From an optimization exercise on the open Yosys and OpenROAD flow, aimed at small area and a short achievable clock period; shortcuts taken in it are not production practice. At most, simulation tests tie the RTL to the original design; equivalence was not proved. The series may have gaps, and a smaller design here may also do less where the tests do not look. Only the layout flow was run in runs 1 to 3; the RTL was not checked for function there.

## flow/design.v in outline (module list and top-level ports)
// module rms_fifo: 40 lines
// module rms: 12589 lines
module rms(input clk, input rst, input pushin, input [1:0] cmdin, input signed [31:0] Xin,
           input pullout, output stopout, output [31:0] Xout);
  // ...
==> flow/run.sh <==
#!/bin/bash
# synth_recipe.tcl (not shown) runs the flow's synth.tcl, then flattens the netlist and writes it again
# the make line also repeats each setting of config.mk as NAME=value (left out here)
make -C /OpenROAD-flow-scripts/flow DESIGN_CONFIG=/design/flow/config.mk WORK_HOME=/design/flow/orfs CLKGATE_MAP_FILE= SYNTH_SCRIPT=/design/flow/synth_recipe.tcl finish
==> flow/config.mk <==
export PLATFORM = sky130hd
export DESIGN_NAME = rms
export DESIGN_NICKNAME = rms
export VERILOG_FILES = /design/flow/design.v
export SDC_FILE = /design/flow/constraint.sdc
export NUM_CORES = 4
export LEC_CHECK = 0
export ABC_AREA = 1
export CAP_MARGIN = 20
export CORE_MARGIN = 2
export CORE_UTILIZATION = 40
export CTS_BUF_LIST = sky130_fd_sc_hd__clkbuf_4 sky130_fd_sc_hd__clkbuf_8
export CTS_CLUSTER_DIAMETER = 60
export CTS_CLUSTER_SIZE = 20
export SLEW_MARGIN = 20
==> flow/constraint.sdc <==
create_clock -name core_clock -period 220.0 [get_ports {clk}]
set_input_delay 44.0000 -clock core_clock [delete_from_list [all_inputs] [get_ports {clk}]]
set_output_delay 44.0000 -clock core_clock [all_outputs]
set_load 0.01 [all_outputs]
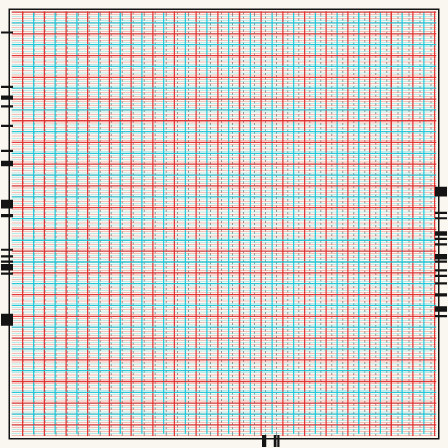
Fig. 1. PDN straps and rails (run 1).
Pins as bars on the die edge. Tap cells in gray.
legend:
  cyan:
    net: VDD
  red:
    net: VSS
tap cells: 3743
rows: 195
met4 straps: 39
met1 rails: 196
signal pins: 71
DIE WIDTH: 536 um
die height: 536 um

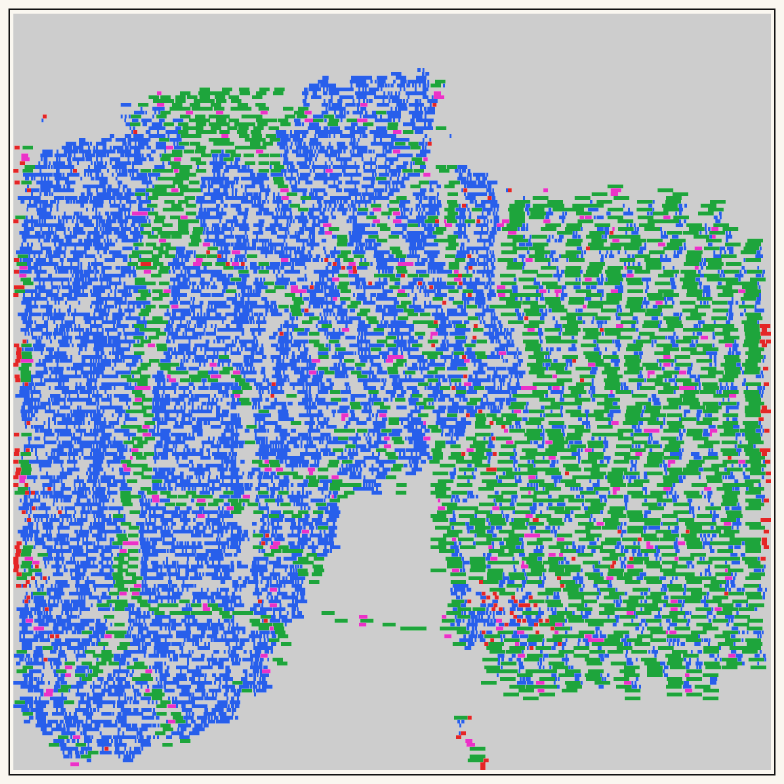
Fig. 2. Placed cells, one color a class (run 1).
Fill, decap, tap and diode cells in gray.
legend:
  blue:
    class: combinational and other logic
    cells: 8423
    share_of_their_area: 55%
  green:
    class: flops
    cells: 1824
    share_of_their_area: 40%
  magenta:
    class: clock drivers and dummy loads
    cells: 256
    share_of_their_area: 2.9%
  red:
    class: other buffers and delay cells
    cells: 202
    share_of_their_area: 1.5%
Finished Core Util: 43.1%
Seq area share: 38.6%

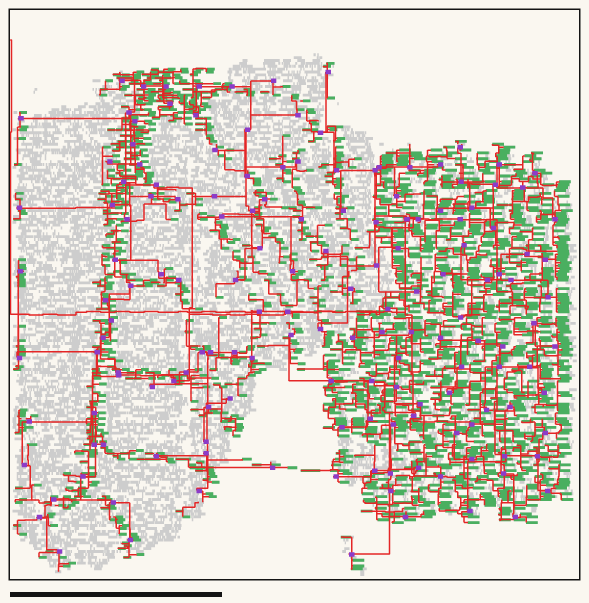
Fig. 3. Clock distribution (run 1).
The bar under the picture is 200 um long.
legend:
  green:
    item: flip-flops
    count: 1824
  red:
    item: clock wires
    length: 21.8 mm
  purple:
    item: clock drivers
    count: 156
routed clock nets: 157
Worst-Skew Late Latency: 1.00 ns

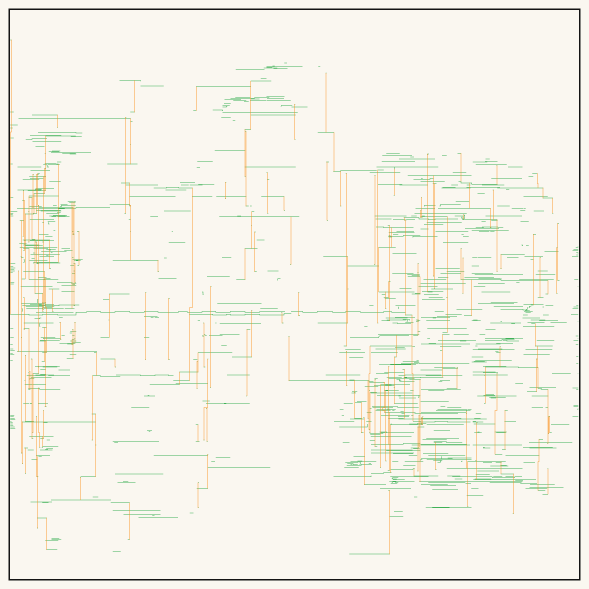
Fig. 4. Routed metal, one color a layer (run 1).
Only two layers are drawn.
legend:
  orange:
    layer: metal 4
    wire_length: 8340 um
  green:
    layer: metal 3
    wire_length: 13400 um
WL final: 265000 um
via count: 72078
gr usage total: 18.7%

==> impl_metrics.env, run 1 <==
export IMPL_fin_crit_ns=46.03
export IMPL_slew_violations=0
export IMPL_nets=12362
export IMPL_fin_skew_ns=0.120
export IMPL_first_global_vias=74909
export IMPL_ant_nets=0
export IMPL_cts_htree_levels=4
export IMPL_ys_async_sr_fraction_pct=1.32
export IMPL_rsz0062_at_grt="false"
export IMPL_grt_pass1_wl_um=422000
export IMPL_cp_num_buf_inv=1
export IMPL_max_freq_mhz=21.7
export IMPL_dpl_instance_area_um2=118000
export IMPL_final_cell_mix="nand2_1, fa_1, inv_1, edfxtp_1, dfxtp_1"
export IMPL_place_gp_congestion=0.888
export IMPL_finalCritPeriodShare_pct=20.9
export IMPL_dieArea_um2=287000
export IMPL_status="timing/DRC/antenna clean"
export IMPL_synth_seq_cells=1824
export IMPL_cts_setup_buffers=0
export IMPL_drc=0
export IMPL_ys_warn_count=2
export IMPL_fp_row_count=195
export IMPL_hold_path_cell_count=0
export IMPL_synth_seq_area_share_pct=41.5
export IMPL_hp_class="reg2reg"
export IMPL_r2r_cells=125
export IMPL_syn_area_um2=113000
export IMPL_drt_iter0_markers=5189
export IMPL_dp_cells=14192
export IMPL_worstPathRequired_ns=176.00
export IMPL_cts_resized=0
export IMPL_maxCapViolations=0
export IMPL_arrival_ns=2.03
export IMPL_first_pass_iters=6
export IMPL_r2r_slack_ns=181.59
export IMPL_syn_inst=10669
export IMPL_path_clk_slew_ns=0.09
export IMPL_largest_reg_flops=992
export IMPL_fin_cells=14450
export IMPL_cts_sinks=1824
export IMPL_critPathTopFamily="flip-flops"
export IMPL_slowest_delay_ns=0.54
export IMPL_syn_avg_cell_area_um2=10.6
export IMPL_port_buffers=70
export IMPL_synthToLayoutAreaGrowth_pct=7.46
export IMPL_core_um2=282000
export IMPL_drive_above_1_share_pct=6.21
export IMPL_setup_total_negative_slack_ns=0
export IMPL_fillCellCount=26463
export IMPL_path_cells="clkdlybuf4s50_1"
export IMPL_ys_flop_type="edfxtp_1"
export IMPL_finalHoldViolations=0
export IMPL_grt_overflow=0
export IMPL_slowest_stage="dfstp_2"
export IMPL_startpoint_type="flop"
export IMPL_dp_hpwl_um=182000
export IMPL_routedWlPerCell_um=18.3
export IMPL_start_util_pct=40.1
export IMPL_worstSetupPathType="reg2out"
export IMPL_end_kind="output pin"
export IMPL_hold_buffers=0
export IMPL_antenna_found_initial=4
export IMPL_cts_tree="built"
export IMPL_worstPathMaxFanout=2
export IMPL_clockBufferDepth=4
export IMPL_cts_root_buf="clkbuf_8"
-- run 1: through the flow --
stage / worst slack, ns / util [%] / hold WS (ns)
6_report: 173.97 / 43.1 / 0.266
5_1_grt: 173.89 / 43.1 / 0.277
4_1_cts: 173.86 / 43.1 / 0.276
3_5_place_dp: 174.49 / 41.9 / 0.312
3_3_place_gp: 174.46 / 41.9 / 0.310
2_1_floorplan: 174.42 / - / 0.310
-- run 1: cells by family (layout without fill, tap and decap cells) --
| logic type | after synthesis | after routing | share of synthesized area, % |
|---|---|---|---|
| AO/OA/AOI/OAI | 1284 | 1284 | 6.78 |
| XOR/XNOR | 109 | 109 | 0.844 |
| adder cells (fa/ha/maj) | 1717 | 1717 | 29.4 |
| buffers and inverters | 1992 | 2028 | 6.89 |
| flip-flops | 1824 | 1824 | 41.5 |
| multiplexers | 261 | 261 | 2.34 |
| other | 0 | 2 | 0 |
| AND/OR/NAND/NOR | 3482 | 3482 | 12.3 |
-- run 1: final cells by class --
class	instances	area, um^2	area share, %
flip-flops and latches	1824	46900	38.6
clock inverters	87	1150	0.950
diodes	2	5.00	0.00412
repair buffers	202	1720	1.42
clock buffers	169	2280	1.87
well taps	3743	4680	3.85
inverters	1570	6050	4.98
multi-input cells	6853	58700	48.3
-- run 1: cells in the mapped netlist (all sizes together), types with 9 or more instances --
master  count  area (um^2)
edfxtp   1024        30700
fa       1570        31400
a31oi      36          231
o22ai      22          138
a32oi      12          105
o211ai     17          128
a32o       77          771
dfxtp     776        15500
a22oi      51          383
mux2i     252         2540
o21ai     562         2880
nand2    2667        10400
a21oi     366         1840
nand3     185          936
o31ai      19          143
inv      1543         5890
clkinv     27          139
nor2      601         2390
or2        12         75.1
ha        147         1840
o221ai     13          114
dfrtp      22          551
mux2        9          105
buf       113          599
xor2       98          858
a221oi     38          333
clkbuf    309         1160
o311ai     30          263
xnor2      11         96.3
-- run 1: per-layer routing --
layer | track usage [%] | part of all wire [%] | vias up
met1 | 24.0 | 42 | 36141
met2 | 32.9 | 50 | 1867
met4 | 5.72 | 3.2 | 0
li1 | - | - | 33641
met5 | 0 | 0 | -
met3 | 2.01 | 5.0 | 429
Fig. 5: run 1, routing congestion map
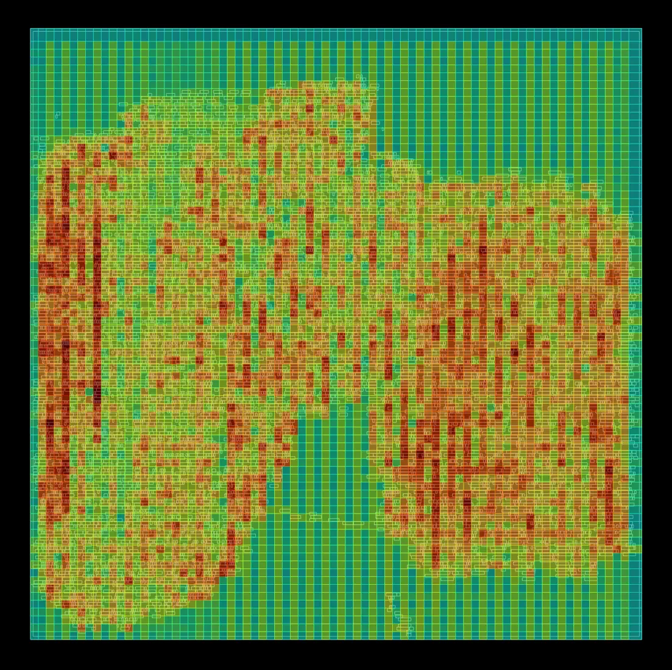

--- run 2 (diff from run 1) ---
==> flow/flow/run.sh (new file) <==
#!/bin/bash
# Layout flow: the standard flow, except that the final ABC technology
# mapping in synthesis uses an area-oriented script (flow/abc_area_map.script).
# Everything else (synthesis passes, flattening, renaming, floorplan through
# finish) is standard.sh unchanged.
set -euo pipefail
HERE=$(pwd)
SCRIPT=$HERE/flow/abc_area_map.script
{
  echo "# synth_recipe.tcl, with the final abc call using $SCRIPT"
  echo "proc abc {args} {"
  echo "  set i [lsearch -exact \$args -script]"
  echo "  if {\$i >= 0} { lset args [expr {\$i + 1}] $SCRIPT }"
  echo "  yosys abc {*}\$args"
  echo "}"
  cat synth_recipe.tcl
} > my_synth.tcl
sed "s#SYNTH_SCRIPT=[^ ]*#SYNTH_SCRIPT=$HERE/my_synth.tcl#" standard.sh > my_standard.sh
grep -q "SYNTH_SCRIPT=$HERE/my_synth.tcl" my_standard.sh
bash my_standard.sh synth > synth.log 2>&1
bash my_standard.sh finish > layout.log 2>&1
test -f out/final.def
==> flow/flow/abc_area_map.script (new file) <==
strash
dch
amap
topo
stime -c
==> flow/standard.sh (new file) <==
#!/bin/bash
# synth_recipe.tcl (not shown) runs the flow's synth.tcl, then flattens the netlist and writes it again
# the make line also repeats each setting of config.mk as NAME=value (left out here)
make -C /OpenROAD-flow-scripts/flow DESIGN_CONFIG=/design/flow/config.mk WORK_HOME=/design/flow/orfs CLKGATE_MAP_FILE= SYNTH_SCRIPT=/design/flow/synth_recipe.tcl "${@:-finish}"
--- a/flow/config.mk
+++ b/flow/config.mk
@@ -9,7 +9,4 @@
 export CAP_MARGIN = 20
 export CORE_MARGIN = 2
 export CORE_UTILIZATION = 40
-export CTS_BUF_LIST = sky130_fd_sc_hd__clkbuf_4 sky130_fd_sc_hd__clkbuf_8
-export CTS_CLUSTER_DIAMETER = 60
-export CTS_CLUSTER_SIZE = 20
 export SLEW_MARGIN = 20
removed: flow/run.sh
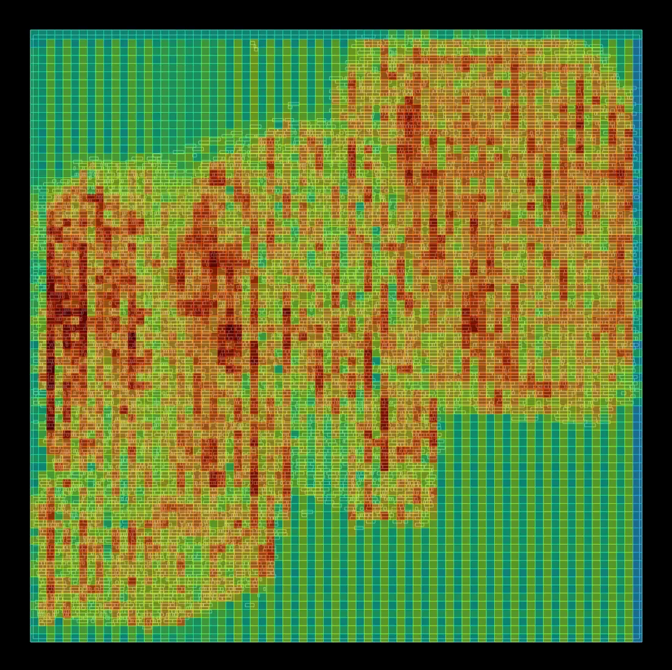
Fig. 6. Routing congestion map (run 2).
met3 Use GR: 2.64%
average wire per standard cell: 21.7 um

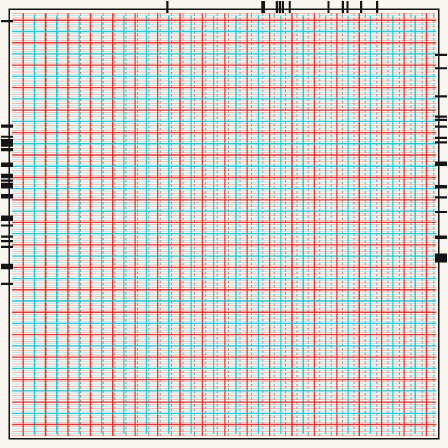
Fig. 7. PDN straps and rails (run 2).
Pins as bars on the die edge. Tap cells in gray.
legend:
  cyan:
    net: VDD
  red:
    net: VSS
signal pins: 71
tap cells: 3515
rows: 188
met5 straps: 37
core area: 263000 um^2
die height: 518 um
DIE WIDTH: 518 um

==> run 2 against run 1 <==
- die area shrank 6.4%
- via count shrank 3.8%
- global-route usage grew 1.7 points
- critical endpoint unchanged
- highest routed layer is now met5
==> impl_metrics.env, run 2 <==
export IMPL_numCtsBuffers=200
export IMPL_grt_max_degree=194
export IMPL_antenna_found_initial=4
export IMPL_path_clk_slew_ns=0.06
export IMPL_critPathTopFamily="flip-flops"
export IMPL_ys_async_sr_fraction_pct=1.32
export IMPL_drive_above_1_share_pct=5.88
export IMPL_cts_setup_buffers=0
export IMPL_drt_iter0_markers=5563
export IMPL_dieArea_um2=269000
export IMPL_hp_class="reg2reg"
export IMPL_status="timing/DRC/antenna clean"
export IMPL_via_count=69330
export IMPL_first_pass_iters=6
export IMPL_fin_cells=12544
export IMPL_yosysTopAreaCell="fa_1"
export IMPL_viasPerCell=5.53
export IMPL_yosysMostFrequentCell="fa_1"
export IMPL_gr_usage_all_layers_pct=20.3
export IMPL_worstPathMaxFanout=2
export IMPL_final_common_cell="fa_1"
export IMPL_slowest_delay_ns=0.53
export IMPL_port_buffers=70
export IMPL_end_kind="output pin"
export IMPL_routed_wl_um=272000
export IMPL_r2r_cells=132
export IMPL_first_global_vias=73072
export IMPL_finalWorstSetupSlack_ns=174.07
export IMPL_hold_path_cell_count=0
export IMPL_syn_avg_cell_area_um2=12.5
export IMPL_synth_area_top_cells="fa_1, edfxtp_1, dfxtp_1"
export IMPL_max_freq_mhz=21.8
export IMPL_syn_nets=10191
export IMPL_synth_seq_area_share_pct=44.3
export IMPL_fin_util_pct=45.3
export IMPL_slew_violations=0
export IMPL_synth_common_cells="fa_1, clkinv_1, edfxtp_1, o22ai_1, dfxtp_1"
export IMPL_dpl_worst_slack_ns=174.35
export IMPL_fp_row_count=188
export IMPL_synth_top_area_share_pct=29.7
export IMPL_synth_edf_count=1024
export IMPL_cts_sinks=1824
export IMPL_place_gp_congestion=0.889
export IMPL_synth_seq_cells=1824
export IMPL_startpoint_type="flop"
export IMPL_dp_hpwl_um=186000
export IMPL_syn_area_um2=106000
export IMPL_clockBufferDepth=4
export IMPL_grt_overflow=0
export IMPL_max_slew_margin_pct=30.6
export IMPL_fin_crit_ns=45.93
export IMPL_fin_skew_ns=0.0847
export IMPL_cts_htree_levels=4
export IMPL_arrival_ns=1.93
export IMPL_setup_total_negative_slack_ns=0
export IMPL_cts_tree="built"
export IMPL_ys_flop_type="edfxtp_1"
export IMPL_rsz0062_at_grt="false"
export IMPL_cp_num_buf_inv=1
export IMPL_worstSetupPathType="reg2out"
export IMPL_final_cell_mix="fa_1, clkinv_1, edfxtp_1, o22ai_1, dfxtp_1"
export IMPL_clk_latency_ns=0.88
export IMPL_ys_warn_count=2
export IMPL_maxCapViolations=0
export IMPL_cts_resized=0
export IMPL_r2r_slack_ns=178.64
export IMPL_hold_buffers=0
export IMPL_worst_pin_slew_ns=1.03
export IMPL_io_pins=71
export IMPL_path_cells="clkdlybuf4s50_1"
export IMPL_syn_inst=8436
export IMPL_grt_pass1_wl_um=428000
export IMPL_finalCritPeriodShare_pct=20.9
export IMPL_start_util_pct=40.3
export IMPL_largest_reg_flops=992
export IMPL_cts_root_buf="clkbuf_16"
export IMPL_fillCellCount=23766
export IMPL_nets=10630
export IMPL_synth_distinct_cells=42
export IMPL_worstPathRequired_ns=176.00
export IMPL_finalHoldViolations=0
export IMPL_dpl_instance_area_um2=113000
export IMPL_synthToLayoutAreaGrowth_pct=12.5
export IMPL_ant_nets=0
export IMPL_dp_cells=12188
export IMPL_cp_depth=1
export IMPL_drc=0
export IMPL_slowest_stage="dfstp_2"
-- run 2: final cells by class --
type                       instances  area (um^2)  share of cell area, %
antenna                            5         12.5                 0.0105
clock buffer                     248         5400                   4.53
clock inverter                   103         1120                  0.940
inverter                        1493         5620                   4.72
multi-input combinational       5119        53600                   45.0
sequential                      1824        46900                   39.4
tap                             3515         4400                   3.69
timing repair buffer             237         1990                   1.67
-- run 2: cell families after synthesis --
logic type	share of synthesized area, %
and+or+nand+nor	4.55
buffers and inverters	5.30
AOI/OAI and AO/OA	14.4
DFF	44.3
adders and majority gates	31.4
-- run 2: metal layers --
layer | routed length [um] | track usage (%)
met2 | 137000 | 35.3
met4 | 10200 | 7.21
met5 | 12 | 0
met1 | 109000 | 26.0
met3 | 16500 | 2.64
-- run 2: metrics by stage --
| stage | hold WS, ns |
|---|---|
| after floorplan | 0.310 |
| after global routing | 0.274 |
| after detailed placement | 0.312 |
| final | 0.274 |
| after CTS | 0.270 |
| after global placement | 0.310 |
-- run 2: worst register-to-register path, delay by kind of cell, from the launching register on --
kind	cells	cell delay, ns
AOI/OAI and AO/OA	16	4.75
adders and majority gates	81	30.79
buffers and inverters	27	4.63
DFF	1	0.41
and+or+nand+nor	8	0.73
Fig. 8: run 2, placed cells, one color a class
Fill, decap, tap and diode cells in gray.
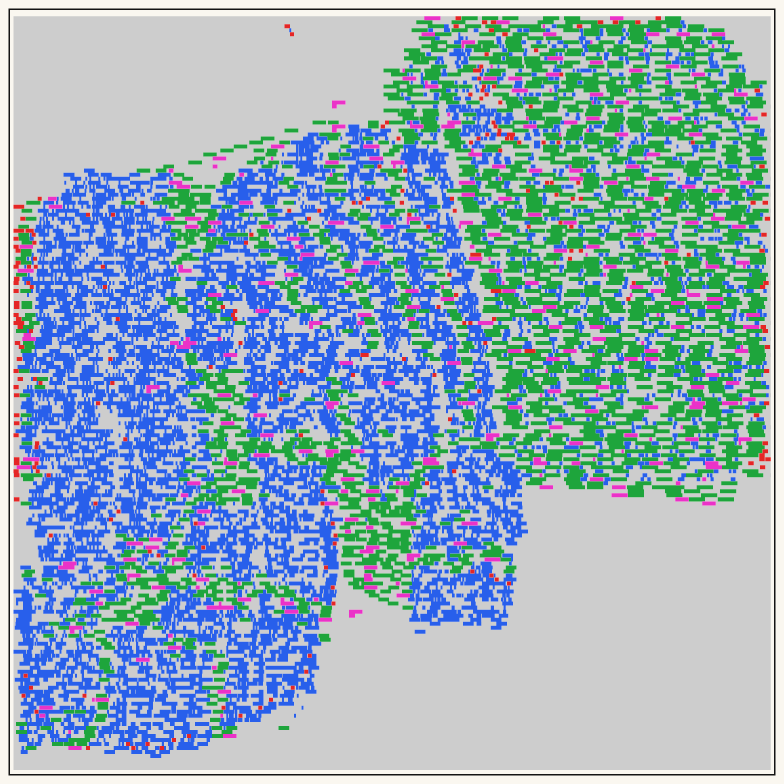

--- run 3 (diff from run 2) ---
==> flow/flow/run.sh (replaced) <==
#!/bin/bash
# Layout flow: the standard flow with two changes to synthesis only:
#  - Yosys synth runs with -noabc (no generic ABC pass before full-adder
#    extraction), so the adders written in the RTL are extracted as written;
#  - the final ABC technology mapping uses an area-oriented script
#    (flow/abc_area_map.script).
# Synthesis otherwise is synth_recipe.tcl (-nofsm -noshare, flatten, rename);
# floorplan through finish is standard.sh unchanged.
set -euo pipefail
HERE=$(pwd)
SCRIPT=$HERE/flow/abc_area_map.script
{
  echo "# synth_recipe.tcl with synth -noabc and the final abc call using $SCRIPT"
  echo "proc abc {args} {"
  echo "  set i [lsearch -exact \$args -script]"
  echo "  if {\$i >= 0} { lset args [expr {\$i + 1}] $SCRIPT }"
  echo "  yosys abc {*}\$args"
  echo "}"
  echo 'proc synth {args} { yosys synth -nofsm -noshare -noabc {*}$args }'
  tail -n +2 synth_recipe.tcl
} > my_synth.tcl
grep -q '^source .*synth.tcl' my_synth.tcl
sed "s#SYNTH_SCRIPT=[^ ]*#SYNTH_SCRIPT=$HERE/my_synth.tcl#" standard.sh > my_standard.sh
grep -q "SYNTH_SCRIPT=$HERE/my_synth.tcl" my_standard.sh
bash my_standard.sh synth > synth.log 2>&1
bash my_standard.sh finish > layout.log 2>&1
test -f out/final.def
==> flow/flow/abc_area_map.script (replaced) <==
strash
dc2
dch
amap
topo
stime -c
--- a/flow/config.mk
+++ b/flow/config.mk
@@ -9,4 +9,7 @@
 export CAP_MARGIN = 20
 export CORE_MARGIN = 2
 export CORE_UTILIZATION = 40
+export CTS_BUF_LIST = sky130_fd_sc_hd__clkbuf_4 sky130_fd_sc_hd__clkbuf_8
+export CTS_CLUSTER_DIAMETER = 50
+export CTS_CLUSTER_SIZE = 18
 export SLEW_MARGIN = 20
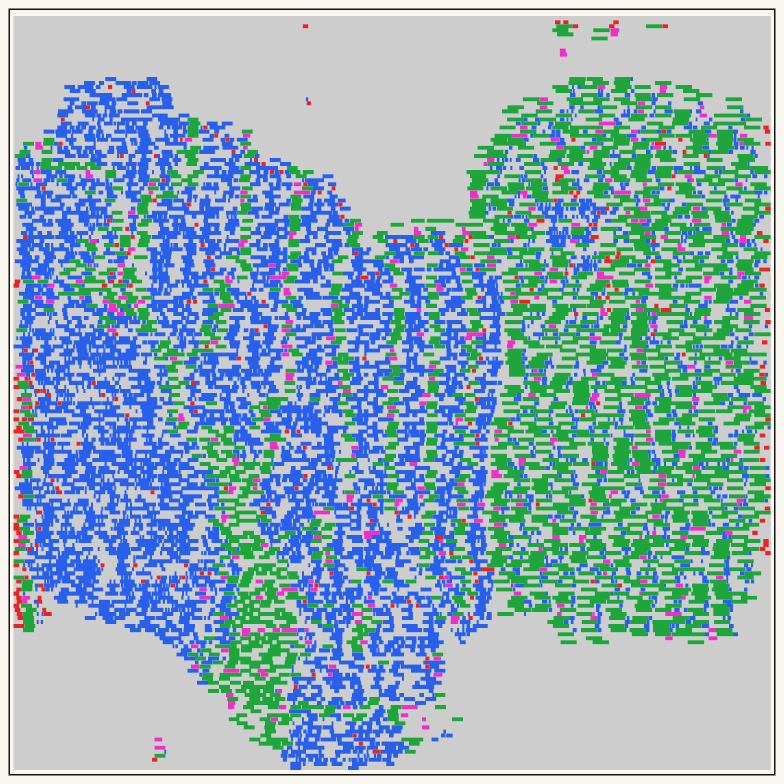
Fig. 9. Placed cells, one color a class (run 3).
Fill, decap, tap and diode cells in gray.
legend:
  green:
    class: flops
    cells: 1824
    share_of_their_area: 42%
  blue:
    class: combinational and other logic
    cells: 5530
    share_of_their_area: 51%
  magenta:
    class: clock drivers and dummy loads
    cells: 360
    share_of_their_area: 4.3%
  red:
    class: other buffers and delay cells
    cells: 290
    share_of_their_area: 2.2%
Design Area, Final: 115000 um^2
Seq area share: 40.7%
core area: 257000 um^2
Finished Core Util: 44.9%
row cnt: 186

==> run 3 against run 2 <==
- non-clock buffer count increased by 53
- first-iteration DRC count decreased by 6.7%
- wire length decreased by 6.6%
- setup slack got worse by 0.16 ns
- register-to-register slack got worse by 2.6 ns
- sequential share of layout area increased by 1.2 points
- utilization decreased by 0.44 points
- cell area decreased by 3.1%
- clock-buffer cell count decreased by 39
- final cell count decreased by 9.2%
==> impl_metrics.env, run 3 <==
export IMPL_worstPathRequired_ns=176.00
export IMPL_grt_max_degree=188
export IMPL_fin_cells=11391
export IMPL_max_slew_margin_pct=28.9
export IMPL_max_freq_mhz=21.7
export IMPL_ys_warn_count=2
export IMPL_dieHeight_um=513
export IMPL_dp_hpwl_um=171000
export IMPL_finalHoldViolations=0
export IMPL_finalWorstSetupSlack_ns=173.91
export IMPL_synth_xor_area_share_pct=0
export IMPL_dieWidth_um=513
export IMPL_slew_violations=0
export IMPL_synth_edf_count=1024
export IMPL_syn_nets=9139
export IMPL_antenna_found_initial=5
export IMPL_cts_resized=0
export IMPL_ys_async_sr_fraction_pct=1.32
export IMPL_maxCapViolations=0
export IMPL_dpl_worst_slack_ns=173.64
export IMPL_start_util_pct=40.3
export IMPL_nets=9624
export IMPL_synth_seq_area_share_pct=45.3
export IMPL_synth_area_top_cells="fa_1, edfxtp_1, dfxtp_1"
export IMPL_dr_wl_met2_um=128000
export IMPL_port_buffers=70
export IMPL_r2r_slack_ns=176.03
export IMPL_ant_nets=0
export IMPL_routed_wl_um=254000
export IMPL_syn_inst=7354
export IMPL_cp_num_buf_inv=1
export IMPL_yosysMostFrequentCell="fa_1"
export IMPL_setup_total_negative_slack_ns=0
export IMPL_synth_mux_area_share_pct=0
export IMPL_viasPerCell=5.69
export IMPL_yosysTopAreaCell="fa_1"
export IMPL_grt_pass1_wl_um=404000
export IMPL_gr_usage_all_layers_pct=19.6
export IMPL_whs_ns=0.324
export IMPL_path_cells="clkdlybuf4s50_1"
export IMPL_synth_distinct_cells=46
export IMPL_worstPathMaxFanout=2
export IMPL_hp_class="reg2reg"
export IMPL_ys_flop_type="edfxtp_1"
export IMPL_hold_path_cell_count=0
export IMPL_worstSetupPathType="reg2out"
export IMPL_finalCritPeriodShare_pct=21.0
export IMPL_drt_iter0_markers=5189
export IMPL_top_layer="met5"
export IMPL_synth_top_area_share_pct=30.9
export IMPL_final_common_cell="fa_1"
export IMPL_dp_cells=11025
export IMPL_worst_pin_slew_ns=1.05
export IMPL_startpoint_type="flop"
export IMPL_synth_seq_cells=1824
export IMPL_synth_adder_area_share_pct=32.7
export IMPL_syn_area_um2=104000
export IMPL_synth_common_cells="fa_1, edfxtp_1, nor2_1, o22a_1, dfxtp_1"
export IMPL_drc=0
export IMPL_clockBufferDepth=3
export IMPL_dpl_instance_area_um2=111000
export IMPL_slowest_delay_ns=0.54
export IMPL_dieArea_um2=263000
export IMPL_yosys_area_share_simple_pct=4.65
export IMPL_cp_depth=1
export IMPL_status="timing/DRC/antenna clean"
export IMPL_synthToLayoutAreaGrowth_pct=11.5
export IMPL_wl_met3_um=16700
export IMPL_first_global_vias=70696
export IMPL_cts_setup_buffers=0
export IMPL_numCtsBuffers=193
export IMPL_drive_above_1_share_pct=8.11
export IMPL_cts_tree="built"
export IMPL_cts_htree_levels=4
export IMPL_via_count=64869
export IMPL_critPathTopFamily="flip-flops"
export IMPL_io_pins=71
export IMPL_synth_compound_gate_area_share_pct=15.6
export IMPL_place_gp_congestion=0.881
export IMPL_m1WireLength_um=101000
export IMPL_hold_buffers=0
export IMPL_rsz0062_at_grt="false"
export IMPL_slowest_stage="dfstp_2"
export IMPL_syn_avg_cell_area_um2=14.1
export IMPL_cts_sinks=1824
export IMPL_final_cell_mix="fa_1, edfxtp_1, o22a_1, nor2_1, dfxtp_1"
export IMPL_first_pass_iters=6
export IMPL_fin_crit_ns=46.09
export IMPL_r2r_cells=111
export IMPL_synth_top_family_by_area="adder cells"
export IMPL_cts_root_buf="clkbuf_8"
export IMPL_grt_overflow=0
export IMPL_end_kind="output pin"
export IMPL_arrival_ns=2.09
export IMPL_path_clk_slew_ns=0.10
export IMPL_largest_reg_flops=992
export IMPL_routedWlPerCell_um=22.3
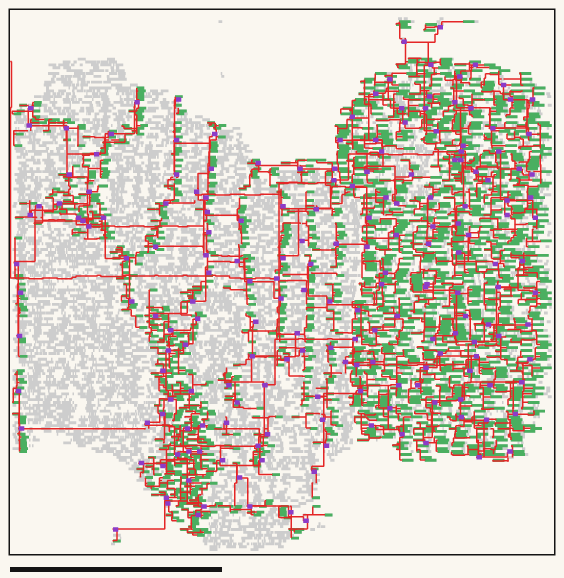
Fig. 10. Clock distribution (run 3).
The bar under the picture is 200 um long.
legend:
  red:
    item: clock wires
    length: 21.1 mm
  purple:
    item: clock drivers
    count: 193
  green:
    item: flip-flops
    count: 1824
routed clock nets: 194
Worst-Skew Late Latency: 1.03 ns
skew final: 0.111 ns

-- run 3: cell count changes in the layout (fill, tap and decap cells not counted), moves of 52 or more --
cell       before  now
a21oi_1       209   54
clkbuf_16     202    1
clkbuf_8       17  196
clkinv_1     1512  490
nand2_1       346  214
nand2b_1       61    2
nor2_1        642  824
nor2b_1        11   63
o221ai_1       52  128
o22a_1        315  833
o22ai_1      1019  403
-- run 3: metal layers --
metal | GRT usage [%] | up-vias
met4 | 6.65 | 4
met5 | 0 | -
li1 | - | 28476
met2 | 34.4 | 2069
met1 | 24.1 | 33819
met3 | 3.70 | 501
-- run 3: logic make-up (layout without fill, tap and decap cells) --
| kind of cell | count (synthesis) | after routing |
|---|---|---|
| adders and majority gates | 1747 | 1747 |
| and+or+nand+nor | 1201 | 1201 |
| AOI/OAI and AO/OA | 2092 | 2092 |
| buffers and inverters | 490 | 1140 |
| other | 0 | 3 |
| DFF | 1824 | 1824 |
-- run 3: cell type report --
| type | instances | area (um^2) |
|---|---|---|
| fillers | 22843 | 142000 |
| multi-input cells | 5040 | 55200 |
| flip-flops and latches | 1824 | 46900 |
| well taps | 3384 | 4230 |
| clock buffers | 209 | 2800 |
| repair buffers | 290 | 2410 |
| clock inverters | 151 | 1970 |
| inverters | 490 | 1860 |
| diodes | 3 | 7.51 |
Fig. 11: run 3, PDN straps and rails
Pins as bars on the die edge. Tap cells in gray.
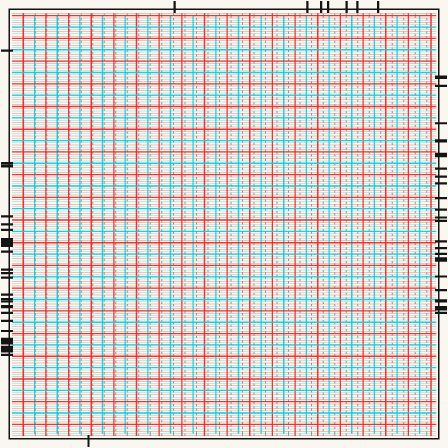

--- run 4 (diff from run 3) ---
--- a/flow/design.v
+++ b/flow/design.v
@@ -4,9 +4,9 @@
   reg [31:0] mem [0:30];
   reg [4:0] wp, rp;
   reg wl, rl;                  
-  reg so;                      
+  reg hv;                      
   wire empty = (wp == rp) && (wl == rl);
-  wire ld = pullout | so;      
+  wire ld = pullout | ~hv;     
   always @(posedge clk)
     if (we) mem[wp] <= wdata_n;
   always @(posedge clk or posedge rst)
@@ -24,9 +24,9 @@
     if (rst) begin
       rp <= 5'd0;
       rl <= 1'b0;
-      so <= 1'b1;
+      hv <= 1'b0;
     end else if (ld) begin
-      so <= empty;
+      hv <= ~empty;
       if (!empty) begin
         if (rp == 5'd30) begin
           rp <= 5'd0;
@@ -37,7 +37,7 @@
     end
   always @(posedge clk)
     if (ld) Xout <= ~mem[rp];
-  assign stopout = so;
+  assign stopout = ~hv;
 endmodule
 `timescale 1ns / 1ps
 module rms(input clk, input rst, input pushin, input [1:0] cmdin, input signed [31:0] Xin,
--- a/flow/flow/run.sh
+++ b/flow/flow/run.sh
@@ -4,6 +4,7 @@
 #    extraction), so the adders written in the RTL are extracted as written;
 #  - the final ABC technology mapping uses an area-oriented script
 #    (flow/abc_area_map.script).
+# Placement buffers the ports with buf_2 cells (BUFFER_PORTS_ARGS).
 # Synthesis otherwise is synth_recipe.tcl (-nofsm -noshare, flatten, rename);
 # floorplan through finish is standard.sh unchanged.
 set -euo pipefail
@@ -23,5 +24,6 @@
 sed "s#SYNTH_SCRIPT=[^ ]*#SYNTH_SCRIPT=$HERE/my_synth.tcl#" standard.sh > my_standard.sh
 grep -q "SYNTH_SCRIPT=$HERE/my_synth.tcl" my_standard.sh
 bash my_standard.sh synth > synth.log 2>&1
+export BUFFER_PORTS_ARGS="-buffer_cell sky130_fd_sc_hd__buf_2"
 bash my_standard.sh finish > layout.log 2>&1
 test -f out/final.def
--- a/flow/config.mk
+++ b/flow/config.mk
@@ -6,10 +6,11 @@
 export NUM_CORES = 4
 export LEC_CHECK = 0
 export ABC_AREA = 1
-export CAP_MARGIN = 20
+export CAP_MARGIN = 30
 export CORE_MARGIN = 2
-export CORE_UTILIZATION = 40
+export CORE_UTILIZATION = 60
 export CTS_BUF_LIST = sky130_fd_sc_hd__clkbuf_4 sky130_fd_sc_hd__clkbuf_8
 export CTS_CLUSTER_DIAMETER = 50
 export CTS_CLUSTER_SIZE = 18
+export PLACE_DENSITY = 0.72
 export SLEW_MARGIN = 20
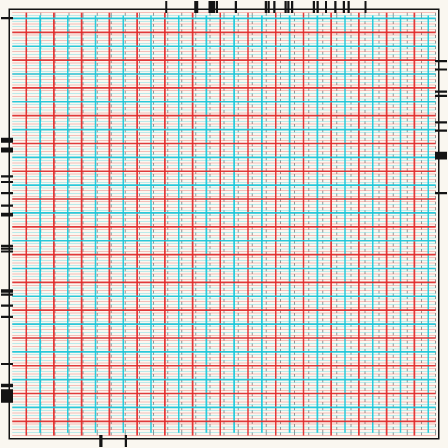
Fig. 12. PDN straps and rails (run 4).
Pins as bars on the die edge. Tap cells in gray.
die height: 419 um
core area: 171000 um^2
DIE WIDTH: 419 um

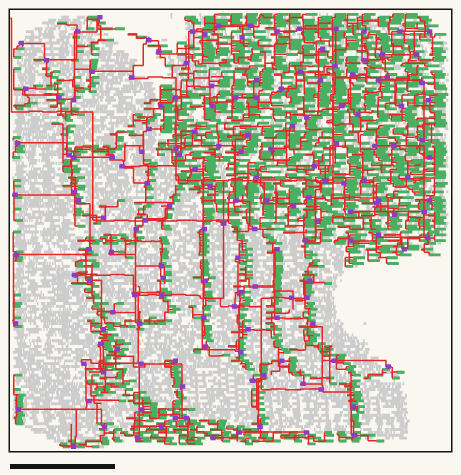
Fig. 13. Clock distribution (run 4).
The bar under the picture is 100 um long.
legend:
  purple:
    item: clock drivers
    count: 159
  green:
    item: flip-flops
    count: 1824
  red:
    item: clock wires
    length: 19100 um
flops lie: all over the die
routed clock nets: 160
skew final: 0.0996 ns
Worst-Skew Late Latency: 1.01 ns

==> run 4 against run 3 <==
- sequential share of layout area rose by 1.0 points
- largest cell class unchanged
- still clean
- register-to-register slack improved by 0.77 ns
- highest routed layer unchanged
- non-clock buffer count rose by 20
- critical path depth did not move
- critical endpoint is now Xout[17]
- synthesized cell count fell by 0.98%
==> impl_metrics.env, run 4 <==
export IMPL_gr_usage_all_layers_pct=28.1
export IMPL_synth_seq_cells=1824
export IMPL_drc=0
export IMPL_syn_area_um2=103000
export IMPL_final_design_area_no_fill_um2=113000
export IMPL_ant_nets=0
export IMPL_numCtsBuffers=159
export IMPL_synth_common_cells="fa_1, edfxtp_1, o22a_1, dfxtp_1, nor2_1"
export IMPL_arrival_ns=1.56
export IMPL_slowest_stage="edfxtp_1"
export IMPL_cts_resized=0
export IMPL_status="timing/DRC/antenna clean"
export IMPL_critPathTopFamily="flip-flops"
export IMPL_syn_nets=9067
export IMPL_r2r_cells=111
export IMPL_cts_setup_buffers=0
export IMPL_via_count=65049
export IMPL_grt_overflow=0
export IMPL_cts_tree="built"
export IMPL_worstSetupPathType="reg2out"
export IMPL_drive_above_1_share_pct=8.20
export IMPL_first_global_vias=69403
export IMPL_synth_top_area_share_pct=30.9
export IMPL_dpl_instance_area_um2=109000
export IMPL_start_util_pct=60.3
export IMPL_fillCellCount=12265
export IMPL_syn_avg_cell_area_um2=14.2
export IMPL_routedWlPerCell_um=23.4
export IMPL_cts_htree_levels=4
export IMPL_dp_cells=9897
export IMPL_drt_iter0_markers=6018
export IMPL_viasPerCell=6.39
export IMPL_setup_total_negative_slack_ns=0
export IMPL_hold_buffers=0
export IMPL_worstPathMaxFanout=1
export IMPL_setup_viol=0
export IMPL_first_pass_iters=6
export IMPL_slew_violations=0
export IMPL_cts_root_buf="clkbuf_8"
export IMPL_syn_inst=7282
export IMPL_end_kind="output pin"
export IMPL_antenna_found_initial=2
export IMPL_io_pins=71
export IMPL_max_slew_margin_pct=32.5
export IMPL_dieArea_um2=176000
export IMPL_dp_hpwl_um=161000
export IMPL_largest_reg_flops=992
export IMPL_r2r_slack_ns=176.80
export IMPL_startpoint_type="flop"
export IMPL_routed_wl_um=238000
export IMPL_hp_class="reg2reg"
export IMPL_final_cell_mix="fa_1, edfxtp_1, o22a_1, dfxtp_1, nor2_1"
export IMPL_fin_cells=10182
export IMPL_hold_path_cell_count=0
export IMPL_finalHoldViolations=0
export IMPL_cts_sinks=1824
export IMPL_rsz0062_at_grt="false"
export IMPL_finalWorstSetupSlack_ns=174.44
export IMPL_synthToLayoutAreaGrowth_pct=8.94
export IMPL_yosysTopAreaCell="fa_1"
export IMPL_worstPathRequired_ns=176.00
export IMPL_grt_max_degree=127
export IMPL_ys_warn_count=2
export IMPL_clockBufferDepth=3
export IMPL_fin_crit_ns=45.56
export IMPL_place_gp_congestion=0.905
export IMPL_slowest_delay_ns=0.40
export IMPL_synth_seq_area_share_pct=45.4
export IMPL_cp_num_buf_inv=1
export IMPL_max_freq_mhz=22.0
export IMPL_fp_row_count=152
export IMPL_final_common_cell="fa_1"
export IMPL_yosysMostFrequentCell="fa_1"
export IMPL_finalCritPeriodShare_pct=20.7
export IMPL_path_cells="buf_2"
export IMPL_cp_depth=1
export IMPL_worst_pin_slew_ns=1.00
export IMPL_synth_area_top_cells="fa_1, edfxtp_1, dfxtp_1"
export IMPL_ys_flop_type="edfxtp_1"
export IMPL_ys_async_sr_fraction_pct=1.32
export IMPL_maxCapViolations=0
export IMPL_nets=9538
export IMPL_dpl_worst_slack_ns=174.79
export IMPL_grt_pass1_wl_um=384000
export IMPL_port_buffers=70
export IMPL_path_clk_slew_ns=0.10
export IMPL_whs_ns=0.319
export IMPL_synth_distinct_cells=48
export IMPL_synth_edf_count=1024
export IMPL_fin_util_pct=65.7
run 4: cell families (layout without fill, tap and decap cells):
family / Yosys count / in the layout / share of synthesized area (%)
AOI/OAI and AO/OA: 1980 / 1980 / 15.3
DFF: 1824 / 1824 / 45.4
buffers and inverters: 488 / 1074 / 1.77
adders and majority gates: 1747 / 1747 / 32.8
other: 0 / 4 / 0
and+or+nand+nor: 1243 / 1243 / 4.83
run 4: layout make-up:
type	count	area (um^2)	area share (%)
flip-flops and latches	1824	46900	41.7
diodes	4	10.0	0.00889
clock buffers	174	2340	2.08
clock inverters	102	1300	1.15
inverters	488	1850	1.64
multi-input cells	4970	55000	48.9
repair buffers	310	2240	1.99
well taps	2310	2890	2.57
run 4: metal layers:
layer / vias to the layer above / wire (um) / share of wire, % / GRT usage (%)
li1: 28109 / - / - / -
met1: 33505 / 93300 / 39 / 37.6
met2: 2812 / 116000 / 49 / 46.7
met3: 621 / 19100 / 8.0 / 4.34
met4: 2 / 9820 / 4.1 / 10.7
met5: - / 20 / 0.0084 / 0
Fig. 14: run 4, routed metal, one color a layer
Only two layers are drawn.
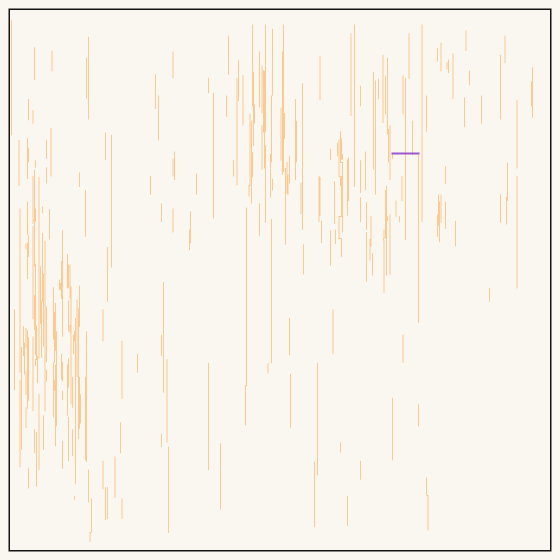

--- run 5 (diff from run 4) ---
--- a/flow/config.mk
+++ b/flow/config.mk
@@ -8,9 +8,8 @@
 export ABC_AREA = 1
 export CAP_MARGIN = 30
 export CORE_MARGIN = 2
-export CORE_UTILIZATION = 60
+export CORE_UTILIZATION = 40
 export CTS_BUF_LIST = sky130_fd_sc_hd__clkbuf_4 sky130_fd_sc_hd__clkbuf_8
 export CTS_CLUSTER_DIAMETER = 50
 export CTS_CLUSTER_SIZE = 18
-export PLACE_DENSITY = 0.72
 export SLEW_MARGIN = 20
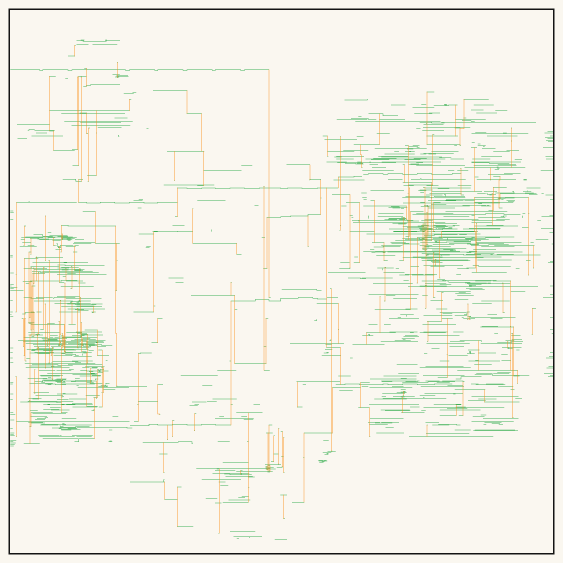
Fig. 15. Routed metal, one color a layer (run 5).
Only two layers are drawn.
legend:
  green:
    layer: metal 3
    wire_length: 18600 um
  orange:
    layer: metal 4
    wire_length: 7260 um
gr usage total: 19.8%
WL final: 256000 um
average wire per standard cell: 22.7 um
via count: 64781

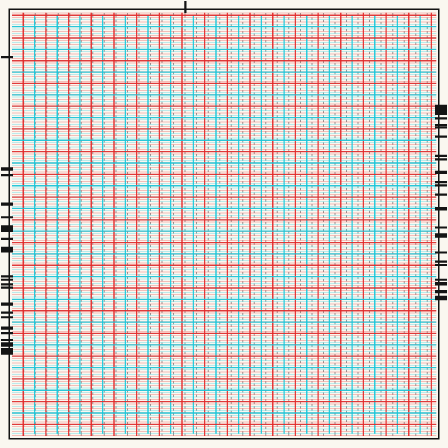
Fig. 16. PDN straps and rails (run 5).
Pins as bars on the die edge. Tap cells in gray.
DIE WIDTH: 512 um
core area: 257000 um^2

==> run 5 against run 4 <==
- highest routed layer is now met4
- largest cell class unchanged
- utilization shrank 21 points
- via count shrank 0.41%
- first-iteration DRC count shrank 6.8%
==> impl_metrics.env, run 5 <==
export IMPL_grt_overflow=0
export IMPL_synth_area_top_cells="fa_1, edfxtp_1, dfxtp_1"
export IMPL_fin_cells=11303
export IMPL_fin_util_pct=44.5
export IMPL_hold_path_cell_count=0
export IMPL_path_clk_slew_ns=0.10
export IMPL_ant_nets=0
export IMPL_place_gp_congestion=0.871
export IMPL_ys_flop_type="edfxtp_1"
export IMPL_synthToLayoutAreaGrowth_pct=10.8
export IMPL_cts_root_buf="clkbuf_8"
export IMPL_max_freq_mhz=21.9
export IMPL_synth_distinct_cells=48
export IMPL_cts_resized=0
export IMPL_max_slew_margin_pct=25.4
export IMPL_synth_common_cells="fa_1, edfxtp_1, o22a_1, dfxtp_1, nor2_1"
export IMPL_end_kind="output pin"
export IMPL_fp_row_count=186
export IMPL_yosysMostFrequentCell="fa_1"
export IMPL_numCtsBuffers=172
export IMPL_hold_buffers=0
export IMPL_startpoint_type="flop"
export IMPL_final_common_cell="fa_1"
export IMPL_r2r_slack_ns=176.35
export IMPL_dpl_worst_slack_ns=174.53
export IMPL_r2r_cells=111
export IMPL_multiInputGateArea_um2=55000
export IMPL_worstPathMaxFanout=2
export IMPL_clockBufferDepth=3
export IMPL_cts_htree_levels=4
export IMPL_fin_crit_ns=45.60
export IMPL_synth_top_area_share_pct=30.9
export IMPL_maxCapViolations=0
export IMPL_status="timing/DRC/antenna clean"
export IMPL_grt_pass1_wl_um=408000
export IMPL_first_pass_iters=7
export IMPL_grt_max_degree=168
export IMPL_first_global_vias=70053
export IMPL_dp_hpwl_um=174000
export IMPL_fin_skew_ns=0.0904
export IMPL_syn_area_um2=103000
export IMPL_finalCritPeriodShare_pct=20.7
export IMPL_fillCellCount=23128
export IMPL_synth_edf_count=1024
export IMPL_clk_latency_ns=0.99
export IMPL_port_buffers=70
export IMPL_cts_setup_buffers=0
export IMPL_syn_nets=9067
export IMPL_dieArea_um2=262000
export IMPL_finalHoldViolations=0
export IMPL_drt_iter0_markers=5611
export IMPL_ys_async_sr_fraction_pct=1.32
export IMPL_syn_inst=7282
export IMPL_ys_warn_count=2
export IMPL_nets=9560
export IMPL_arrival_ns=1.60
export IMPL_synth_seq_cells=1824
export IMPL_rsz0062_at_grt="false"
export IMPL_largest_reg_flops=992
export IMPL_worstPathRequired_ns=176.00
export IMPL_viasPerCell=5.73
export IMPL_final_cell_mix="fa_1, edfxtp_1, o22a_1, dfxtp_1, nor2_1"
export IMPL_register_area_um2=46900
export IMPL_slew_violations=0
export IMPL_start_util_pct=40.2
export IMPL_cts_tree="built"
export IMPL_syn_avg_cell_area_um2=14.2
export IMPL_worstSetupPathType="reg2out"
export IMPL_yosysTopAreaCell="fa_1"
export IMPL_antenna_found_initial=6
export IMPL_synth_seq_area_share_pct=45.4
export IMPL_dp_cells=10978
export IMPL_worst_pin_slew_ns=1.10
export IMPL_finalWorstSetupSlack_ns=174.40
export IMPL_io_pins=71
export IMPL_setup_total_negative_slack_ns=0
==> run 5: logic make-up after synthesis <==
| family | after synthesis | synth area share [%] |
|---|---|---|
| flops | 1824 | 45.4 |
| compound gates | 1980 | 15.3 |
| buf+inv | 488 | 1.77 |
| simple gates | 1243 | 4.83 |
| fa+ha+maj | 1747 | 32.8 |
==> run 5: layout make-up <==
type	instances	area share [%]
clock buffer	192	2.24
clock inverter	122	1.24
multi-input combinational	4970	48.1
timing repair buffer	319	2.13
inverter	488	1.61
tap	3384	3.70
sequential	1824	41.0
antenna	4	0.00875
==> run 5: layer usage <==
metal,GRT usage [%],wire (um),share of wire (%)
met5,0,0,0
met4,5.50,7260,2.8
met3,3.47,18600,7.3
met2,34.4,129000,50
met1,25.4,102000,40
==> run 5: worst max-delay path: stages, from the launching register on <==
cell and delay (ns):
dfrtp_1 0.35, clkinv_1 0.08, buf_2 0.15
==> run 5: through the flow <==
step                cell area, um^2  hold slack (ns)
floorplan                    103000            0.310
global placement             110000            0.310
detailed placement           110000            0.312
CTS                          114000            0.309
global route                 114000            0.313
finish                       114000            0.313
--- run 6 (diff from run 5) ---
--- a/flow/config.mk
+++ b/flow/config.mk
@@ -9,7 +9,7 @@
 export CAP_MARGIN = 30
 export CORE_MARGIN = 2
 export CORE_UTILIZATION = 40
-export CTS_BUF_LIST = sky130_fd_sc_hd__clkbuf_4 sky130_fd_sc_hd__clkbuf_8
-export CTS_CLUSTER_DIAMETER = 50
-export CTS_CLUSTER_SIZE = 18
+export CTS_BUF_LIST = sky130_fd_sc_hd__clkbuf_8 sky130_fd_sc_hd__clkbuf_16
+export CTS_CLUSTER_DIAMETER = 40
+export CTS_CLUSTER_SIZE = 30
 export SLEW_MARGIN = 20
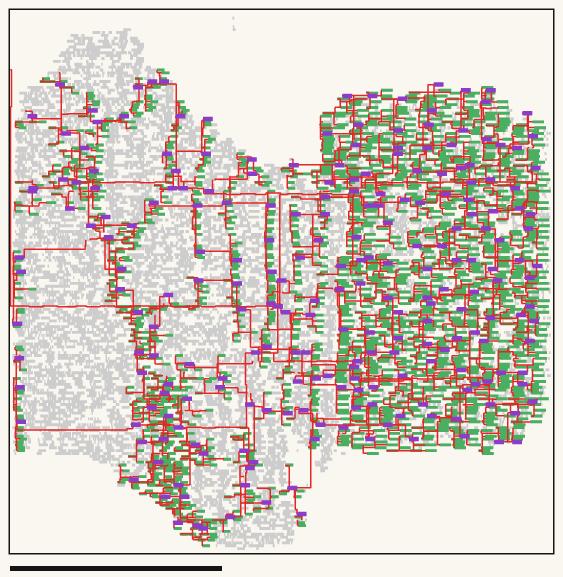
Fig. 17. Clock distribution (run 6).
The bar under the picture is 200 um long.
Worst-Skew Late Latency: 0.91 ns

==> run 6 against run 5 <==
- final cell count increased by 1.2%
- area after synthesis did not move
- largest cell class unchanged
- synthesized cell count unchanged
- still clean on timing, DRC and antenna
- register-to-register slack got worse by 0.04 ns
- setup slack improved by 0.12 ns
- critical path type unchanged
- first-iteration DRC count down 5.0%
- wire length rose by 0.67%
==> impl_metrics.env, run 6 <==
export IMPL_r2r_cells=111
export IMPL_largest_reg_flops=992
export IMPL_drt_iter0_markers=5330
export IMPL_first_pass_iters=8
export IMPL_synth_edf_count=1024
export IMPL_startpoint_type="flop"
export IMPL_cts_tree="built"
export IMPL_io_pins=71
export IMPL_hold_path_cell_count=0
export IMPL_synth_area_top_cells="fa_1, edfxtp_1, dfxtp_1"
export IMPL_status="timing/DRC/antenna clean"
export IMPL_ys_async_sr_fraction_pct=1.32
export IMPL_max_slew_margin_pct=20.9
export IMPL_final_cell_mix="fa_1, edfxtp_1, o22a_1, dfxtp_1, nor2_1"
export IMPL_worstPathMaxFanout=2
export IMPL_cts_sinks=1824
export IMPL_synth_seq_area_share_pct=45.4
export IMPL_synthToLayoutAreaGrowth_pct=15.1
export IMPL_setup_total_negative_slack_ns=0
export IMPL_cts_htree_levels=4
export IMPL_path_clk_slew_ns=0.07
export IMPL_worst_pin_slew_ns=1.17
export IMPL_drc=0
export IMPL_cp_num_buf_inv=2
export IMPL_m1WireLength_um=102000
export IMPL_fin_cells=11433
export IMPL_syn_nets=9067
export IMPL_clockBufferDepth=3
export IMPL_syn_inst=7282
export IMPL_port_buffers=70
export IMPL_grt_max_degree=168
export IMPL_dpl_worst_slack_ns=174.53
export IMPL_fin_skew_ns=0.113
export IMPL_place_gp_congestion=0.871
export IMPL_fp_row_count=186
export IMPL_r2r_slack_ns=176.31
export IMPL_routedWlPerCell_um=22.5
export IMPL_final_design_area_no_fill_um2=119000
export IMPL_viasPerCell=5.72
export IMPL_nets=9622
export IMPL_end_kind="output pin"
export IMPL_syn_area_um2=103000
export IMPL_hp_class="reg2reg"
export IMPL_max_freq_mhz=22.0
export IMPL_yosysMostFrequentCell="fa_1"
export IMPL_dp_hpwl_um=174000
export IMPL_dpl_instance_area_um2=110000
export IMPL_dp_cells=10978
export IMPL_cp_depth=2
export IMPL_dieArea_um2=262000
export IMPL_ys_warn_count=2
export IMPL_maxCapViolations=0
export IMPL_cts_setup_buffers=0
export IMPL_first_global_vias=70884
export IMPL_finalWorstSetupSlack_ns=174.53
export IMPL_grt_overflow=0
export IMPL_ant_nets=0
export IMPL_dieWidth_um=512
export IMPL_grt_pass1_wl_um=411000
export IMPL_critPathTopFamily="flip-flops"
export IMPL_core_um2=257000
export IMPL_yosysTopAreaCell="fa_1"
export IMPL_cts_root_buf="clkbuf_16"
export IMPL_drive_above_1_share_pct=10.2
export IMPL_finalHoldViolations=0
export IMPL_rsz0062_at_grt="false"
export IMPL_setup_viol=0
export IMPL_final_common_cell="fa_1"
export IMPL_start_util_pct=40.2
export IMPL_synth_seq_cells=1824
export IMPL_worstPathRequired_ns=176.00
export IMPL_slowest_delay_ns=0.33
export IMPL_hold_buffers=0
export IMPL_slowest_stage="dfrtp_1"
export IMPL_syn_avg_cell_area_um2=14.2
export IMPL_finalCritPeriodShare_pct=20.7
export IMPL_numCtsBuffers=234
export IMPL_synth_common_cells="fa_1, edfxtp_1, o22a_1, dfxtp_1, nor2_1"
export IMPL_synth_distinct_cells=48
export IMPL_synth_top_area_share_pct=30.9
export IMPL_worstSetupPathType="reg2out"
export IMPL_antenna_found_initial=4
export IMPL_arrival_ns=1.47
export IMPL_wl_met3_um=18500
export IMPL_ys_flop_type="edfxtp_1"
export IMPL_fin_crit_ns=45.47
export IMPL_fin_util_pct=46.3
export IMPL_whs_ns=0.297
export IMPL_path_cells="clkinv_1, buf_2"
export IMPL_cts_resized=0
export IMPL_dieHeight_um=512
export IMPL_slew_violations=0
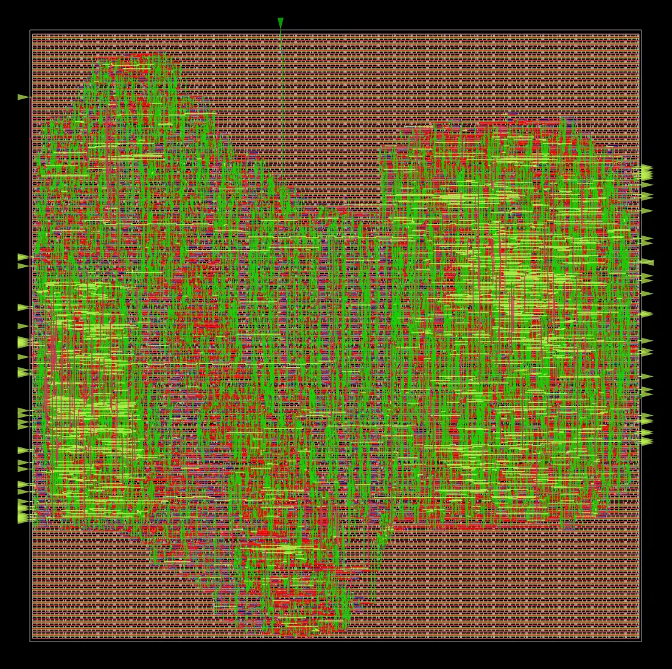
Fig. 18. Routing view (run 6).
WL final: 258000 um
met2 WL: 130000 um
via count: 65376
gr usage total: 19.9%
Top Layer Used: met4

==> run 6: cell counts after synthesis <==
Identical to the previous run, type by type.
==> run 6: worst register-to-register path, delay by kind of cell (launching register included) <==
kind / cells / cell delay [ns]
adders and majority gates: 76 / 32.83
AOI/OAI and AO/OA: 17 / 4.87
DFF: 1 / 0.32
buffers and inverters: 17 / 4.92
and+or+nand+nor: 1 / 0.63
==> run 6: kinds of logic (layout without fill, tap and decap cells) <==
| kind of cell | count (synthesis) | count (layout) | share of synthesized area, % |
|---|---|---|---|
| AO/OA/AOI/OAI | 1980 | 1980 | 15.3 |
| adder cells (fa/ha/maj) | 1747 | 1747 | 32.8 |
| buffers and inverters | 488 | 1253 | 1.77 |
| flip-flops | 1824 | 1824 | 45.4 |
| other | 0 | 2 | 0 |
| AND/OR/NAND/NOR | 1243 | 1243 | 4.83 |
==> run 6: layout make-up <==
type | count | area (um^2)
fill | 22643 | 138000
multi-input combinational | 4970 | 55000
sequential | 1824 | 46900
clock buffer | 241 | 5950
tap | 3384 | 4230
clock inverter | 205 | 2530
timing repair buffer | 319 | 2430
inverter | 488 | 1850
antenna | 2 | 5.00
==> run 6: routing by layer <==
layer	vias up	GRT usage, %
li1	28405	-
met1	34123	25.4
met2	2365	34.7
met3	483	3.50
met4	0	5.67
met5	-	0
--- run 7 (diff from run 6) ---
--- a/flow/flow/run.sh
+++ b/flow/flow/run.sh
@@ -5,6 +5,7 @@
 #  - the final ABC technology mapping uses an area-oriented script
 #    (flow/abc_area_map.script).
 # Placement buffers the ports with buf_2 cells (BUFFER_PORTS_ARGS).
+# CTS runs without dummy loads (CTS_ARGS; same clustering as config.mk).
 # Synthesis otherwise is synth_recipe.tcl (-nofsm -noshare, flatten, rename);
 # floorplan through finish is standard.sh unchanged.
 set -euo pipefail
@@ -25,5 +26,6 @@
 grep -q "SYNTH_SCRIPT=$HERE/my_synth.tcl" my_standard.sh
 bash my_standard.sh synth > synth.log 2>&1
 export BUFFER_PORTS_ARGS="-buffer_cell sky130_fd_sc_hd__buf_2"
+export CTS_ARGS="-sink_clustering_enable -repair_clock_nets -sink_clustering_size 18 -sink_clustering_max_diameter 50 -buf_list {sky130_fd_sc_hd__clkbuf_4 sky130_fd_sc_hd__clkbuf_8} -dont_use_dummy_load"
 bash my_standard.sh finish > layout.log 2>&1
 test -f out/final.def
==> flow/config.mk (replaced) <==
export PLATFORM = sky130hd
export DESIGN_NAME = rms
export DESIGN_NICKNAME = rms
export VERILOG_FILES = /design/flow/design.v
export SDC_FILE = /design/flow/constraint.sdc
export NUM_CORES = 4
export LEC_CHECK = 0
export ABC_AREA = 1
export CAP_MARGIN = 30
export CORE_MARGIN = 2
export CORE_UTILIZATION = 60
export CTS_BUF_LIST = sky130_fd_sc_hd__clkbuf_4 sky130_fd_sc_hd__clkbuf_8
export CTS_CLUSTER_DIAMETER = 50
export CTS_CLUSTER_SIZE = 18
export PLACE_DENSITY = 0.72
export SLEW_MARGIN = 20
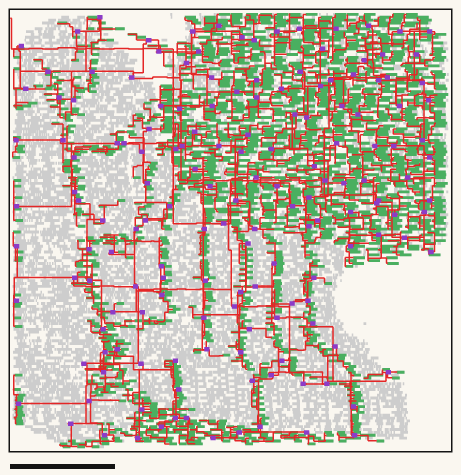
Fig. 19. Clock distribution (run 7).
The bar under the picture is 100 um long.
legend:
  purple:
    item: clock drivers
    count: 159
  green:
    item: flip-flops
    count: 1824
  red:
    item: clock wires
    length: 18800 um
routed clock nets: 160
skew final: 0.165 ns
Worst-Skew Late Latency: 0.98 ns

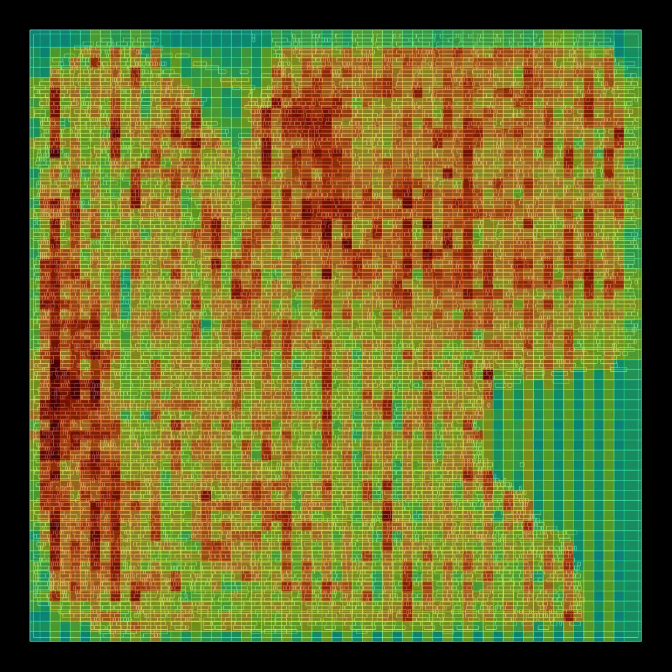
Fig. 20. Routing congestion map (run 7).
global route hottest layer: met2
GR Layer Usage met2: 46.5%

==> run 7 against run 6 <==
- synthesized cell count unchanged
- register-to-register slack better by 0.46 ns
- sequential share of layout area increased by 2.8 points
- maximum frequency fell by 0.14%
- utilization rose by 19 points
- critical endpoint is now Xout[25]
==> impl_metrics.env, run 7 <==
export IMPL_status="timing/DRC/antenna clean"
export IMPL_maxCapViolations=0
export IMPL_finalHoldViolations=0
export IMPL_numCtsBuffers=159
export IMPL_cts_tree="built"
export IMPL_final_cell_mix="fa_1, edfxtp_1, o22a_1, dfxtp_1, nor2_1"
export IMPL_first_global_vias=69029
export IMPL_grt_pass1_wl_um=382000
export IMPL_synth_top_area_share_pct=30.9
export IMPL_rsz0062_at_grt="false"
export IMPL_finalCritPeriodShare_pct=20.7
export IMPL_hold_buffers=0
export IMPL_hp_class="reg2reg"
export IMPL_cts_resized=0
export IMPL_syn_nets=9067
export IMPL_first_pass_iters=10
export IMPL_r2r_cells=111
export IMPL_start_util_pct=60.3
export IMPL_place_gp_congestion=0.905
export IMPL_fp_row_count=152
export IMPL_worst_pin_slew_ns=1.01
export IMPL_r2r_slack_ns=176.77
export IMPL_drt_iter0_markers=5756
export IMPL_max_slew_margin_pct=32.3
export IMPL_cts_setup_buffers=0
export IMPL_routed_wl_um=237000
export IMPL_setup_viol=0
export IMPL_syn_avg_cell_area_um2=14.2
export IMPL_path_cells="buf_2"
export IMPL_register_area_um2=46900
export IMPL_synth_seq_area_share_pct=45.4
export IMPL_yosysMostFrequentCell="fa_1"
export IMPL_viasPerCell=6.42
export IMPL_final_common_cell="fa_1"
export IMPL_dieWidth_um=419
export IMPL_hold_path_cell_count=0
export IMPL_path_clk_slew_ns=0.11
export IMPL_fin_crit_ns=45.54
export IMPL_arrival_ns=1.54
export IMPL_synth_distinct_cells=48
export IMPL_dpl_worst_slack_ns=174.79
export IMPL_drc=0
export IMPL_worstPathRequired_ns=176.00
export IMPL_gr_usage_all_layers_pct=28.0
export IMPL_dieHeight_um=419
export IMPL_end_kind="output pin"
export IMPL_dp_hpwl_um=161000
export IMPL_dieArea_um2=176000
export IMPL_max_freq_mhz=22.0
export IMPL_yosysTopAreaCell="fa_1"
export IMPL_synth_common_cells="fa_1, edfxtp_1, o22a_1, dfxtp_1, nor2_1"
export IMPL_startpoint_type="flop"
export IMPL_drive_above_1_share_pct=6.92
export IMPL_clockBufferDepth=3
export IMPL_largest_reg_flops=992
export IMPL_synth_seq_cells=1824
export IMPL_ys_flop_type="edfxtp_1"
export IMPL_ant_nets=0
export IMPL_multiInputGateArea_um2=55000
export IMPL_io_pins=71
[run 7: cell counts after synthesis]
Identical to the previous run, type by type.
[run 7: cells by family (layout without fill, tap and decap cells)]
group / after synthesis / count (layout) / share of synthesized area [%]
AO/OA/AOI/OAI: 1980 / 1980 / 15.3
flip-flops: 1824 / 1824 / 45.4
adder cells (fa/ha/maj): 1747 / 1747 / 32.8
AND/OR/NAND/NOR: 1243 / 1243 / 4.83
buffers and inverters: 488 / 957 / 1.77
other: 0 / 3 / 0
[run 7: worst register-to-register path, delay by kind of cell, from the launching register on]
| kind | cells | cell delay (ns) |
|---|---|---|
| DFF | 1 | 0.39 |
| buffers and inverters | 18 | 5.21 |
| and+or+nand+nor | 1 | 0.77 |
| adders and majority gates | 75 | 32.09 |
| AOI/OAI and AO/OA | 17 | 4.61 |
[run 7: area by class of cell]
cell class              count  area share, %
clock buffers             159           1.97
diodes                      3        0.00676
flip-flops and latches   1824           42.2
well taps                2310           2.60
multi-input cells        4970           49.5
repair buffers            310           2.02
inverters                 488           1.66
[run 7: per-stage QoR]
step | cells | utilization [%] | hold WS (ns) | cell area [um^2]
final | 10064 | 64.8 | 0.260 | 111000
after global placement | 9890 | 63.4 | 0.310 | 109000
after global routing | 10063 | 64.8 | 0.269 | 111000
after detailed placement | 9897 | 63.5 | 0.312 | 109000
after CTS | 10056 | 64.8 | 0.260 | 111000
after floorplan | 7282 | - | 0.310 | 103000
[run 7: per-layer routing]
| metal | global-route usage, % | wire length [um] |
|---|---|---|
| met5 | 0 | 20 |
| met4 | 10.7 | 9440 |
| met2 | 46.5 | 115000 |
| met3 | 4.43 | 18500 |
| met1 | 37.4 | 93600 |
--- run 8 (diff from run 7) ---
--- a/flow/flow/run.sh
+++ b/flow/flow/run.sh
@@ -26,6 +26,6 @@
 grep -q "SYNTH_SCRIPT=$HERE/my_synth.tcl" my_standard.sh
 bash my_standard.sh synth > synth.log 2>&1
 export BUFFER_PORTS_ARGS="-buffer_cell sky130_fd_sc_hd__buf_2"
-export CTS_ARGS="-sink_clustering_enable -repair_clock_nets -sink_clustering_size 18 -sink_clustering_max_diameter 50 -buf_list {sky130_fd_sc_hd__clkbuf_4 sky130_fd_sc_hd__clkbuf_8} -dont_use_dummy_load"
+export CTS_ARGS="-sink_clustering_enable -repair_clock_nets -sink_clustering_size 24 -sink_clustering_max_diameter 40 -buf_list {sky130_fd_sc_hd__clkbuf_4 sky130_fd_sc_hd__clkbuf_8} -dont_use_dummy_load"
 bash my_standard.sh finish > layout.log 2>&1
 test -f out/final.def
--- a/flow/config.mk
+++ b/flow/config.mk
@@ -10,7 +10,7 @@
 export CORE_MARGIN = 2
 export CORE_UTILIZATION = 60
 export CTS_BUF_LIST = sky130_fd_sc_hd__clkbuf_4 sky130_fd_sc_hd__clkbuf_8
-export CTS_CLUSTER_DIAMETER = 50
-export CTS_CLUSTER_SIZE = 18
+export CTS_CLUSTER_DIAMETER = 40
+export CTS_CLUSTER_SIZE = 24
 export PLACE_DENSITY = 0.72
 export SLEW_MARGIN = 20
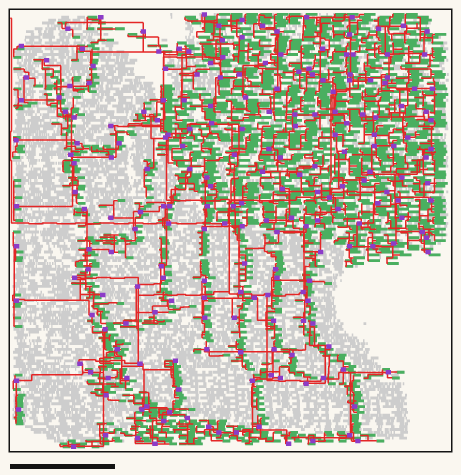
Fig. 21. Clock distribution (run 8).
The bar under the picture is 100 um long.
legend:
  purple:
    item: clock drivers
    count: 218
  green:
    item: flip-flops
    count: 1824
  red:
    item: clock wires
    length: 19300 um
flops lie: all over the die
routed clock nets: 219
skew final: 0.176 ns

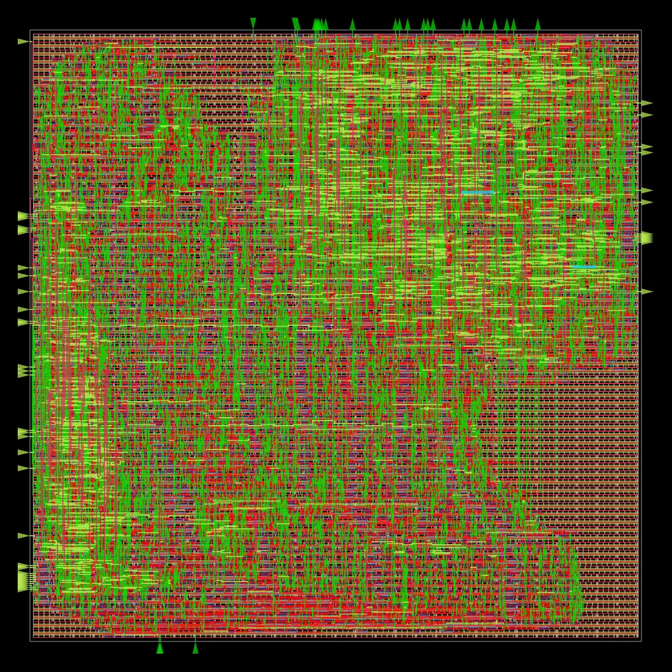
Fig. 22. Routing view (run 8).
WL final: 237000 um
met2 WL: 115000 um

==> run 8 against run 7 <==
- setup slack worse by 0.044 ns
- final cell count up 0.60%
- wire length about the same
- worst hold slack worse by 0.0095 ns
- global-route usage up 0.072 points
- cell area up 0.72%
- area after synthesis unchanged
- utilization up 0.47 points
- critical path depth unchanged
- synthesized cell count unchanged
==> impl_metrics.env, run 8 <==
export IMPL_status="timing/DRC/antenna clean"
export IMPL_r2r_slack_ns=176.74
export IMPL_synth_common_cells="fa_1, edfxtp_1, o22a_1, dfxtp_1, nor2_1"
export IMPL_routedWlPerCell_um=23.4
export IMPL_fin_crit_ns=45.58
export IMPL_dp_hpwl_um=161000
export IMPL_via_count=64724
export IMPL_top_layer="met5"
export IMPL_ys_warn_count=2
export IMPL_r2r_cells=111
export IMPL_core_um2=171000
export IMPL_rsz0062_at_grt="false"
export IMPL_fp_row_count=152
export IMPL_cp_depth=1
export IMPL_cts_htree_levels=4
export IMPL_drive_above_1_share_pct=7.62
export IMPL_setup_total_negative_slack_ns=0
export IMPL_port_buffers=70
export IMPL_ant_nets=0
export IMPL_max_freq_mhz=21.9
export IMPL_synth_distinct_cells=48
export IMPL_first_pass_iters=7
export IMPL_syn_inst=7282
export IMPL_final_common_cell="fa_1"
export IMPL_worstPathRequired_ns=176.00
export IMPL_clockBufferDepth=3
export IMPL_finalHoldViolations=0
export IMPL_clk_latency_ns=1.04
export IMPL_maxCapViolations=0
export IMPL_m1WireLength_um=93700
export IMPL_fin_util_pct=65.3
export IMPL_slowest_delay_ns=0.40
export IMPL_io_pins=71
export IMPL_grt_max_degree=127
export IMPL_path_cells="buf_2"
export IMPL_yosysTopAreaCell="fa_1"
export IMPL_viasPerCell=6.39
export IMPL_slew_violations=0
export IMPL_cp_num_buf_inv=1
export IMPL_dieArea_um2=176000
export IMPL_hold_path_cell_count=0
export IMPL_fin_cells=10124
export IMPL_dieHeight_um=419
export IMPL_hold_buffers=0
export IMPL_startpoint_type="flop"
export IMPL_syn_avg_cell_area_um2=14.2
export IMPL_synth_edf_count=1024
export IMPL_max_slew_margin_pct=32.4
export IMPL_synth_seq_cells=1824
export IMPL_synth_area_top_cells="fa_1, edfxtp_1, dfxtp_1"
export IMPL_dpl_instance_area_um2=109000
export IMPL_numCtsBuffers=218
export IMPL_arrival_ns=1.58
export IMPL_start_util_pct=60.3
export IMPL_synth_top_area_share_pct=30.9
export IMPL_slowest_stage="edfxtp_1"
export IMPL_antenna_found_initial=4
export IMPL_nets=9597
export IMPL_register_area_um2=46900
export IMPL_drt_iter0_markers=6164
export IMPL_gr_usage_all_layers_pct=28.0
export IMPL_finalCritPeriodShare_pct=20.7
export IMPL_hp_class="reg2reg"
export IMPL_worstSetupPathType="reg2out"
export IMPL_fillCellCount=12340
export IMPL_ys_flop_type="edfxtp_1"
export IMPL_path_clk_slew_ns=0.11
export IMPL_setup_viol=0
export IMPL_first_global_vias=69502
export IMPL_critPathTopFamily="flip-flops"
export IMPL_cts_tree="built"
export IMPL_final_cell_mix="fa_1, edfxtp_1, o22a_1, dfxtp_1, nor2_1"
export IMPL_grt_pass1_wl_um=383000
export IMPL_cts_resized=0
export IMPL_place_gp_congestion=0.905
export IMPL_final_design_area_no_fill_um2=112000
export IMPL_wl_met3_um=18400
export IMPL_dieWidth_um=419
export IMPL_synthToLayoutAreaGrowth_pct=8.31
export IMPL_ys_async_sr_fraction_pct=1.32
export IMPL_synth_seq_area_share_pct=45.4
export IMPL_cts_sinks=1824
export IMPL_cts_setup_buffers=0
export IMPL_syn_area_um2=103000
export IMPL_yosysMostFrequentCell="fa_1"
export IMPL_end_kind="output pin"
export IMPL_dp_cells=9897
export IMPL_cts_root_buf="clkbuf_8"
export IMPL_grt_overflow=0
export IMPL_worst_pin_slew_ns=1.00
export IMPL_worstPathMaxFanout=1
export IMPL_largest_reg_flops=992
export IMPL_drc=0
export IMPL_syn_nets=9067
==> run 8: cell counts after synthesis <==
No cell type changed its count.
==> run 8: metrics by stage <==
step	setup slack, ns	hold slack [ns]
after floorplan	174.07	0.310
after global placement	174.79	0.310
after detailed placement	174.79	0.312
after CTS	174.32	0.243
after global routing	174.34	0.246
final	174.42	0.250
==> run 8: area by class of cell <==
| cell class | instances | share of cell area [%] |
|---|---|---|
| well taps | 2310 | 2.58 |
| multi-input cells | 4970 | 49.2 |
| repair buffers | 310 | 1.99 |
| inverters | 488 | 1.65 |
| clock buffers | 218 | 2.68 |
| flip-flops and latches | 1824 | 41.9 |
| diodes | 4 | 0.00894 |
==> run 8: logic make-up after synthesis <==
| family | after synthesis | synth area share (%) |
|---|---|---|
| and+or+nand+nor | 1243 | 4.83 |
| buffers and inverters | 488 | 1.77 |
| DFF | 1824 | 45.4 |
| AOI/OAI and AO/OA | 1980 | 15.3 |
| adders and majority gates | 1747 | 32.8 |
==> run 8: layer usage <==
metal | global-route usage, % | vias to the layer above
met5 | 0 | -
met2 | 46.6 | 2785
met1 | 37.4 | 33248
met4 | 10.7 | 4
li1 | - | 28061
met3 | 4.52 | 626
Fig. 23: run 8, placed cells, one color a class
Fill, decap, tap and diode cells in gray.
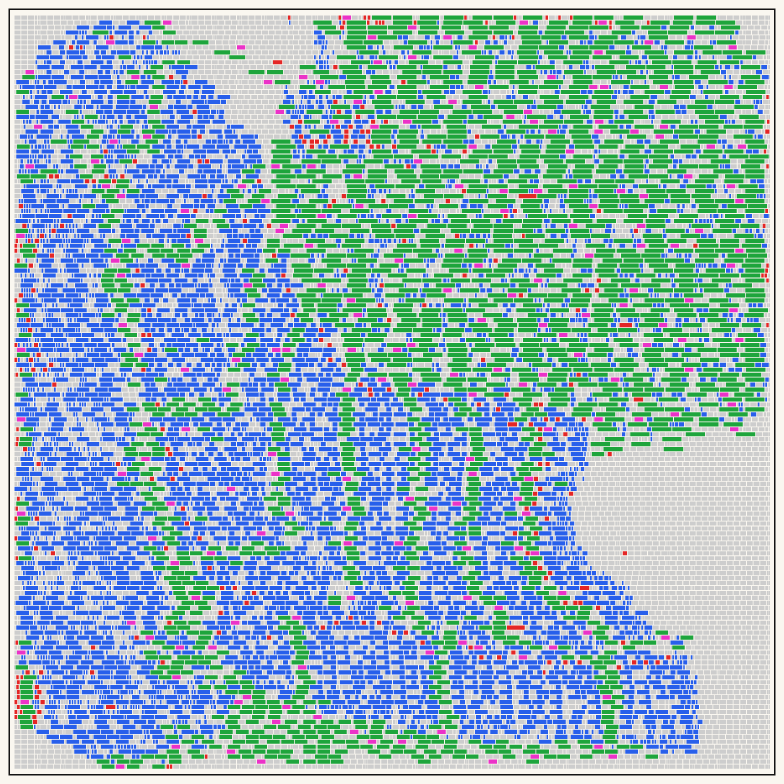

--- run 9 (diff from run 8) ---
--- a/flow/design.v
+++ b/flow/design.v
@@ -11280,9 +11280,20 @@
       clr <= p0 & c0[1] & c0[0];
       v1 <= p0 & c0[1];
     end
+  wire [9:0] nd = {{9{sub}}, p0};
+  wire [10:0] nc;
+  wire [9:0] Nn;
+  assign nc[0] = 1'b0;
+  genvar k;
+  generate
+    for (k = 0; k < 10; k = k + 1) begin : g_n
+      assign Nn[k] = Ne[k] ^ nd[k] ^ nc[k];
+      assign nc[k + 1] = (Ne[k] & nd[k]) | (nc[k] & (Ne[k] ^ nd[k]));
+    end
+  endgenerate
   always @(posedge clk) begin
     S <= T;
-    N <= Ne + {{9{sub}}, p0};
+    N <= Nn;
   end
   reg p2_S_59;
   reg p2_w1729;
--- a/flow/flow/run.sh
+++ b/flow/flow/run.sh
@@ -1,7 +1,8 @@
 #!/bin/bash
-# Layout flow: the standard flow with two changes to synthesis only:
+# Layout flow: the standard flow with three changes to synthesis:
 #  - Yosys synth runs with -noabc (no generic ABC pass before full-adder
 #    extraction), so the adders written in the RTL are extracted as written;
+#  - only full adders are extracted (extract_fa -fa), no half adders;
 #  - the final ABC technology mapping uses an area-oriented script
 #    (flow/abc_area_map.script).
 # Placement buffers the ports with buf_2 cells (BUFFER_PORTS_ARGS).
@@ -19,6 +20,7 @@
   echo "  yosys abc {*}\$args"
   echo "}"
   echo 'proc synth {args} { yosys synth -nofsm -noshare -noabc {*}$args }'
+  echo 'proc extract_fa {args} { yosys extract_fa -fa }'
   tail -n +2 synth_recipe.tcl
 } > my_synth.tcl
 grep -q '^source .*synth.tcl' my_synth.tcl
@@ -26,6 +28,6 @@
 grep -q "SYNTH_SCRIPT=$HERE/my_synth.tcl" my_standard.sh
 bash my_standard.sh synth > synth.log 2>&1
 export BUFFER_PORTS_ARGS="-buffer_cell sky130_fd_sc_hd__buf_2"
-export CTS_ARGS="-sink_clustering_enable -repair_clock_nets -sink_clustering_size 24 -sink_clustering_max_diameter 40 -buf_list {sky130_fd_sc_hd__clkbuf_4 sky130_fd_sc_hd__clkbuf_8} -dont_use_dummy_load"
+export CTS_ARGS="-sink_clustering_enable -repair_clock_nets -sink_clustering_size 18 -sink_clustering_max_diameter 50 -buf_list {sky130_fd_sc_hd__clkbuf_4 sky130_fd_sc_hd__clkbuf_8} -dont_use_dummy_load"
 bash my_standard.sh finish > layout.log 2>&1
 test -f out/final.def
--- a/flow/config.mk
+++ b/flow/config.mk
@@ -10,7 +10,7 @@
 export CORE_MARGIN = 2
 export CORE_UTILIZATION = 60
 export CTS_BUF_LIST = sky130_fd_sc_hd__clkbuf_4 sky130_fd_sc_hd__clkbuf_8
-export CTS_CLUSTER_DIAMETER = 40
-export CTS_CLUSTER_SIZE = 24
+export CTS_CLUSTER_DIAMETER = 50
+export CTS_CLUSTER_SIZE = 18
 export PLACE_DENSITY = 0.72
 export SLEW_MARGIN = 20
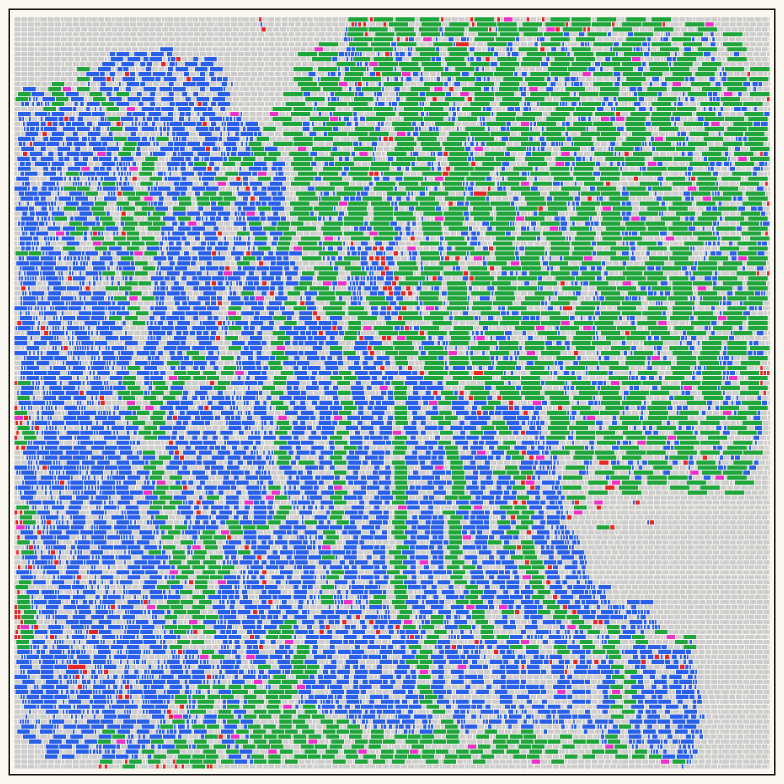
Fig. 24. Placed cells, one color a class (run 9).
Fill, decap, tap and diode cells in gray.
legend:
  magenta:
    class: clock drivers
    cells: 159
    share_of_their_area: 2.0%
  blue:
    class: combinational and other logic
    cells: 5464
    share_of_their_area: 52%
  red:
    class: other buffers and delay cells
    cells: 302
    share_of_their_area: 2.0%
  green:
    class: flops
    cells: 1824
    share_of_their_area: 44%
row cnt: 151
Design Area, Final: 110000 um^2

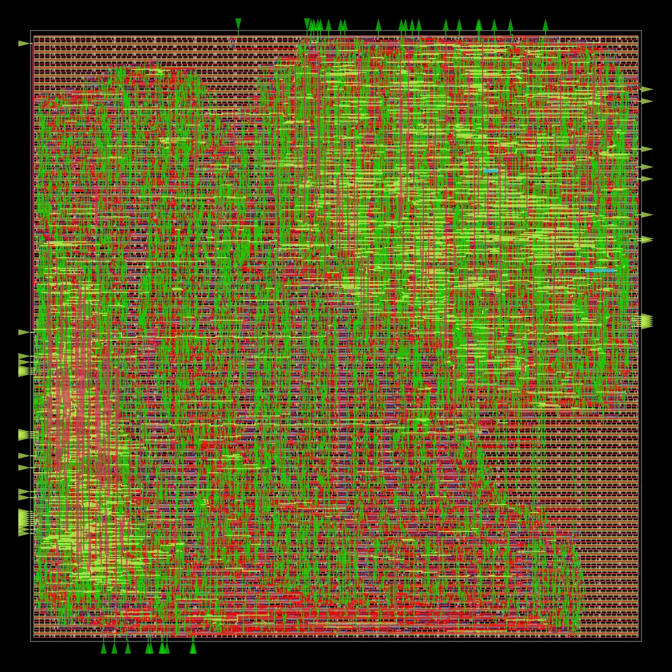
Fig. 25. Routing view (run 9).
met1 WL: 94900 um
met3 WL: 20300 um
gr usage total: 28.9%

==> run 9 against run 8 <==
- still clean on timing, DRC and antenna
- sequential share of layout area rose by 0.72 points
- worst hold slack improved by 0.046 ns
- global-route usage grew 0.87 points
- clock skew down 0.016 ns
- die area fell by 0.85%
- maximum frequency hardly changed
- non-clock buffer count down 8
- via count up 0.57%
- clock-buffer cell count fell by 59
- highest routed layer unchanged
==> impl_metrics.env, run 9 <==
export IMPL_synth_top_area_share_pct=31.3
export IMPL_ant_nets=0
export IMPL_antenna_found_initial=6
export IMPL_dpl_worst_slack_ns=174.65
export IMPL_synth_distinct_cells=47
export IMPL_slowest_delay_ns=0.40
export IMPL_slew_violations=0
export IMPL_fin_skew_ns=0.159
export IMPL_viasPerCell=6.53
export IMPL_fin_cells=9970
export IMPL_status="timing/DRC/antenna clean"
export IMPL_core_um2=169000
export IMPL_ys_warn_count=2
export IMPL_synth_area_top_cells="fa_1, edfxtp_1, dfxtp_1"
export IMPL_worstSetupPathType="reg2out"
export IMPL_hp_class="reg2reg"
export IMPL_cts_htree_levels=4
export IMPL_max_slew_margin_pct=23.1
export IMPL_r2r_cells=123
export IMPL_setup_viol=0
export IMPL_dieWidth_um=417
export IMPL_setup_total_negative_slack_ns=0
export IMPL_start_util_pct=60.4
export IMPL_dieArea_um2=174000
export IMPL_dp_hpwl_um=164000
export IMPL_critPathTopFamily="flip-flops"
export IMPL_routed_wl_um=244000
export IMPL_r2r_slack_ns=176.39
export IMPL_path_cells="buf_2"
export IMPL_place_gp_congestion=0.917
export IMPL_ys_flop_type="edfxtp_1"
export IMPL_yosysTopAreaCell="fa_1"
export IMPL_worstPathRequired_ns=176.00
export IMPL_worstPathMaxFanout=1
export IMPL_drive_above_1_share_pct=6.79
export IMPL_rsz0062_at_grt="false"
export IMPL_clockBufferDepth=3
export IMPL_slowest_stage="edfxtp_1"
export IMPL_hold_path_cell_count=0
export IMPL_clk_latency_ns=1.02
export IMPL_hold_buffers=0
export IMPL_cts_setup_buffers=0
export IMPL_first_pass_iters=8
export IMPL_largest_reg_flops=992
export IMPL_ys_async_sr_fraction_pct=1.32
export IMPL_syn_area_um2=102000
-- run 9: cells by family after synthesis --
group,count (synthesis),synth area share [%]
xor+xnor,1,0.00855
fa+ha+maj,1603,31.3
simple gates,1576,6.48
flops,1824,45.8
buf+inv,329,1.21
compound gates,1955,15.2
-- run 9: cell type report --
type                            count  area (um^2)
Antenna cell                        3         7.51
Fill cell                       12342        59500
Sequential cell                  1824        46900
Tap cell                         2218         2780
Clock buffer                      159         2190
Multi-Input combinational cell   5135        54700
Timing Repair Buffer              302         2160
Inverter                          329         1250
-- run 9: per-stage QoR --
step | hold WS, ns
final | 0.296
after global routing | 0.301
after CTS | 0.293
after detailed placement | 0.312
after global placement | 0.310
after floorplan | 0.310
-- run 9: routing by layer --
metal	part of all wire, %	vias to the layer above	GRT usage [%]
li1	-	27946	-
met1	39	33560	38.4
met3	8.3	655	4.80
met5	0.010	-	0
met2	48	2927	48.1
met4	4.4	4	11.2
Fig. 26: run 9, routing congestion map
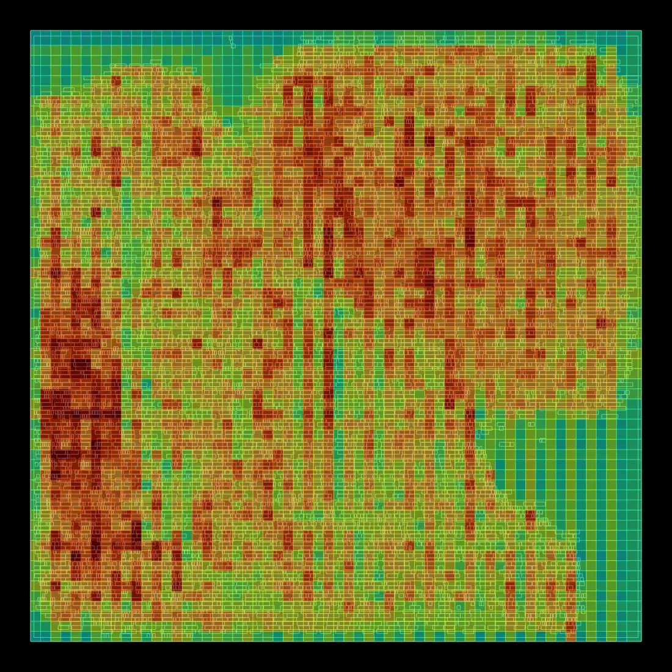

--- run 10 (diff from run 9) ---
--- a/flow/config.mk
+++ b/flow/config.mk
@@ -8,9 +8,10 @@
 export ABC_AREA = 1
 export CAP_MARGIN = 30
 export CORE_MARGIN = 2
-export CORE_UTILIZATION = 60
+export CORE_UTILIZATION = 70
 export CTS_BUF_LIST = sky130_fd_sc_hd__clkbuf_4 sky130_fd_sc_hd__clkbuf_8
 export CTS_CLUSTER_DIAMETER = 50
 export CTS_CLUSTER_SIZE = 18
-export PLACE_DENSITY = 0.72
+export GPL_TIMING_DRIVEN = 0
+export PLACE_DENSITY = 0.8
 export SLEW_MARGIN = 20
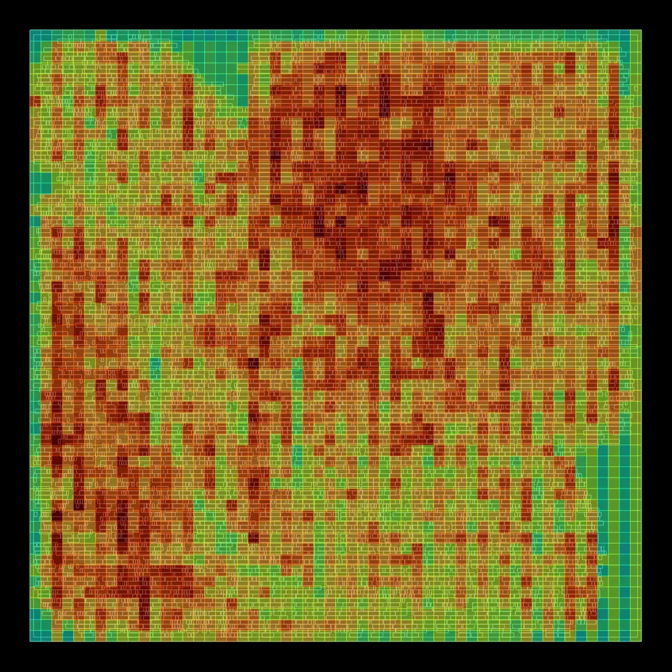
Fig. 27. Routing congestion map (run 10).
met1 usage: 44.6%
average wire per standard cell: 26.2 um
Finished Core Util: 77.0%
met3 Use GR: 6.17%

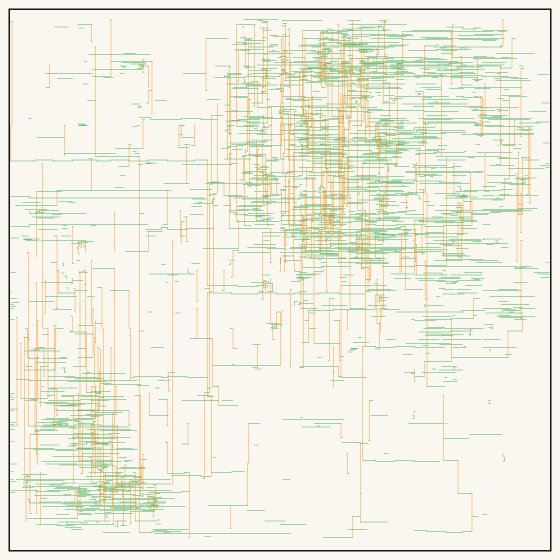
Fig. 28. Routed metal, one color a layer (run 10).
Only two layers are drawn.
legend:
  orange:
    layer: metal 4
    wire_length: 13800 um
  green:
    layer: metal 3
    wire_length: 23.3 mm
gr usage total: 34.7%
via count: 66789
WL final: 252000 um

==> run 10 against run 9 <==
- setup slack got worse by 1.4 ns
- cell area rose by 1.8%
- register-to-register slack got worse by 3.4 ns
- final cell count fell by 3.3%
- highest routed layer is now met4
==> impl_metrics.env, run 10 <==
export IMPL_synth_seq_cells=1824
export IMPL_cts_sinks=1824
export IMPL_port_buffers=70
export IMPL_slowest_delay_ns=0.70
export IMPL_final_common_cell="fa_1"
export IMPL_dieWidth_um=387
export IMPL_dieHeight_um=387
export IMPL_grt_overflow=0
export IMPL_setup_total_negative_slack_ns=0
export IMPL_grt_busiest_layer="met2"
export IMPL_finalHoldViolations=0
export IMPL_io_pins=71
export IMPL_drive_above_1_share_pct=7.01
export IMPL_max_freq_mhz=21.3
export IMPL_ant_nets=0
export IMPL_final_cell_mix="fa_1, edfxtp_1, nor2_1, o22a_1, dfxtp_1"
export IMPL_syn_area_um2=102000
export IMPL_crit_top_cell="fa_1"
export IMPL_cts_resized=0
export IMPL_arrival_ns=47.79
export IMPL_hold_path_cell_count=0
export IMPL_ys_async_sr_fraction_pct=1.32
export IMPL_grtUsageMet2_pct=58.1
export IMPL_fin_crit_ns=47.01
export IMPL_ys_warn_count=2
export IMPL_path_clk_slew_ns=0.10
export IMPL_final_design_area_no_fill_um2=112000
export IMPL_rsz0062_at_grt="false"
export IMPL_status="timing/DRC/antenna clean"
export IMPL_dpl_instance_area_um2=109000
export IMPL_drc=0
export IMPL_numCtsBuffers=154
export IMPL_dieArea_um2=149000
export IMPL_grt_max_degree=82
export IMPL_worstPathMaxFanout=19
export IMPL_yosysMostFrequentCell="fa_1"
export IMPL_dp_hpwl_um=178000
export IMPL_cts_tree="built"
export IMPL_r2r_slack_ns=172.99
export IMPL_synthToLayoutAreaGrowth_pct=9.29
export IMPL_r2r_cells=114
export IMPL_viasPerCell=6.93
export IMPL_yosysTopAreaCell="fa_1"
export IMPL_slew_violations=0
export IMPL_fin_skew_ns=0.159
export IMPL_nets=9363
export IMPL_syn_nets=8929
export IMPL_worstPathRequired_ns=220.78
export IMPL_hold_buffers=0
export IMPL_core_um2=145000
export IMPL_maxCapViolations=0
export IMPL_first_pass_iters=6
export IMPL_clockBufferDepth=3
export IMPL_cts_setup_buffers=0
export IMPL_syn_inst=7288
export IMPL_synth_top_area_share_pct=31.3
export IMPL_start_util_pct=70.5
export IMPL_synth_edf_count=1024
export IMPL_grt_pass1_wl_um=400000
export IMPL_worstSetupPathType="reg2reg"
export IMPL_first_global_vias=71298
export IMPL_largest_reg_flops=992
export IMPL_slowest_stage="a221oi_1"
export IMPL_fp_row_count=140
export IMPL_cts_htree_levels=4
export IMPL_ys_flop_type="edfxtp_1"
export IMPL_clk_latency_ns=1.01
export IMPL_synth_area_top_cells="fa_1, edfxtp_1, dfxtp_1"
export IMPL_synth_common_cells="fa_1, edfxtp_1, nor2_1, o22a_1, dfxtp_1"
export IMPL_drt_iter0_markers=7572
export IMPL_end_kind="flop"
export IMPL_cts_root_buf="clkbuf_8"
export IMPL_max_slew_margin_pct=31.0
export IMPL_setup_viol=0
export IMPL_antenna_found_initial=4
export IMPL_synth_seq_area_share_pct=45.8
export IMPL_synth_distinct_cells=47
export IMPL_startpoint_type="flop"
export IMPL_worst_pin_slew_ns=1.03
export IMPL_syn_avg_cell_area_um2=14.1
export IMPL_place_gp_congestion=0.897
export IMPL_finalCritPeriodShare_pct=21.4
export IMPL_hp_class="reg2reg"
export IMPL_fillCellCount=8458
## run 10: cell counts after synthesis
Identical to the previous run, type by type.
## run 10: logic make-up (layout without fill, tap and decap cells)
family          after synthesis  in the layout  share of synthesized area, %
flops                      1824           1824                          45.8
compound gates             1955           1955                          15.2
other cells                   0              4                             0
fa+ha+maj                  1603           1603                          31.3
buf+inv                     329            761                          1.21
xor+xnor                      1              1                       0.00855
simple gates               1576           1576                          6.48
## run 10: per-stage QoR
stage	std cells	utilization [%]	hold WS, ns	worst slack (ns)
2_1_floorplan	7288	-	0.310	174.42
3_3_place_gp	9275	72.3	0.310	168.46
3_5_place_dp	9464	75.3	0.312	172.61
4_1_cts	9618	76.8	0.261	172.12
5_1_grt	9639	77.0	0.263	170.50
6_report	9641	77.0	0.263	172.99
## run 10: per-layer routing
metal / vias to the layer above / wire [um]
li1: 27956 / -
met1: 34120 / 90500
met2: 3770 / 125000
met3: 943 / 23300
met4: 0 / 13800
met5: - / 0
## run 10: final cells by class
| cell class | instances | area [um^2] | area share [%] |
|---|---|---|---|
| Multi-Input combinational cell | 5135 | 55000 | 49.1 |
| Sequential cell | 1824 | 46900 | 41.9 |
| Timing Repair Buffer | 278 | 4280 | 3.82 |
| Tap cell | 1917 | 2400 | 2.14 |
| Clock buffer | 154 | 2120 | 1.89 |
| Inverter | 329 | 1270 | 1.13 |
| Antenna cell | 4 | 10.0 | 0.00894 |
## run 10: worst max-delay path, delay by kind of cell, from the launching register on
kind | cells | cell delay [ns]
adders and majority gates | 77 | 33.92
AOI/OAI and AO/OA | 17 | 6.97
buffers and inverters | 10 | 3.99
and+or+nand+nor | 10 | 1.50
DFF | 1 | 0.48
--- run 11 (diff from run 10) ---
--- a/flow/config.mk
+++ b/flow/config.mk
@@ -12,6 +12,5 @@
 export CTS_BUF_LIST = sky130_fd_sc_hd__clkbuf_4 sky130_fd_sc_hd__clkbuf_8
 export CTS_CLUSTER_DIAMETER = 50
 export CTS_CLUSTER_SIZE = 18
-export GPL_TIMING_DRIVEN = 0
 export PLACE_DENSITY = 0.8
 export SLEW_MARGIN = 20
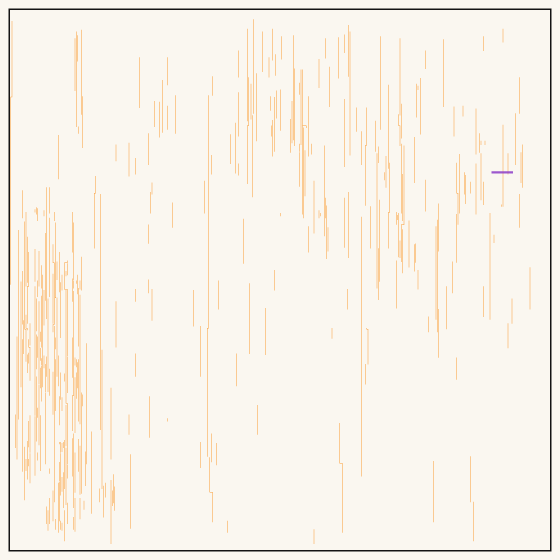
Fig. 29. Routed metal, one color a layer (run 11).
Only two layers are drawn.
legend:
  orange:
    layer: metal 4
    wire_length: 10900 um
  purple:
    layer: metal 5
    wire_length: 13.8 um
average wire per standard cell: 25.5 um
gr usage total: 33.8%

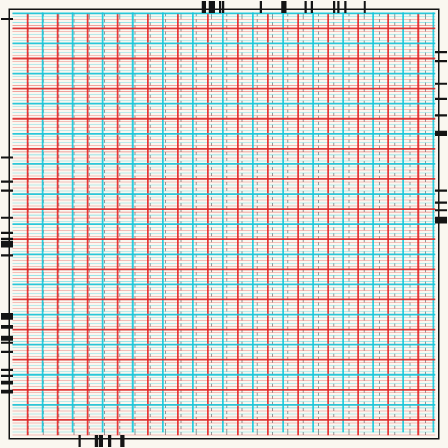
Fig. 30. PDN straps and rails (run 11).
Pins as bars on the die edge. Tap cells in gray.
core area: 145000 um^2
DIE WIDTH: 387 um

==> run 11 against run 10 <==
- wire length decreased by 2.5%
- non-clock buffer count rose by 16
- final cell count increased by 0.16%
- utilization decreased by 1.6 points
- critical path type is now reg2out
- worst hold slack hardly changed
- clock skew is 0.0077 ns lower
- highest routed layer is now met5
- sequential share of layout area increased by 0.89 points
- global-route usage shrank 0.91 points
- cell area fell by 2.1%
- area after synthesis is the same
==> impl_metrics.env, run 11 <==
export IMPL_status="timing/DRC/antenna clean"
export IMPL_synth_seq_area_share_pct=45.8
export IMPL_cts_setup_buffers=0
export IMPL_drt_iter0_markers=8221
export IMPL_maxCapViolations=0
export IMPL_max_freq_mhz=22.0
export IMPL_clockBufferDepth=3
export IMPL_drive_above_1_share_pct=6.66
export IMPL_viasPerCell=6.84
export IMPL_r2r_slack_ns=175.86
export IMPL_cts_htree_levels=4
export IMPL_yosysTopAreaCell="fa_1"
export IMPL_setup_viol=0
export IMPL_synth_area_top_cells="fa_1, edfxtp_1, dfxtp_1"
export IMPL_setup_total_negative_slack_ns=0
export IMPL_cts_root_buf="clkbuf_8"
export IMPL_path_cells="buf_2"
export IMPL_dpl_instance_area_um2=107000
export IMPL_numCtsBuffers=155
export IMPL_final_design_area_no_fill_um2=110000
export IMPL_largest_reg_flops=992
export IMPL_multiInputGateArea_um2=54700
export IMPL_drc=0
export IMPL_grt_pass1_wl_um=392000
export IMPL_hold_path_cell_count=0
export IMPL_final_common_cell="fa_1"
export IMPL_ys_async_sr_fraction_pct=1.32
export IMPL_port_buffers=70
export IMPL_max_slew_margin_pct=20.6
export IMPL_worst_pin_slew_ns=1.19
export IMPL_fillCellCount=8979
export IMPL_synth_seq_cells=1824
export IMPL_worstPathMaxFanout=1
export IMPL_syn_nets=8929
export IMPL_path_clk_slew_ns=0.10
export IMPL_fin_skew_ns=0.152
export IMPL_synth_common_cells="fa_1, edfxtp_1, nor2_1, o22a_1, dfxtp_1"
export IMPL_finalHoldViolations=0
export IMPL_synthToLayoutAreaGrowth_pct=6.95
export IMPL_r2r_cells=120
export IMPL_arrival_ns=1.52
export IMPL_routed_wl_um=246000
export IMPL_io_pins=71
export IMPL_first_pass_iters=14
export IMPL_start_util_pct=70.5
export IMPL_hp_class="reg2reg"
export IMPL_place_gp_congestion=0.942
export IMPL_grt_overflow=0
export IMPL_fin_crit_ns=45.52
export IMPL_synth_top_area_share_pct=31.3
export IMPL_nets=9380
export IMPL_synth_distinct_cells=47
export IMPL_ant_nets=0
export IMPL_startpoint_type="flop"
export IMPL_antenna_found_initial=8
export IMPL_worstSetupPathType="reg2out"
export IMPL_syn_inst=7288
export IMPL_rsz0062_at_grt="false"
export IMPL_dieArea_um2=149000
export IMPL_cts_sinks=1824
export IMPL_cts_tree="built"
export IMPL_cp_num_buf_inv=1
export IMPL_grt_max_degree=134
export IMPL_cp_depth=1
export IMPL_first_global_vias=70772
export IMPL_via_count=66001
export IMPL_slowest_delay_ns=0.40
export IMPL_clk_latency_ns=0.99
export IMPL_slew_violations=0
export IMPL_syn_area_um2=102000
export IMPL_register_area_um2=46900
export IMPL_end_kind="output pin"
export IMPL_fp_row_count=140
export IMPL_synth_edf_count=1024
export IMPL_worstPathRequired_ns=176.00
export IMPL_yosysMostFrequentCell="fa_1"
export IMPL_finalCritPeriodShare_pct=20.7
export IMPL_cts_resized=0
export IMPL_slowest_stage="edfxtp_1"
export IMPL_ys_flop_type="edfxtp_1"
export IMPL_dp_hpwl_um=165000
export IMPL_critPathTopFamily="flip-flops"
export IMPL_final_cell_mix="fa_1, edfxtp_1, nor2_1, o22a_1, dfxtp_1"
export IMPL_hold_buffers=0
export IMPL_ys_warn_count=2
export IMPL_syn_avg_cell_area_um2=14.1
export IMPL_whs_ns=0.263
[run 11: cell counts after synthesis]
No cell type changed its count.
[run 11: through the flow]
| step | worst slack [ns] | utilization [%] | cells |
|---|---|---|---|
| 6_report | 174.48 | 75.4 | 9656 |
| 4_1_cts | 174.39 | 75.3 | 9647 |
| 5_1_grt | 173.77 | 75.4 | 9655 |
| 3_5_place_dp | 174.64 | 73.8 | 9492 |
| 2_1_floorplan | 174.42 | - | 7288 |
| 3_3_place_gp | 174.67 | 73.7 | 9482 |
[run 11: routing by layer]
layer  part of all wire [%]  global-route usage [%]  up-vias  routed length (um)
li1                       -                       -    27941                   -
met1                     37                    44.9    33503               90700
met2                     49                    55.9     3761              120000
met3                     10                    6.28      794               24600
met4                    4.4                    13.7        2               10900
met5                 0.0053                       0        -                  13
[run 11: area by class of cell]
cell class / instances / area share (%)
Antenna cell: 2 / 0.00457
Clock buffer: 155 / 1.95
Inverter: 329 / 1.14
Multi-Input combinational cell: 5135 / 50.0
Sequential cell: 1824 / 42.8
Tap cell: 1917 / 2.19
Timing Repair Buffer: 294 / 1.95
[run 11: kinds of logic after synthesis]
group | after synthesis | synth area share [%]
and+or+nand+nor | 1576 | 6.48
adders and majority gates | 1603 | 31.3
DFF | 1824 | 45.8
buffers and inverters | 329 | 1.21
AOI/OAI and AO/OA | 1955 | 15.2
xor gates and xnor gates | 1 | 0.00855
Fig. 31: run 11, routing view
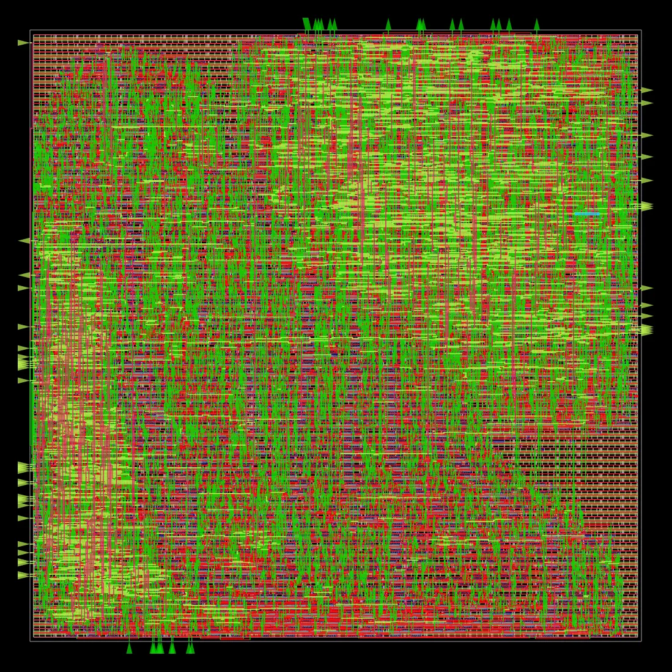

--- run 12 (diff from run 11) ---
--- a/flow/config.mk
+++ b/flow/config.mk
@@ -6,11 +6,11 @@
 export NUM_CORES = 4
 export LEC_CHECK = 0
 export ABC_AREA = 1
-export CAP_MARGIN = 30
+export CAP_MARGIN = 20
 export CORE_MARGIN = 2
 export CORE_UTILIZATION = 70
 export CTS_BUF_LIST = sky130_fd_sc_hd__clkbuf_4 sky130_fd_sc_hd__clkbuf_8
 export CTS_CLUSTER_DIAMETER = 50
 export CTS_CLUSTER_SIZE = 18
 export PLACE_DENSITY = 0.8
-export SLEW_MARGIN = 20
+export SLEW_MARGIN = 10
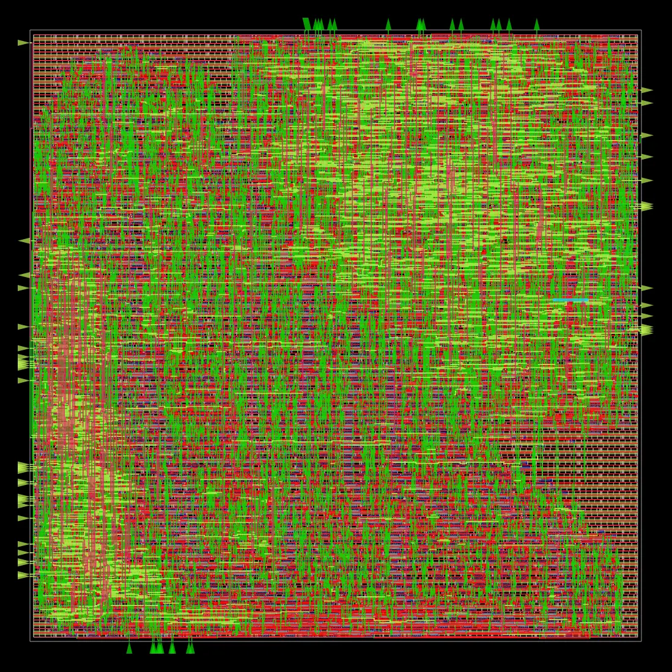
Fig. 32. Routing view (run 12).
WL final: 245000 um
via count: 66163

==> run 12 against run 11 <==
- cell area hardly changed
- sequential share of layout area hardly changed
- global-route usage hardly changed
- synthesized cell count stayed put
- setup slack stayed put
- flip-flop and latch count stayed put
- clock skew is 0.00072 ns lower
==> impl_metrics.env, run 12 <==
export IMPL_start_util_pct=70.5
export IMPL_first_pass_iters=8
export IMPL_grt_overflow=0
export IMPL_cts_root_buf="clkbuf_8"
export IMPL_cts_resized=0
export IMPL_max_slew_margin_pct=19.4
export IMPL_hold_path_cell_count=0
export IMPL_r2r_cells=120
export IMPL_maxCapViolations=0
export IMPL_startpoint_type="flop"
export IMPL_dpl_instance_area_um2=107000
export IMPL_yosysTopAreaCell="fa_1"
export IMPL_cp_num_buf_inv=1
export IMPL_ant_nets=0
export IMPL_status="timing/DRC/antenna clean"
export IMPL_cts_setup_buffers=0
export IMPL_ys_async_sr_fraction_pct=1.32
export IMPL_clockBufferDepth=3
export IMPL_viasPerCell=6.85
export IMPL_finalHoldViolations=0
export IMPL_largest_reg_flops=992
export IMPL_cp_depth=1
export IMPL_antenna_found_initial=6
export IMPL_numCtsBuffers=157
export IMPL_io_pins=71
export IMPL_synthToLayoutAreaGrowth_pct=6.92
export IMPL_syn_inst=7288
export IMPL_multiInputGateArea_um2=54700
export IMPL_fillCellCount=8961
export IMPL_core_um2=145000
export IMPL_worst_pin_slew_ns=1.21
export IMPL_nets=9376
export IMPL_ys_flop_type="edfxtp_1"
export IMPL_synth_distinct_cells=47
export IMPL_slew_violations=0
export IMPL_syn_avg_cell_area_um2=14.1
export IMPL_clk_latency_ns=0.96
export IMPL_fp_row_count=140
export IMPL_dieArea_um2=149000
export IMPL_dieWidth_um=387
export IMPL_slowest_delay_ns=0.40
export IMPL_first_global_vias=70722
export IMPL_syn_area_um2=102000
export IMPL_final_cell_mix="fa_1, edfxtp_1, nor2_1, o22a_1, dfxtp_1"
export IMPL_hold_buffers=0
export IMPL_fin_crit_ns=45.52
export IMPL_setup_viol=0
export IMPL_synth_seq_area_share_pct=45.8
export IMPL_setup_total_negative_slack_ns=0
export IMPL_drc=0
export IMPL_dp_hpwl_um=164000
export IMPL_cts_htree_levels=4
export IMPL_cts_tree="built"
export IMPL_worstPathMaxFanout=1
export IMPL_final_common_cell="fa_1"
export IMPL_synth_area_top_cells="fa_1, edfxtp_1, dfxtp_1"
export IMPL_worstPathRequired_ns=176.00
export IMPL_arrival_ns=1.52
export IMPL_grt_max_degree=134
export IMPL_cts_sinks=1824
export IMPL_fin_skew_ns=0.151
export IMPL_r2r_slack_ns=175.80
export IMPL_rsz0062_at_grt="false"
export IMPL_critPathTopFamily="flip-flops"
export IMPL_synth_common_cells="fa_1, edfxtp_1, nor2_1, o22a_1, dfxtp_1"
export IMPL_dieHeight_um=387
export IMPL_synth_seq_cells=1824
export IMPL_path_clk_slew_ns=0.10
export IMPL_drive_above_1_share_pct=6.58
export IMPL_hp_class="reg2reg"
export IMPL_register_area_um2=46900
export IMPL_drt_iter0_markers=7647
export IMPL_synth_edf_count=1024
export IMPL_ys_warn_count=2
export IMPL_syn_nets=8929
export IMPL_slowest_stage="edfxtp_1"
export IMPL_max_freq_mhz=22.0
export IMPL_worstSetupPathType="reg2out"
export IMPL_end_kind="output pin"
export IMPL_finalCritPeriodShare_pct=20.7
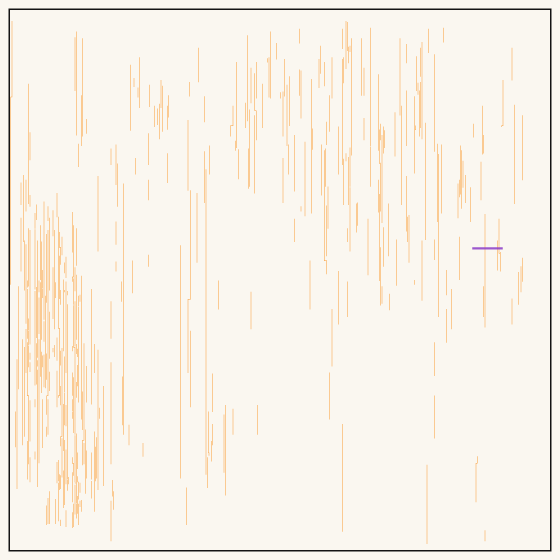
Fig. 33. Routed metal, one color a layer (run 12).
Only two layers are drawn.
legend:
  orange:
    layer: metal 4
    wire_length: 12200 um
  purple:
    layer: metal 5
    wire_length: 20.2 um
average wire per standard cell: 25.4 um
gr usage total: 33.8%

## run 12: metal layers
metal / vias up / global-route usage (%) / wire length (um) / share of wire (%)
li1: 27919 / - / - / -
met1: 33544 / 44.7 / 89800 / 37
met2: 3826 / 55.7 / 119000 / 48
met3: 872 / 6.51 / 24900 / 10
met4: 2 / 14.2 / 12200 / 5.0
met5: - / 0 / 20 / 0.0081
## run 12: cell families after synthesis
family,synth area share [%]
AO/OA/AOI/OAI,15.2
XOR/XNOR,0.00855
adder cells (fa/ha/maj),31.3
buffers and inverters,1.21
flip-flops,45.8
AND/OR/NAND/NOR,6.48
## run 12: metrics by stage
stage                     util, %  worst slack, ns  hold slack, ns  std cells
after floorplan                 -           174.42           0.310       7288
after CTS                    75.2           174.41           0.256       9641
after detailed placement     73.8           174.64           0.312       9484
after global placement       73.7           174.67           0.310       9482
final                        75.3           174.48           0.272       9657
after global routing         75.3           173.72           0.266       9653
## run 12: area by class of cell
type,count,area share (%)
clock buffer,157,1.97
timing repair buffer,288,1.90
sequential,1824,42.8
antenna,7,0.0160
tap,1917,2.19
inverter,329,1.14
multi-input combinational,5135,50.0
--- run 13 (diff from run 12) ---
--- a/flow/flow/run.sh
+++ b/flow/flow/run.sh
@@ -28,6 +28,6 @@
 grep -q "SYNTH_SCRIPT=$HERE/my_synth.tcl" my_standard.sh
 bash my_standard.sh synth > synth.log 2>&1
 export BUFFER_PORTS_ARGS="-buffer_cell sky130_fd_sc_hd__buf_2"
-export CTS_ARGS="-sink_clustering_enable -repair_clock_nets -sink_clustering_size 18 -sink_clustering_max_diameter 50 -buf_list {sky130_fd_sc_hd__clkbuf_4 sky130_fd_sc_hd__clkbuf_8} -dont_use_dummy_load"
+export CTS_ARGS="-sink_clustering_enable -repair_clock_nets -sink_clustering_size 20 -sink_clustering_max_diameter 45 -buf_list {sky130_fd_sc_hd__clkbuf_4 sky130_fd_sc_hd__clkbuf_8} -dont_use_dummy_load"
 bash my_standard.sh finish > layout.log 2>&1
 test -f out/final.def
==> flow/config.mk (replaced) <==
export PLATFORM = sky130hd
export DESIGN_NAME = rms
export DESIGN_NICKNAME = rms
export VERILOG_FILES = /design/flow/design.v
export SDC_FILE = /design/flow/constraint.sdc
export NUM_CORES = 4
export LEC_CHECK = 0
export ABC_AREA = 1
export CAP_MARGIN = 30
export CORE_MARGIN = 2
export CORE_UTILIZATION = 70
export CTS_BUF_LIST = sky130_fd_sc_hd__clkbuf_4 sky130_fd_sc_hd__clkbuf_8
export CTS_CLUSTER_DIAMETER = 45
export CTS_CLUSTER_SIZE = 20
export PLACE_DENSITY = 0.8
export SLEW_MARGIN = 20
==> run 13 against run 12 <==
- flip-flop and latch count did not move
- critical path depth rose by 1
- register-to-register slack improved by 0.10 ns
- area after synthesis did not move
- clock skew rose by 0.0015 ns
- highest routed layer is now met4
==> impl_metrics.env, run 13 <==
export IMPL_status="timing/DRC/antenna clean"
export IMPL_finalCritPeriodShare_pct=20.7
export IMPL_hold_path_cell_count=0
export IMPL_final_common_cell="fa_1"
export IMPL_dp_cells=9492
export IMPL_cts_sinks=1824
export IMPL_io_pins=71
export IMPL_cts_htree_levels=4
export IMPL_syn_nets=8929
export IMPL_ys_warn_count=2
export IMPL_port_buffers=70
export IMPL_path_cells="clkinv_1, buf_2"
export IMPL_cp_num_buf_inv=2
export IMPL_critPathTopFamily="flip-flops"
export IMPL_finalHoldViolations=0
export IMPL_numCtsBuffers=165
export IMPL_synth_seq_cells=1824
export IMPL_worst_pin_slew_ns=1.21
export IMPL_syn_avg_cell_area_um2=14.1
export IMPL_synth_edf_count=1024
export IMPL_drive_above_1_share_pct=6.78
export IMPL_place_gp_congestion=0.942
export IMPL_setup_total_negative_slack_ns=0
export IMPL_ant_nets=0
export IMPL_end_kind="output pin"
export IMPL_first_pass_iters=6
export IMPL_worstPathRequired_ns=176.00
export IMPL_clk_latency_ns=0.98
export IMPL_path_clk_slew_ns=0.11
export IMPL_synth_top_area_share_pct=31.3
export IMPL_ys_flop_type="edfxtp_1"
export IMPL_yosys_area_share_simple_pct=6.48
export IMPL_startpoint_type="flop"
export IMPL_yosysTopAreaCell="fa_1"
export IMPL_start_util_pct=70.5
export IMPL_arrival_ns=1.56
export IMPL_grt_max_degree=134
export IMPL_viasPerCell=6.85
export IMPL_ys_async_sr_fraction_pct=1.32
export IMPL_synth_adder_area_share_pct=31.3
export IMPL_r2r_slack_ns=175.90
export IMPL_synth_compound_gate_area_share_pct=15.2
export IMPL_syn_inst=7288
export IMPL_drt_iter0_markers=8167
export IMPL_clockBufferDepth=3
export IMPL_slew_violations=0
export IMPL_cp_depth=2
export IMPL_dp_hpwl_um=165000
export IMPL_routed_wl_um=247000
## run 13: cell counts after synthesis
No cell type changed its count.
## run 13: final cells by class
class	instances	area (um^2)
diodes	1	2.50
clock buffers	165	2270
fillers	8952	35700
inverters	329	1250
multi-input cells	5135	54700
flip-flops and latches	1824	46900
well taps	1917	2400
repair buffers	294	2130
## run 13: cells by family after synthesis
kind of cell / after synthesis
buf+inv: 329
simple gates: 1576
compound gates: 1955
flops: 1824
xor+xnor: 1
fa+ha+maj: 1603
## run 13: metal layers
layer | wire (um) | up-vias | share of wire [%] | track usage [%]
met5 | 0 | - | 0 | 0
met4 | 11600 | 0 | 4.7 | 13.9
met3 | 24700 | 820 | 10 | 6.36
met2 | 119000 | 3911 | 48 | 55.9
met1 | 90900 | 33529 | 37 | 44.9
li1 | - | 27953 | - | -
## run 13: stage by stage
stage | util, % | setup WS (ns) | cell area (um^2)
finish | 75.4 | 174.44 | 110000
floorplan | - | 174.42 | 102000
detailed placement | 73.8 | 174.64 | 107000
global route | 75.4 | 173.80 | 110000
global placement | 73.7 | 174.67 | 107000
CTS | 75.4 | 174.35 | 110000
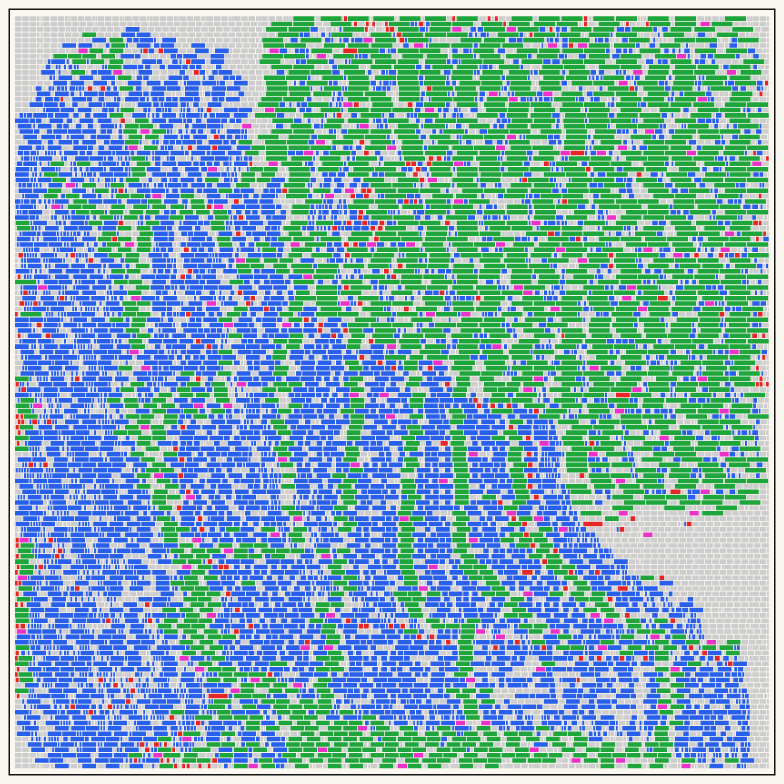
Fig. 34. Placed cells, one color a class (run 13).
Fill, decap, tap and diode cells in gray.
legend:
  red:
    class: other buffers and delay cells
    cells: 294
    share_of_their_area: 2.0%
  green:
    class: flops
    cells: 1824
    share_of_their_area: 44%
  magenta:
    class: clock drivers
    cells: 165
    share_of_their_area: 2.1%
  blue:
    class: combinational and other logic
    cells: 5464
    share_of_their_area: 52%
row cnt: 140
Design Area, Final: 110000 um^2
Finished Core Util: 75.4%

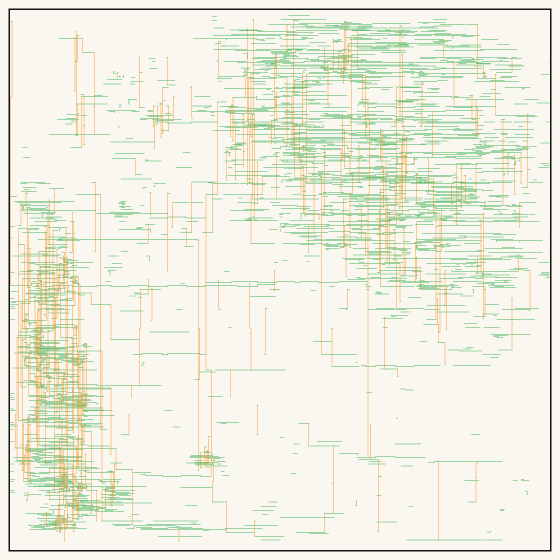
Fig. 35. Routed metal, one color a layer (run 13).
Only two layers are drawn.
legend:
  green:
    layer: metal 3
    wire_length: 24.7 mm
  orange:
    layer: metal 4
    wire_length: 11600 um
average wire per standard cell: 25.5 um
gr usage total: 33.8%

==> what the ideal ports hide <==
Ports are ideal in the flow. The routed layouts listed here were re-timed in OpenROAD. Step 1 (the two cells are an assumption about what drives the block):
set clk [get_ports {clk}]
set_driving_cell -lib_cell sky130_fd_sc_hd__clkbuf_16 $clk
set_driving_cell -lib_cell sky130_fd_sc_hd__buf_2 [delete_from_list [all_inputs] $clk]
Step 2 adds t to the input delays and takes it off the output delays; t is the mean of the earliest and latest rising clock arrival at the registers after step 1. Input paths then give back, and output paths get back, about the clock's delay inside the block. Three values: no drivers, after step 1, after step 2; two values: the first two.
run | t (ns) | slack for setup (ns) | hold slack, ns | worst setup path at the end | slew at the worst register clock pin (ns)
run 1 | 1.026 | 173.969 / 173.879 / 174.537 | 0.266 / 0.266 / 0.266 | input to register | 0.12 / 0.12
run 2 | 0.947 | 174.066 / 173.971 / 174.327 | 0.274 / 0.274 / 0.274 | input to register | 0.07 / 0.07
run 3 | 1.058 | 173.908 / 173.824 / 173.557 | 0.324 / 0.324 / 0.324 | input to register | 0.11 / 0.11
run 4 | 1.048 | 174.443 / 174.361 / 174.798 | 0.319 / 0.319 / 0.319 | input to register | 0.11 / 0.11
run 5 | 1.047 | 174.404 / 174.319 / 174.546 | 0.313 / 0.313 / 0.313 | input to register | 0.12 / 0.12
run 6 | 0.950 | 174.526 / 174.438 / 174.523 | 0.297 / 0.297 / 0.297 | input to register | 0.08 / 0.08
run 7 | 0.988 | 174.461 / 174.376 / 174.818 | 0.260 / 0.260 / 0.260 | input to register | 0.11 / 0.11
run 8 | 1.030 | 174.417 / 174.340 / 174.747 | 0.250 / 0.250 / 0.250 | input to register | 0.11 / 0.11
run 9 | 1.016 | 174.436 / 174.358 / 174.662 | 0.296 / 0.296 / 0.296 | input to register | 0.11 / 0.11
run 10 | 1.000 | 172.992 / 172.992 / 172.992 | 0.263 / 0.263 / 0.263 | register to register | 0.12 / 0.12
run 11 | 0.996 | 174.481 / 174.399 / 174.612 | 0.263 / 0.263 / 0.263 | input to register | 0.11 / 0.11
run 12 | 0.958 | 174.481 / 174.402 / 174.638 | 0.272 / 0.272 / 0.272 | input to register | 0.11 / 0.11
run 13 | 0.986 | 174.443 / 174.362 / 174.642 | 0.266 / 0.266 / 0.266 | input to register | 0.12 / 0.12
After both steps every run listed still meets setup and hold. For run 3, which loses most, drivers alone change the setup slack by -0.084 ns; drivers and shift together by -0.351 ns.
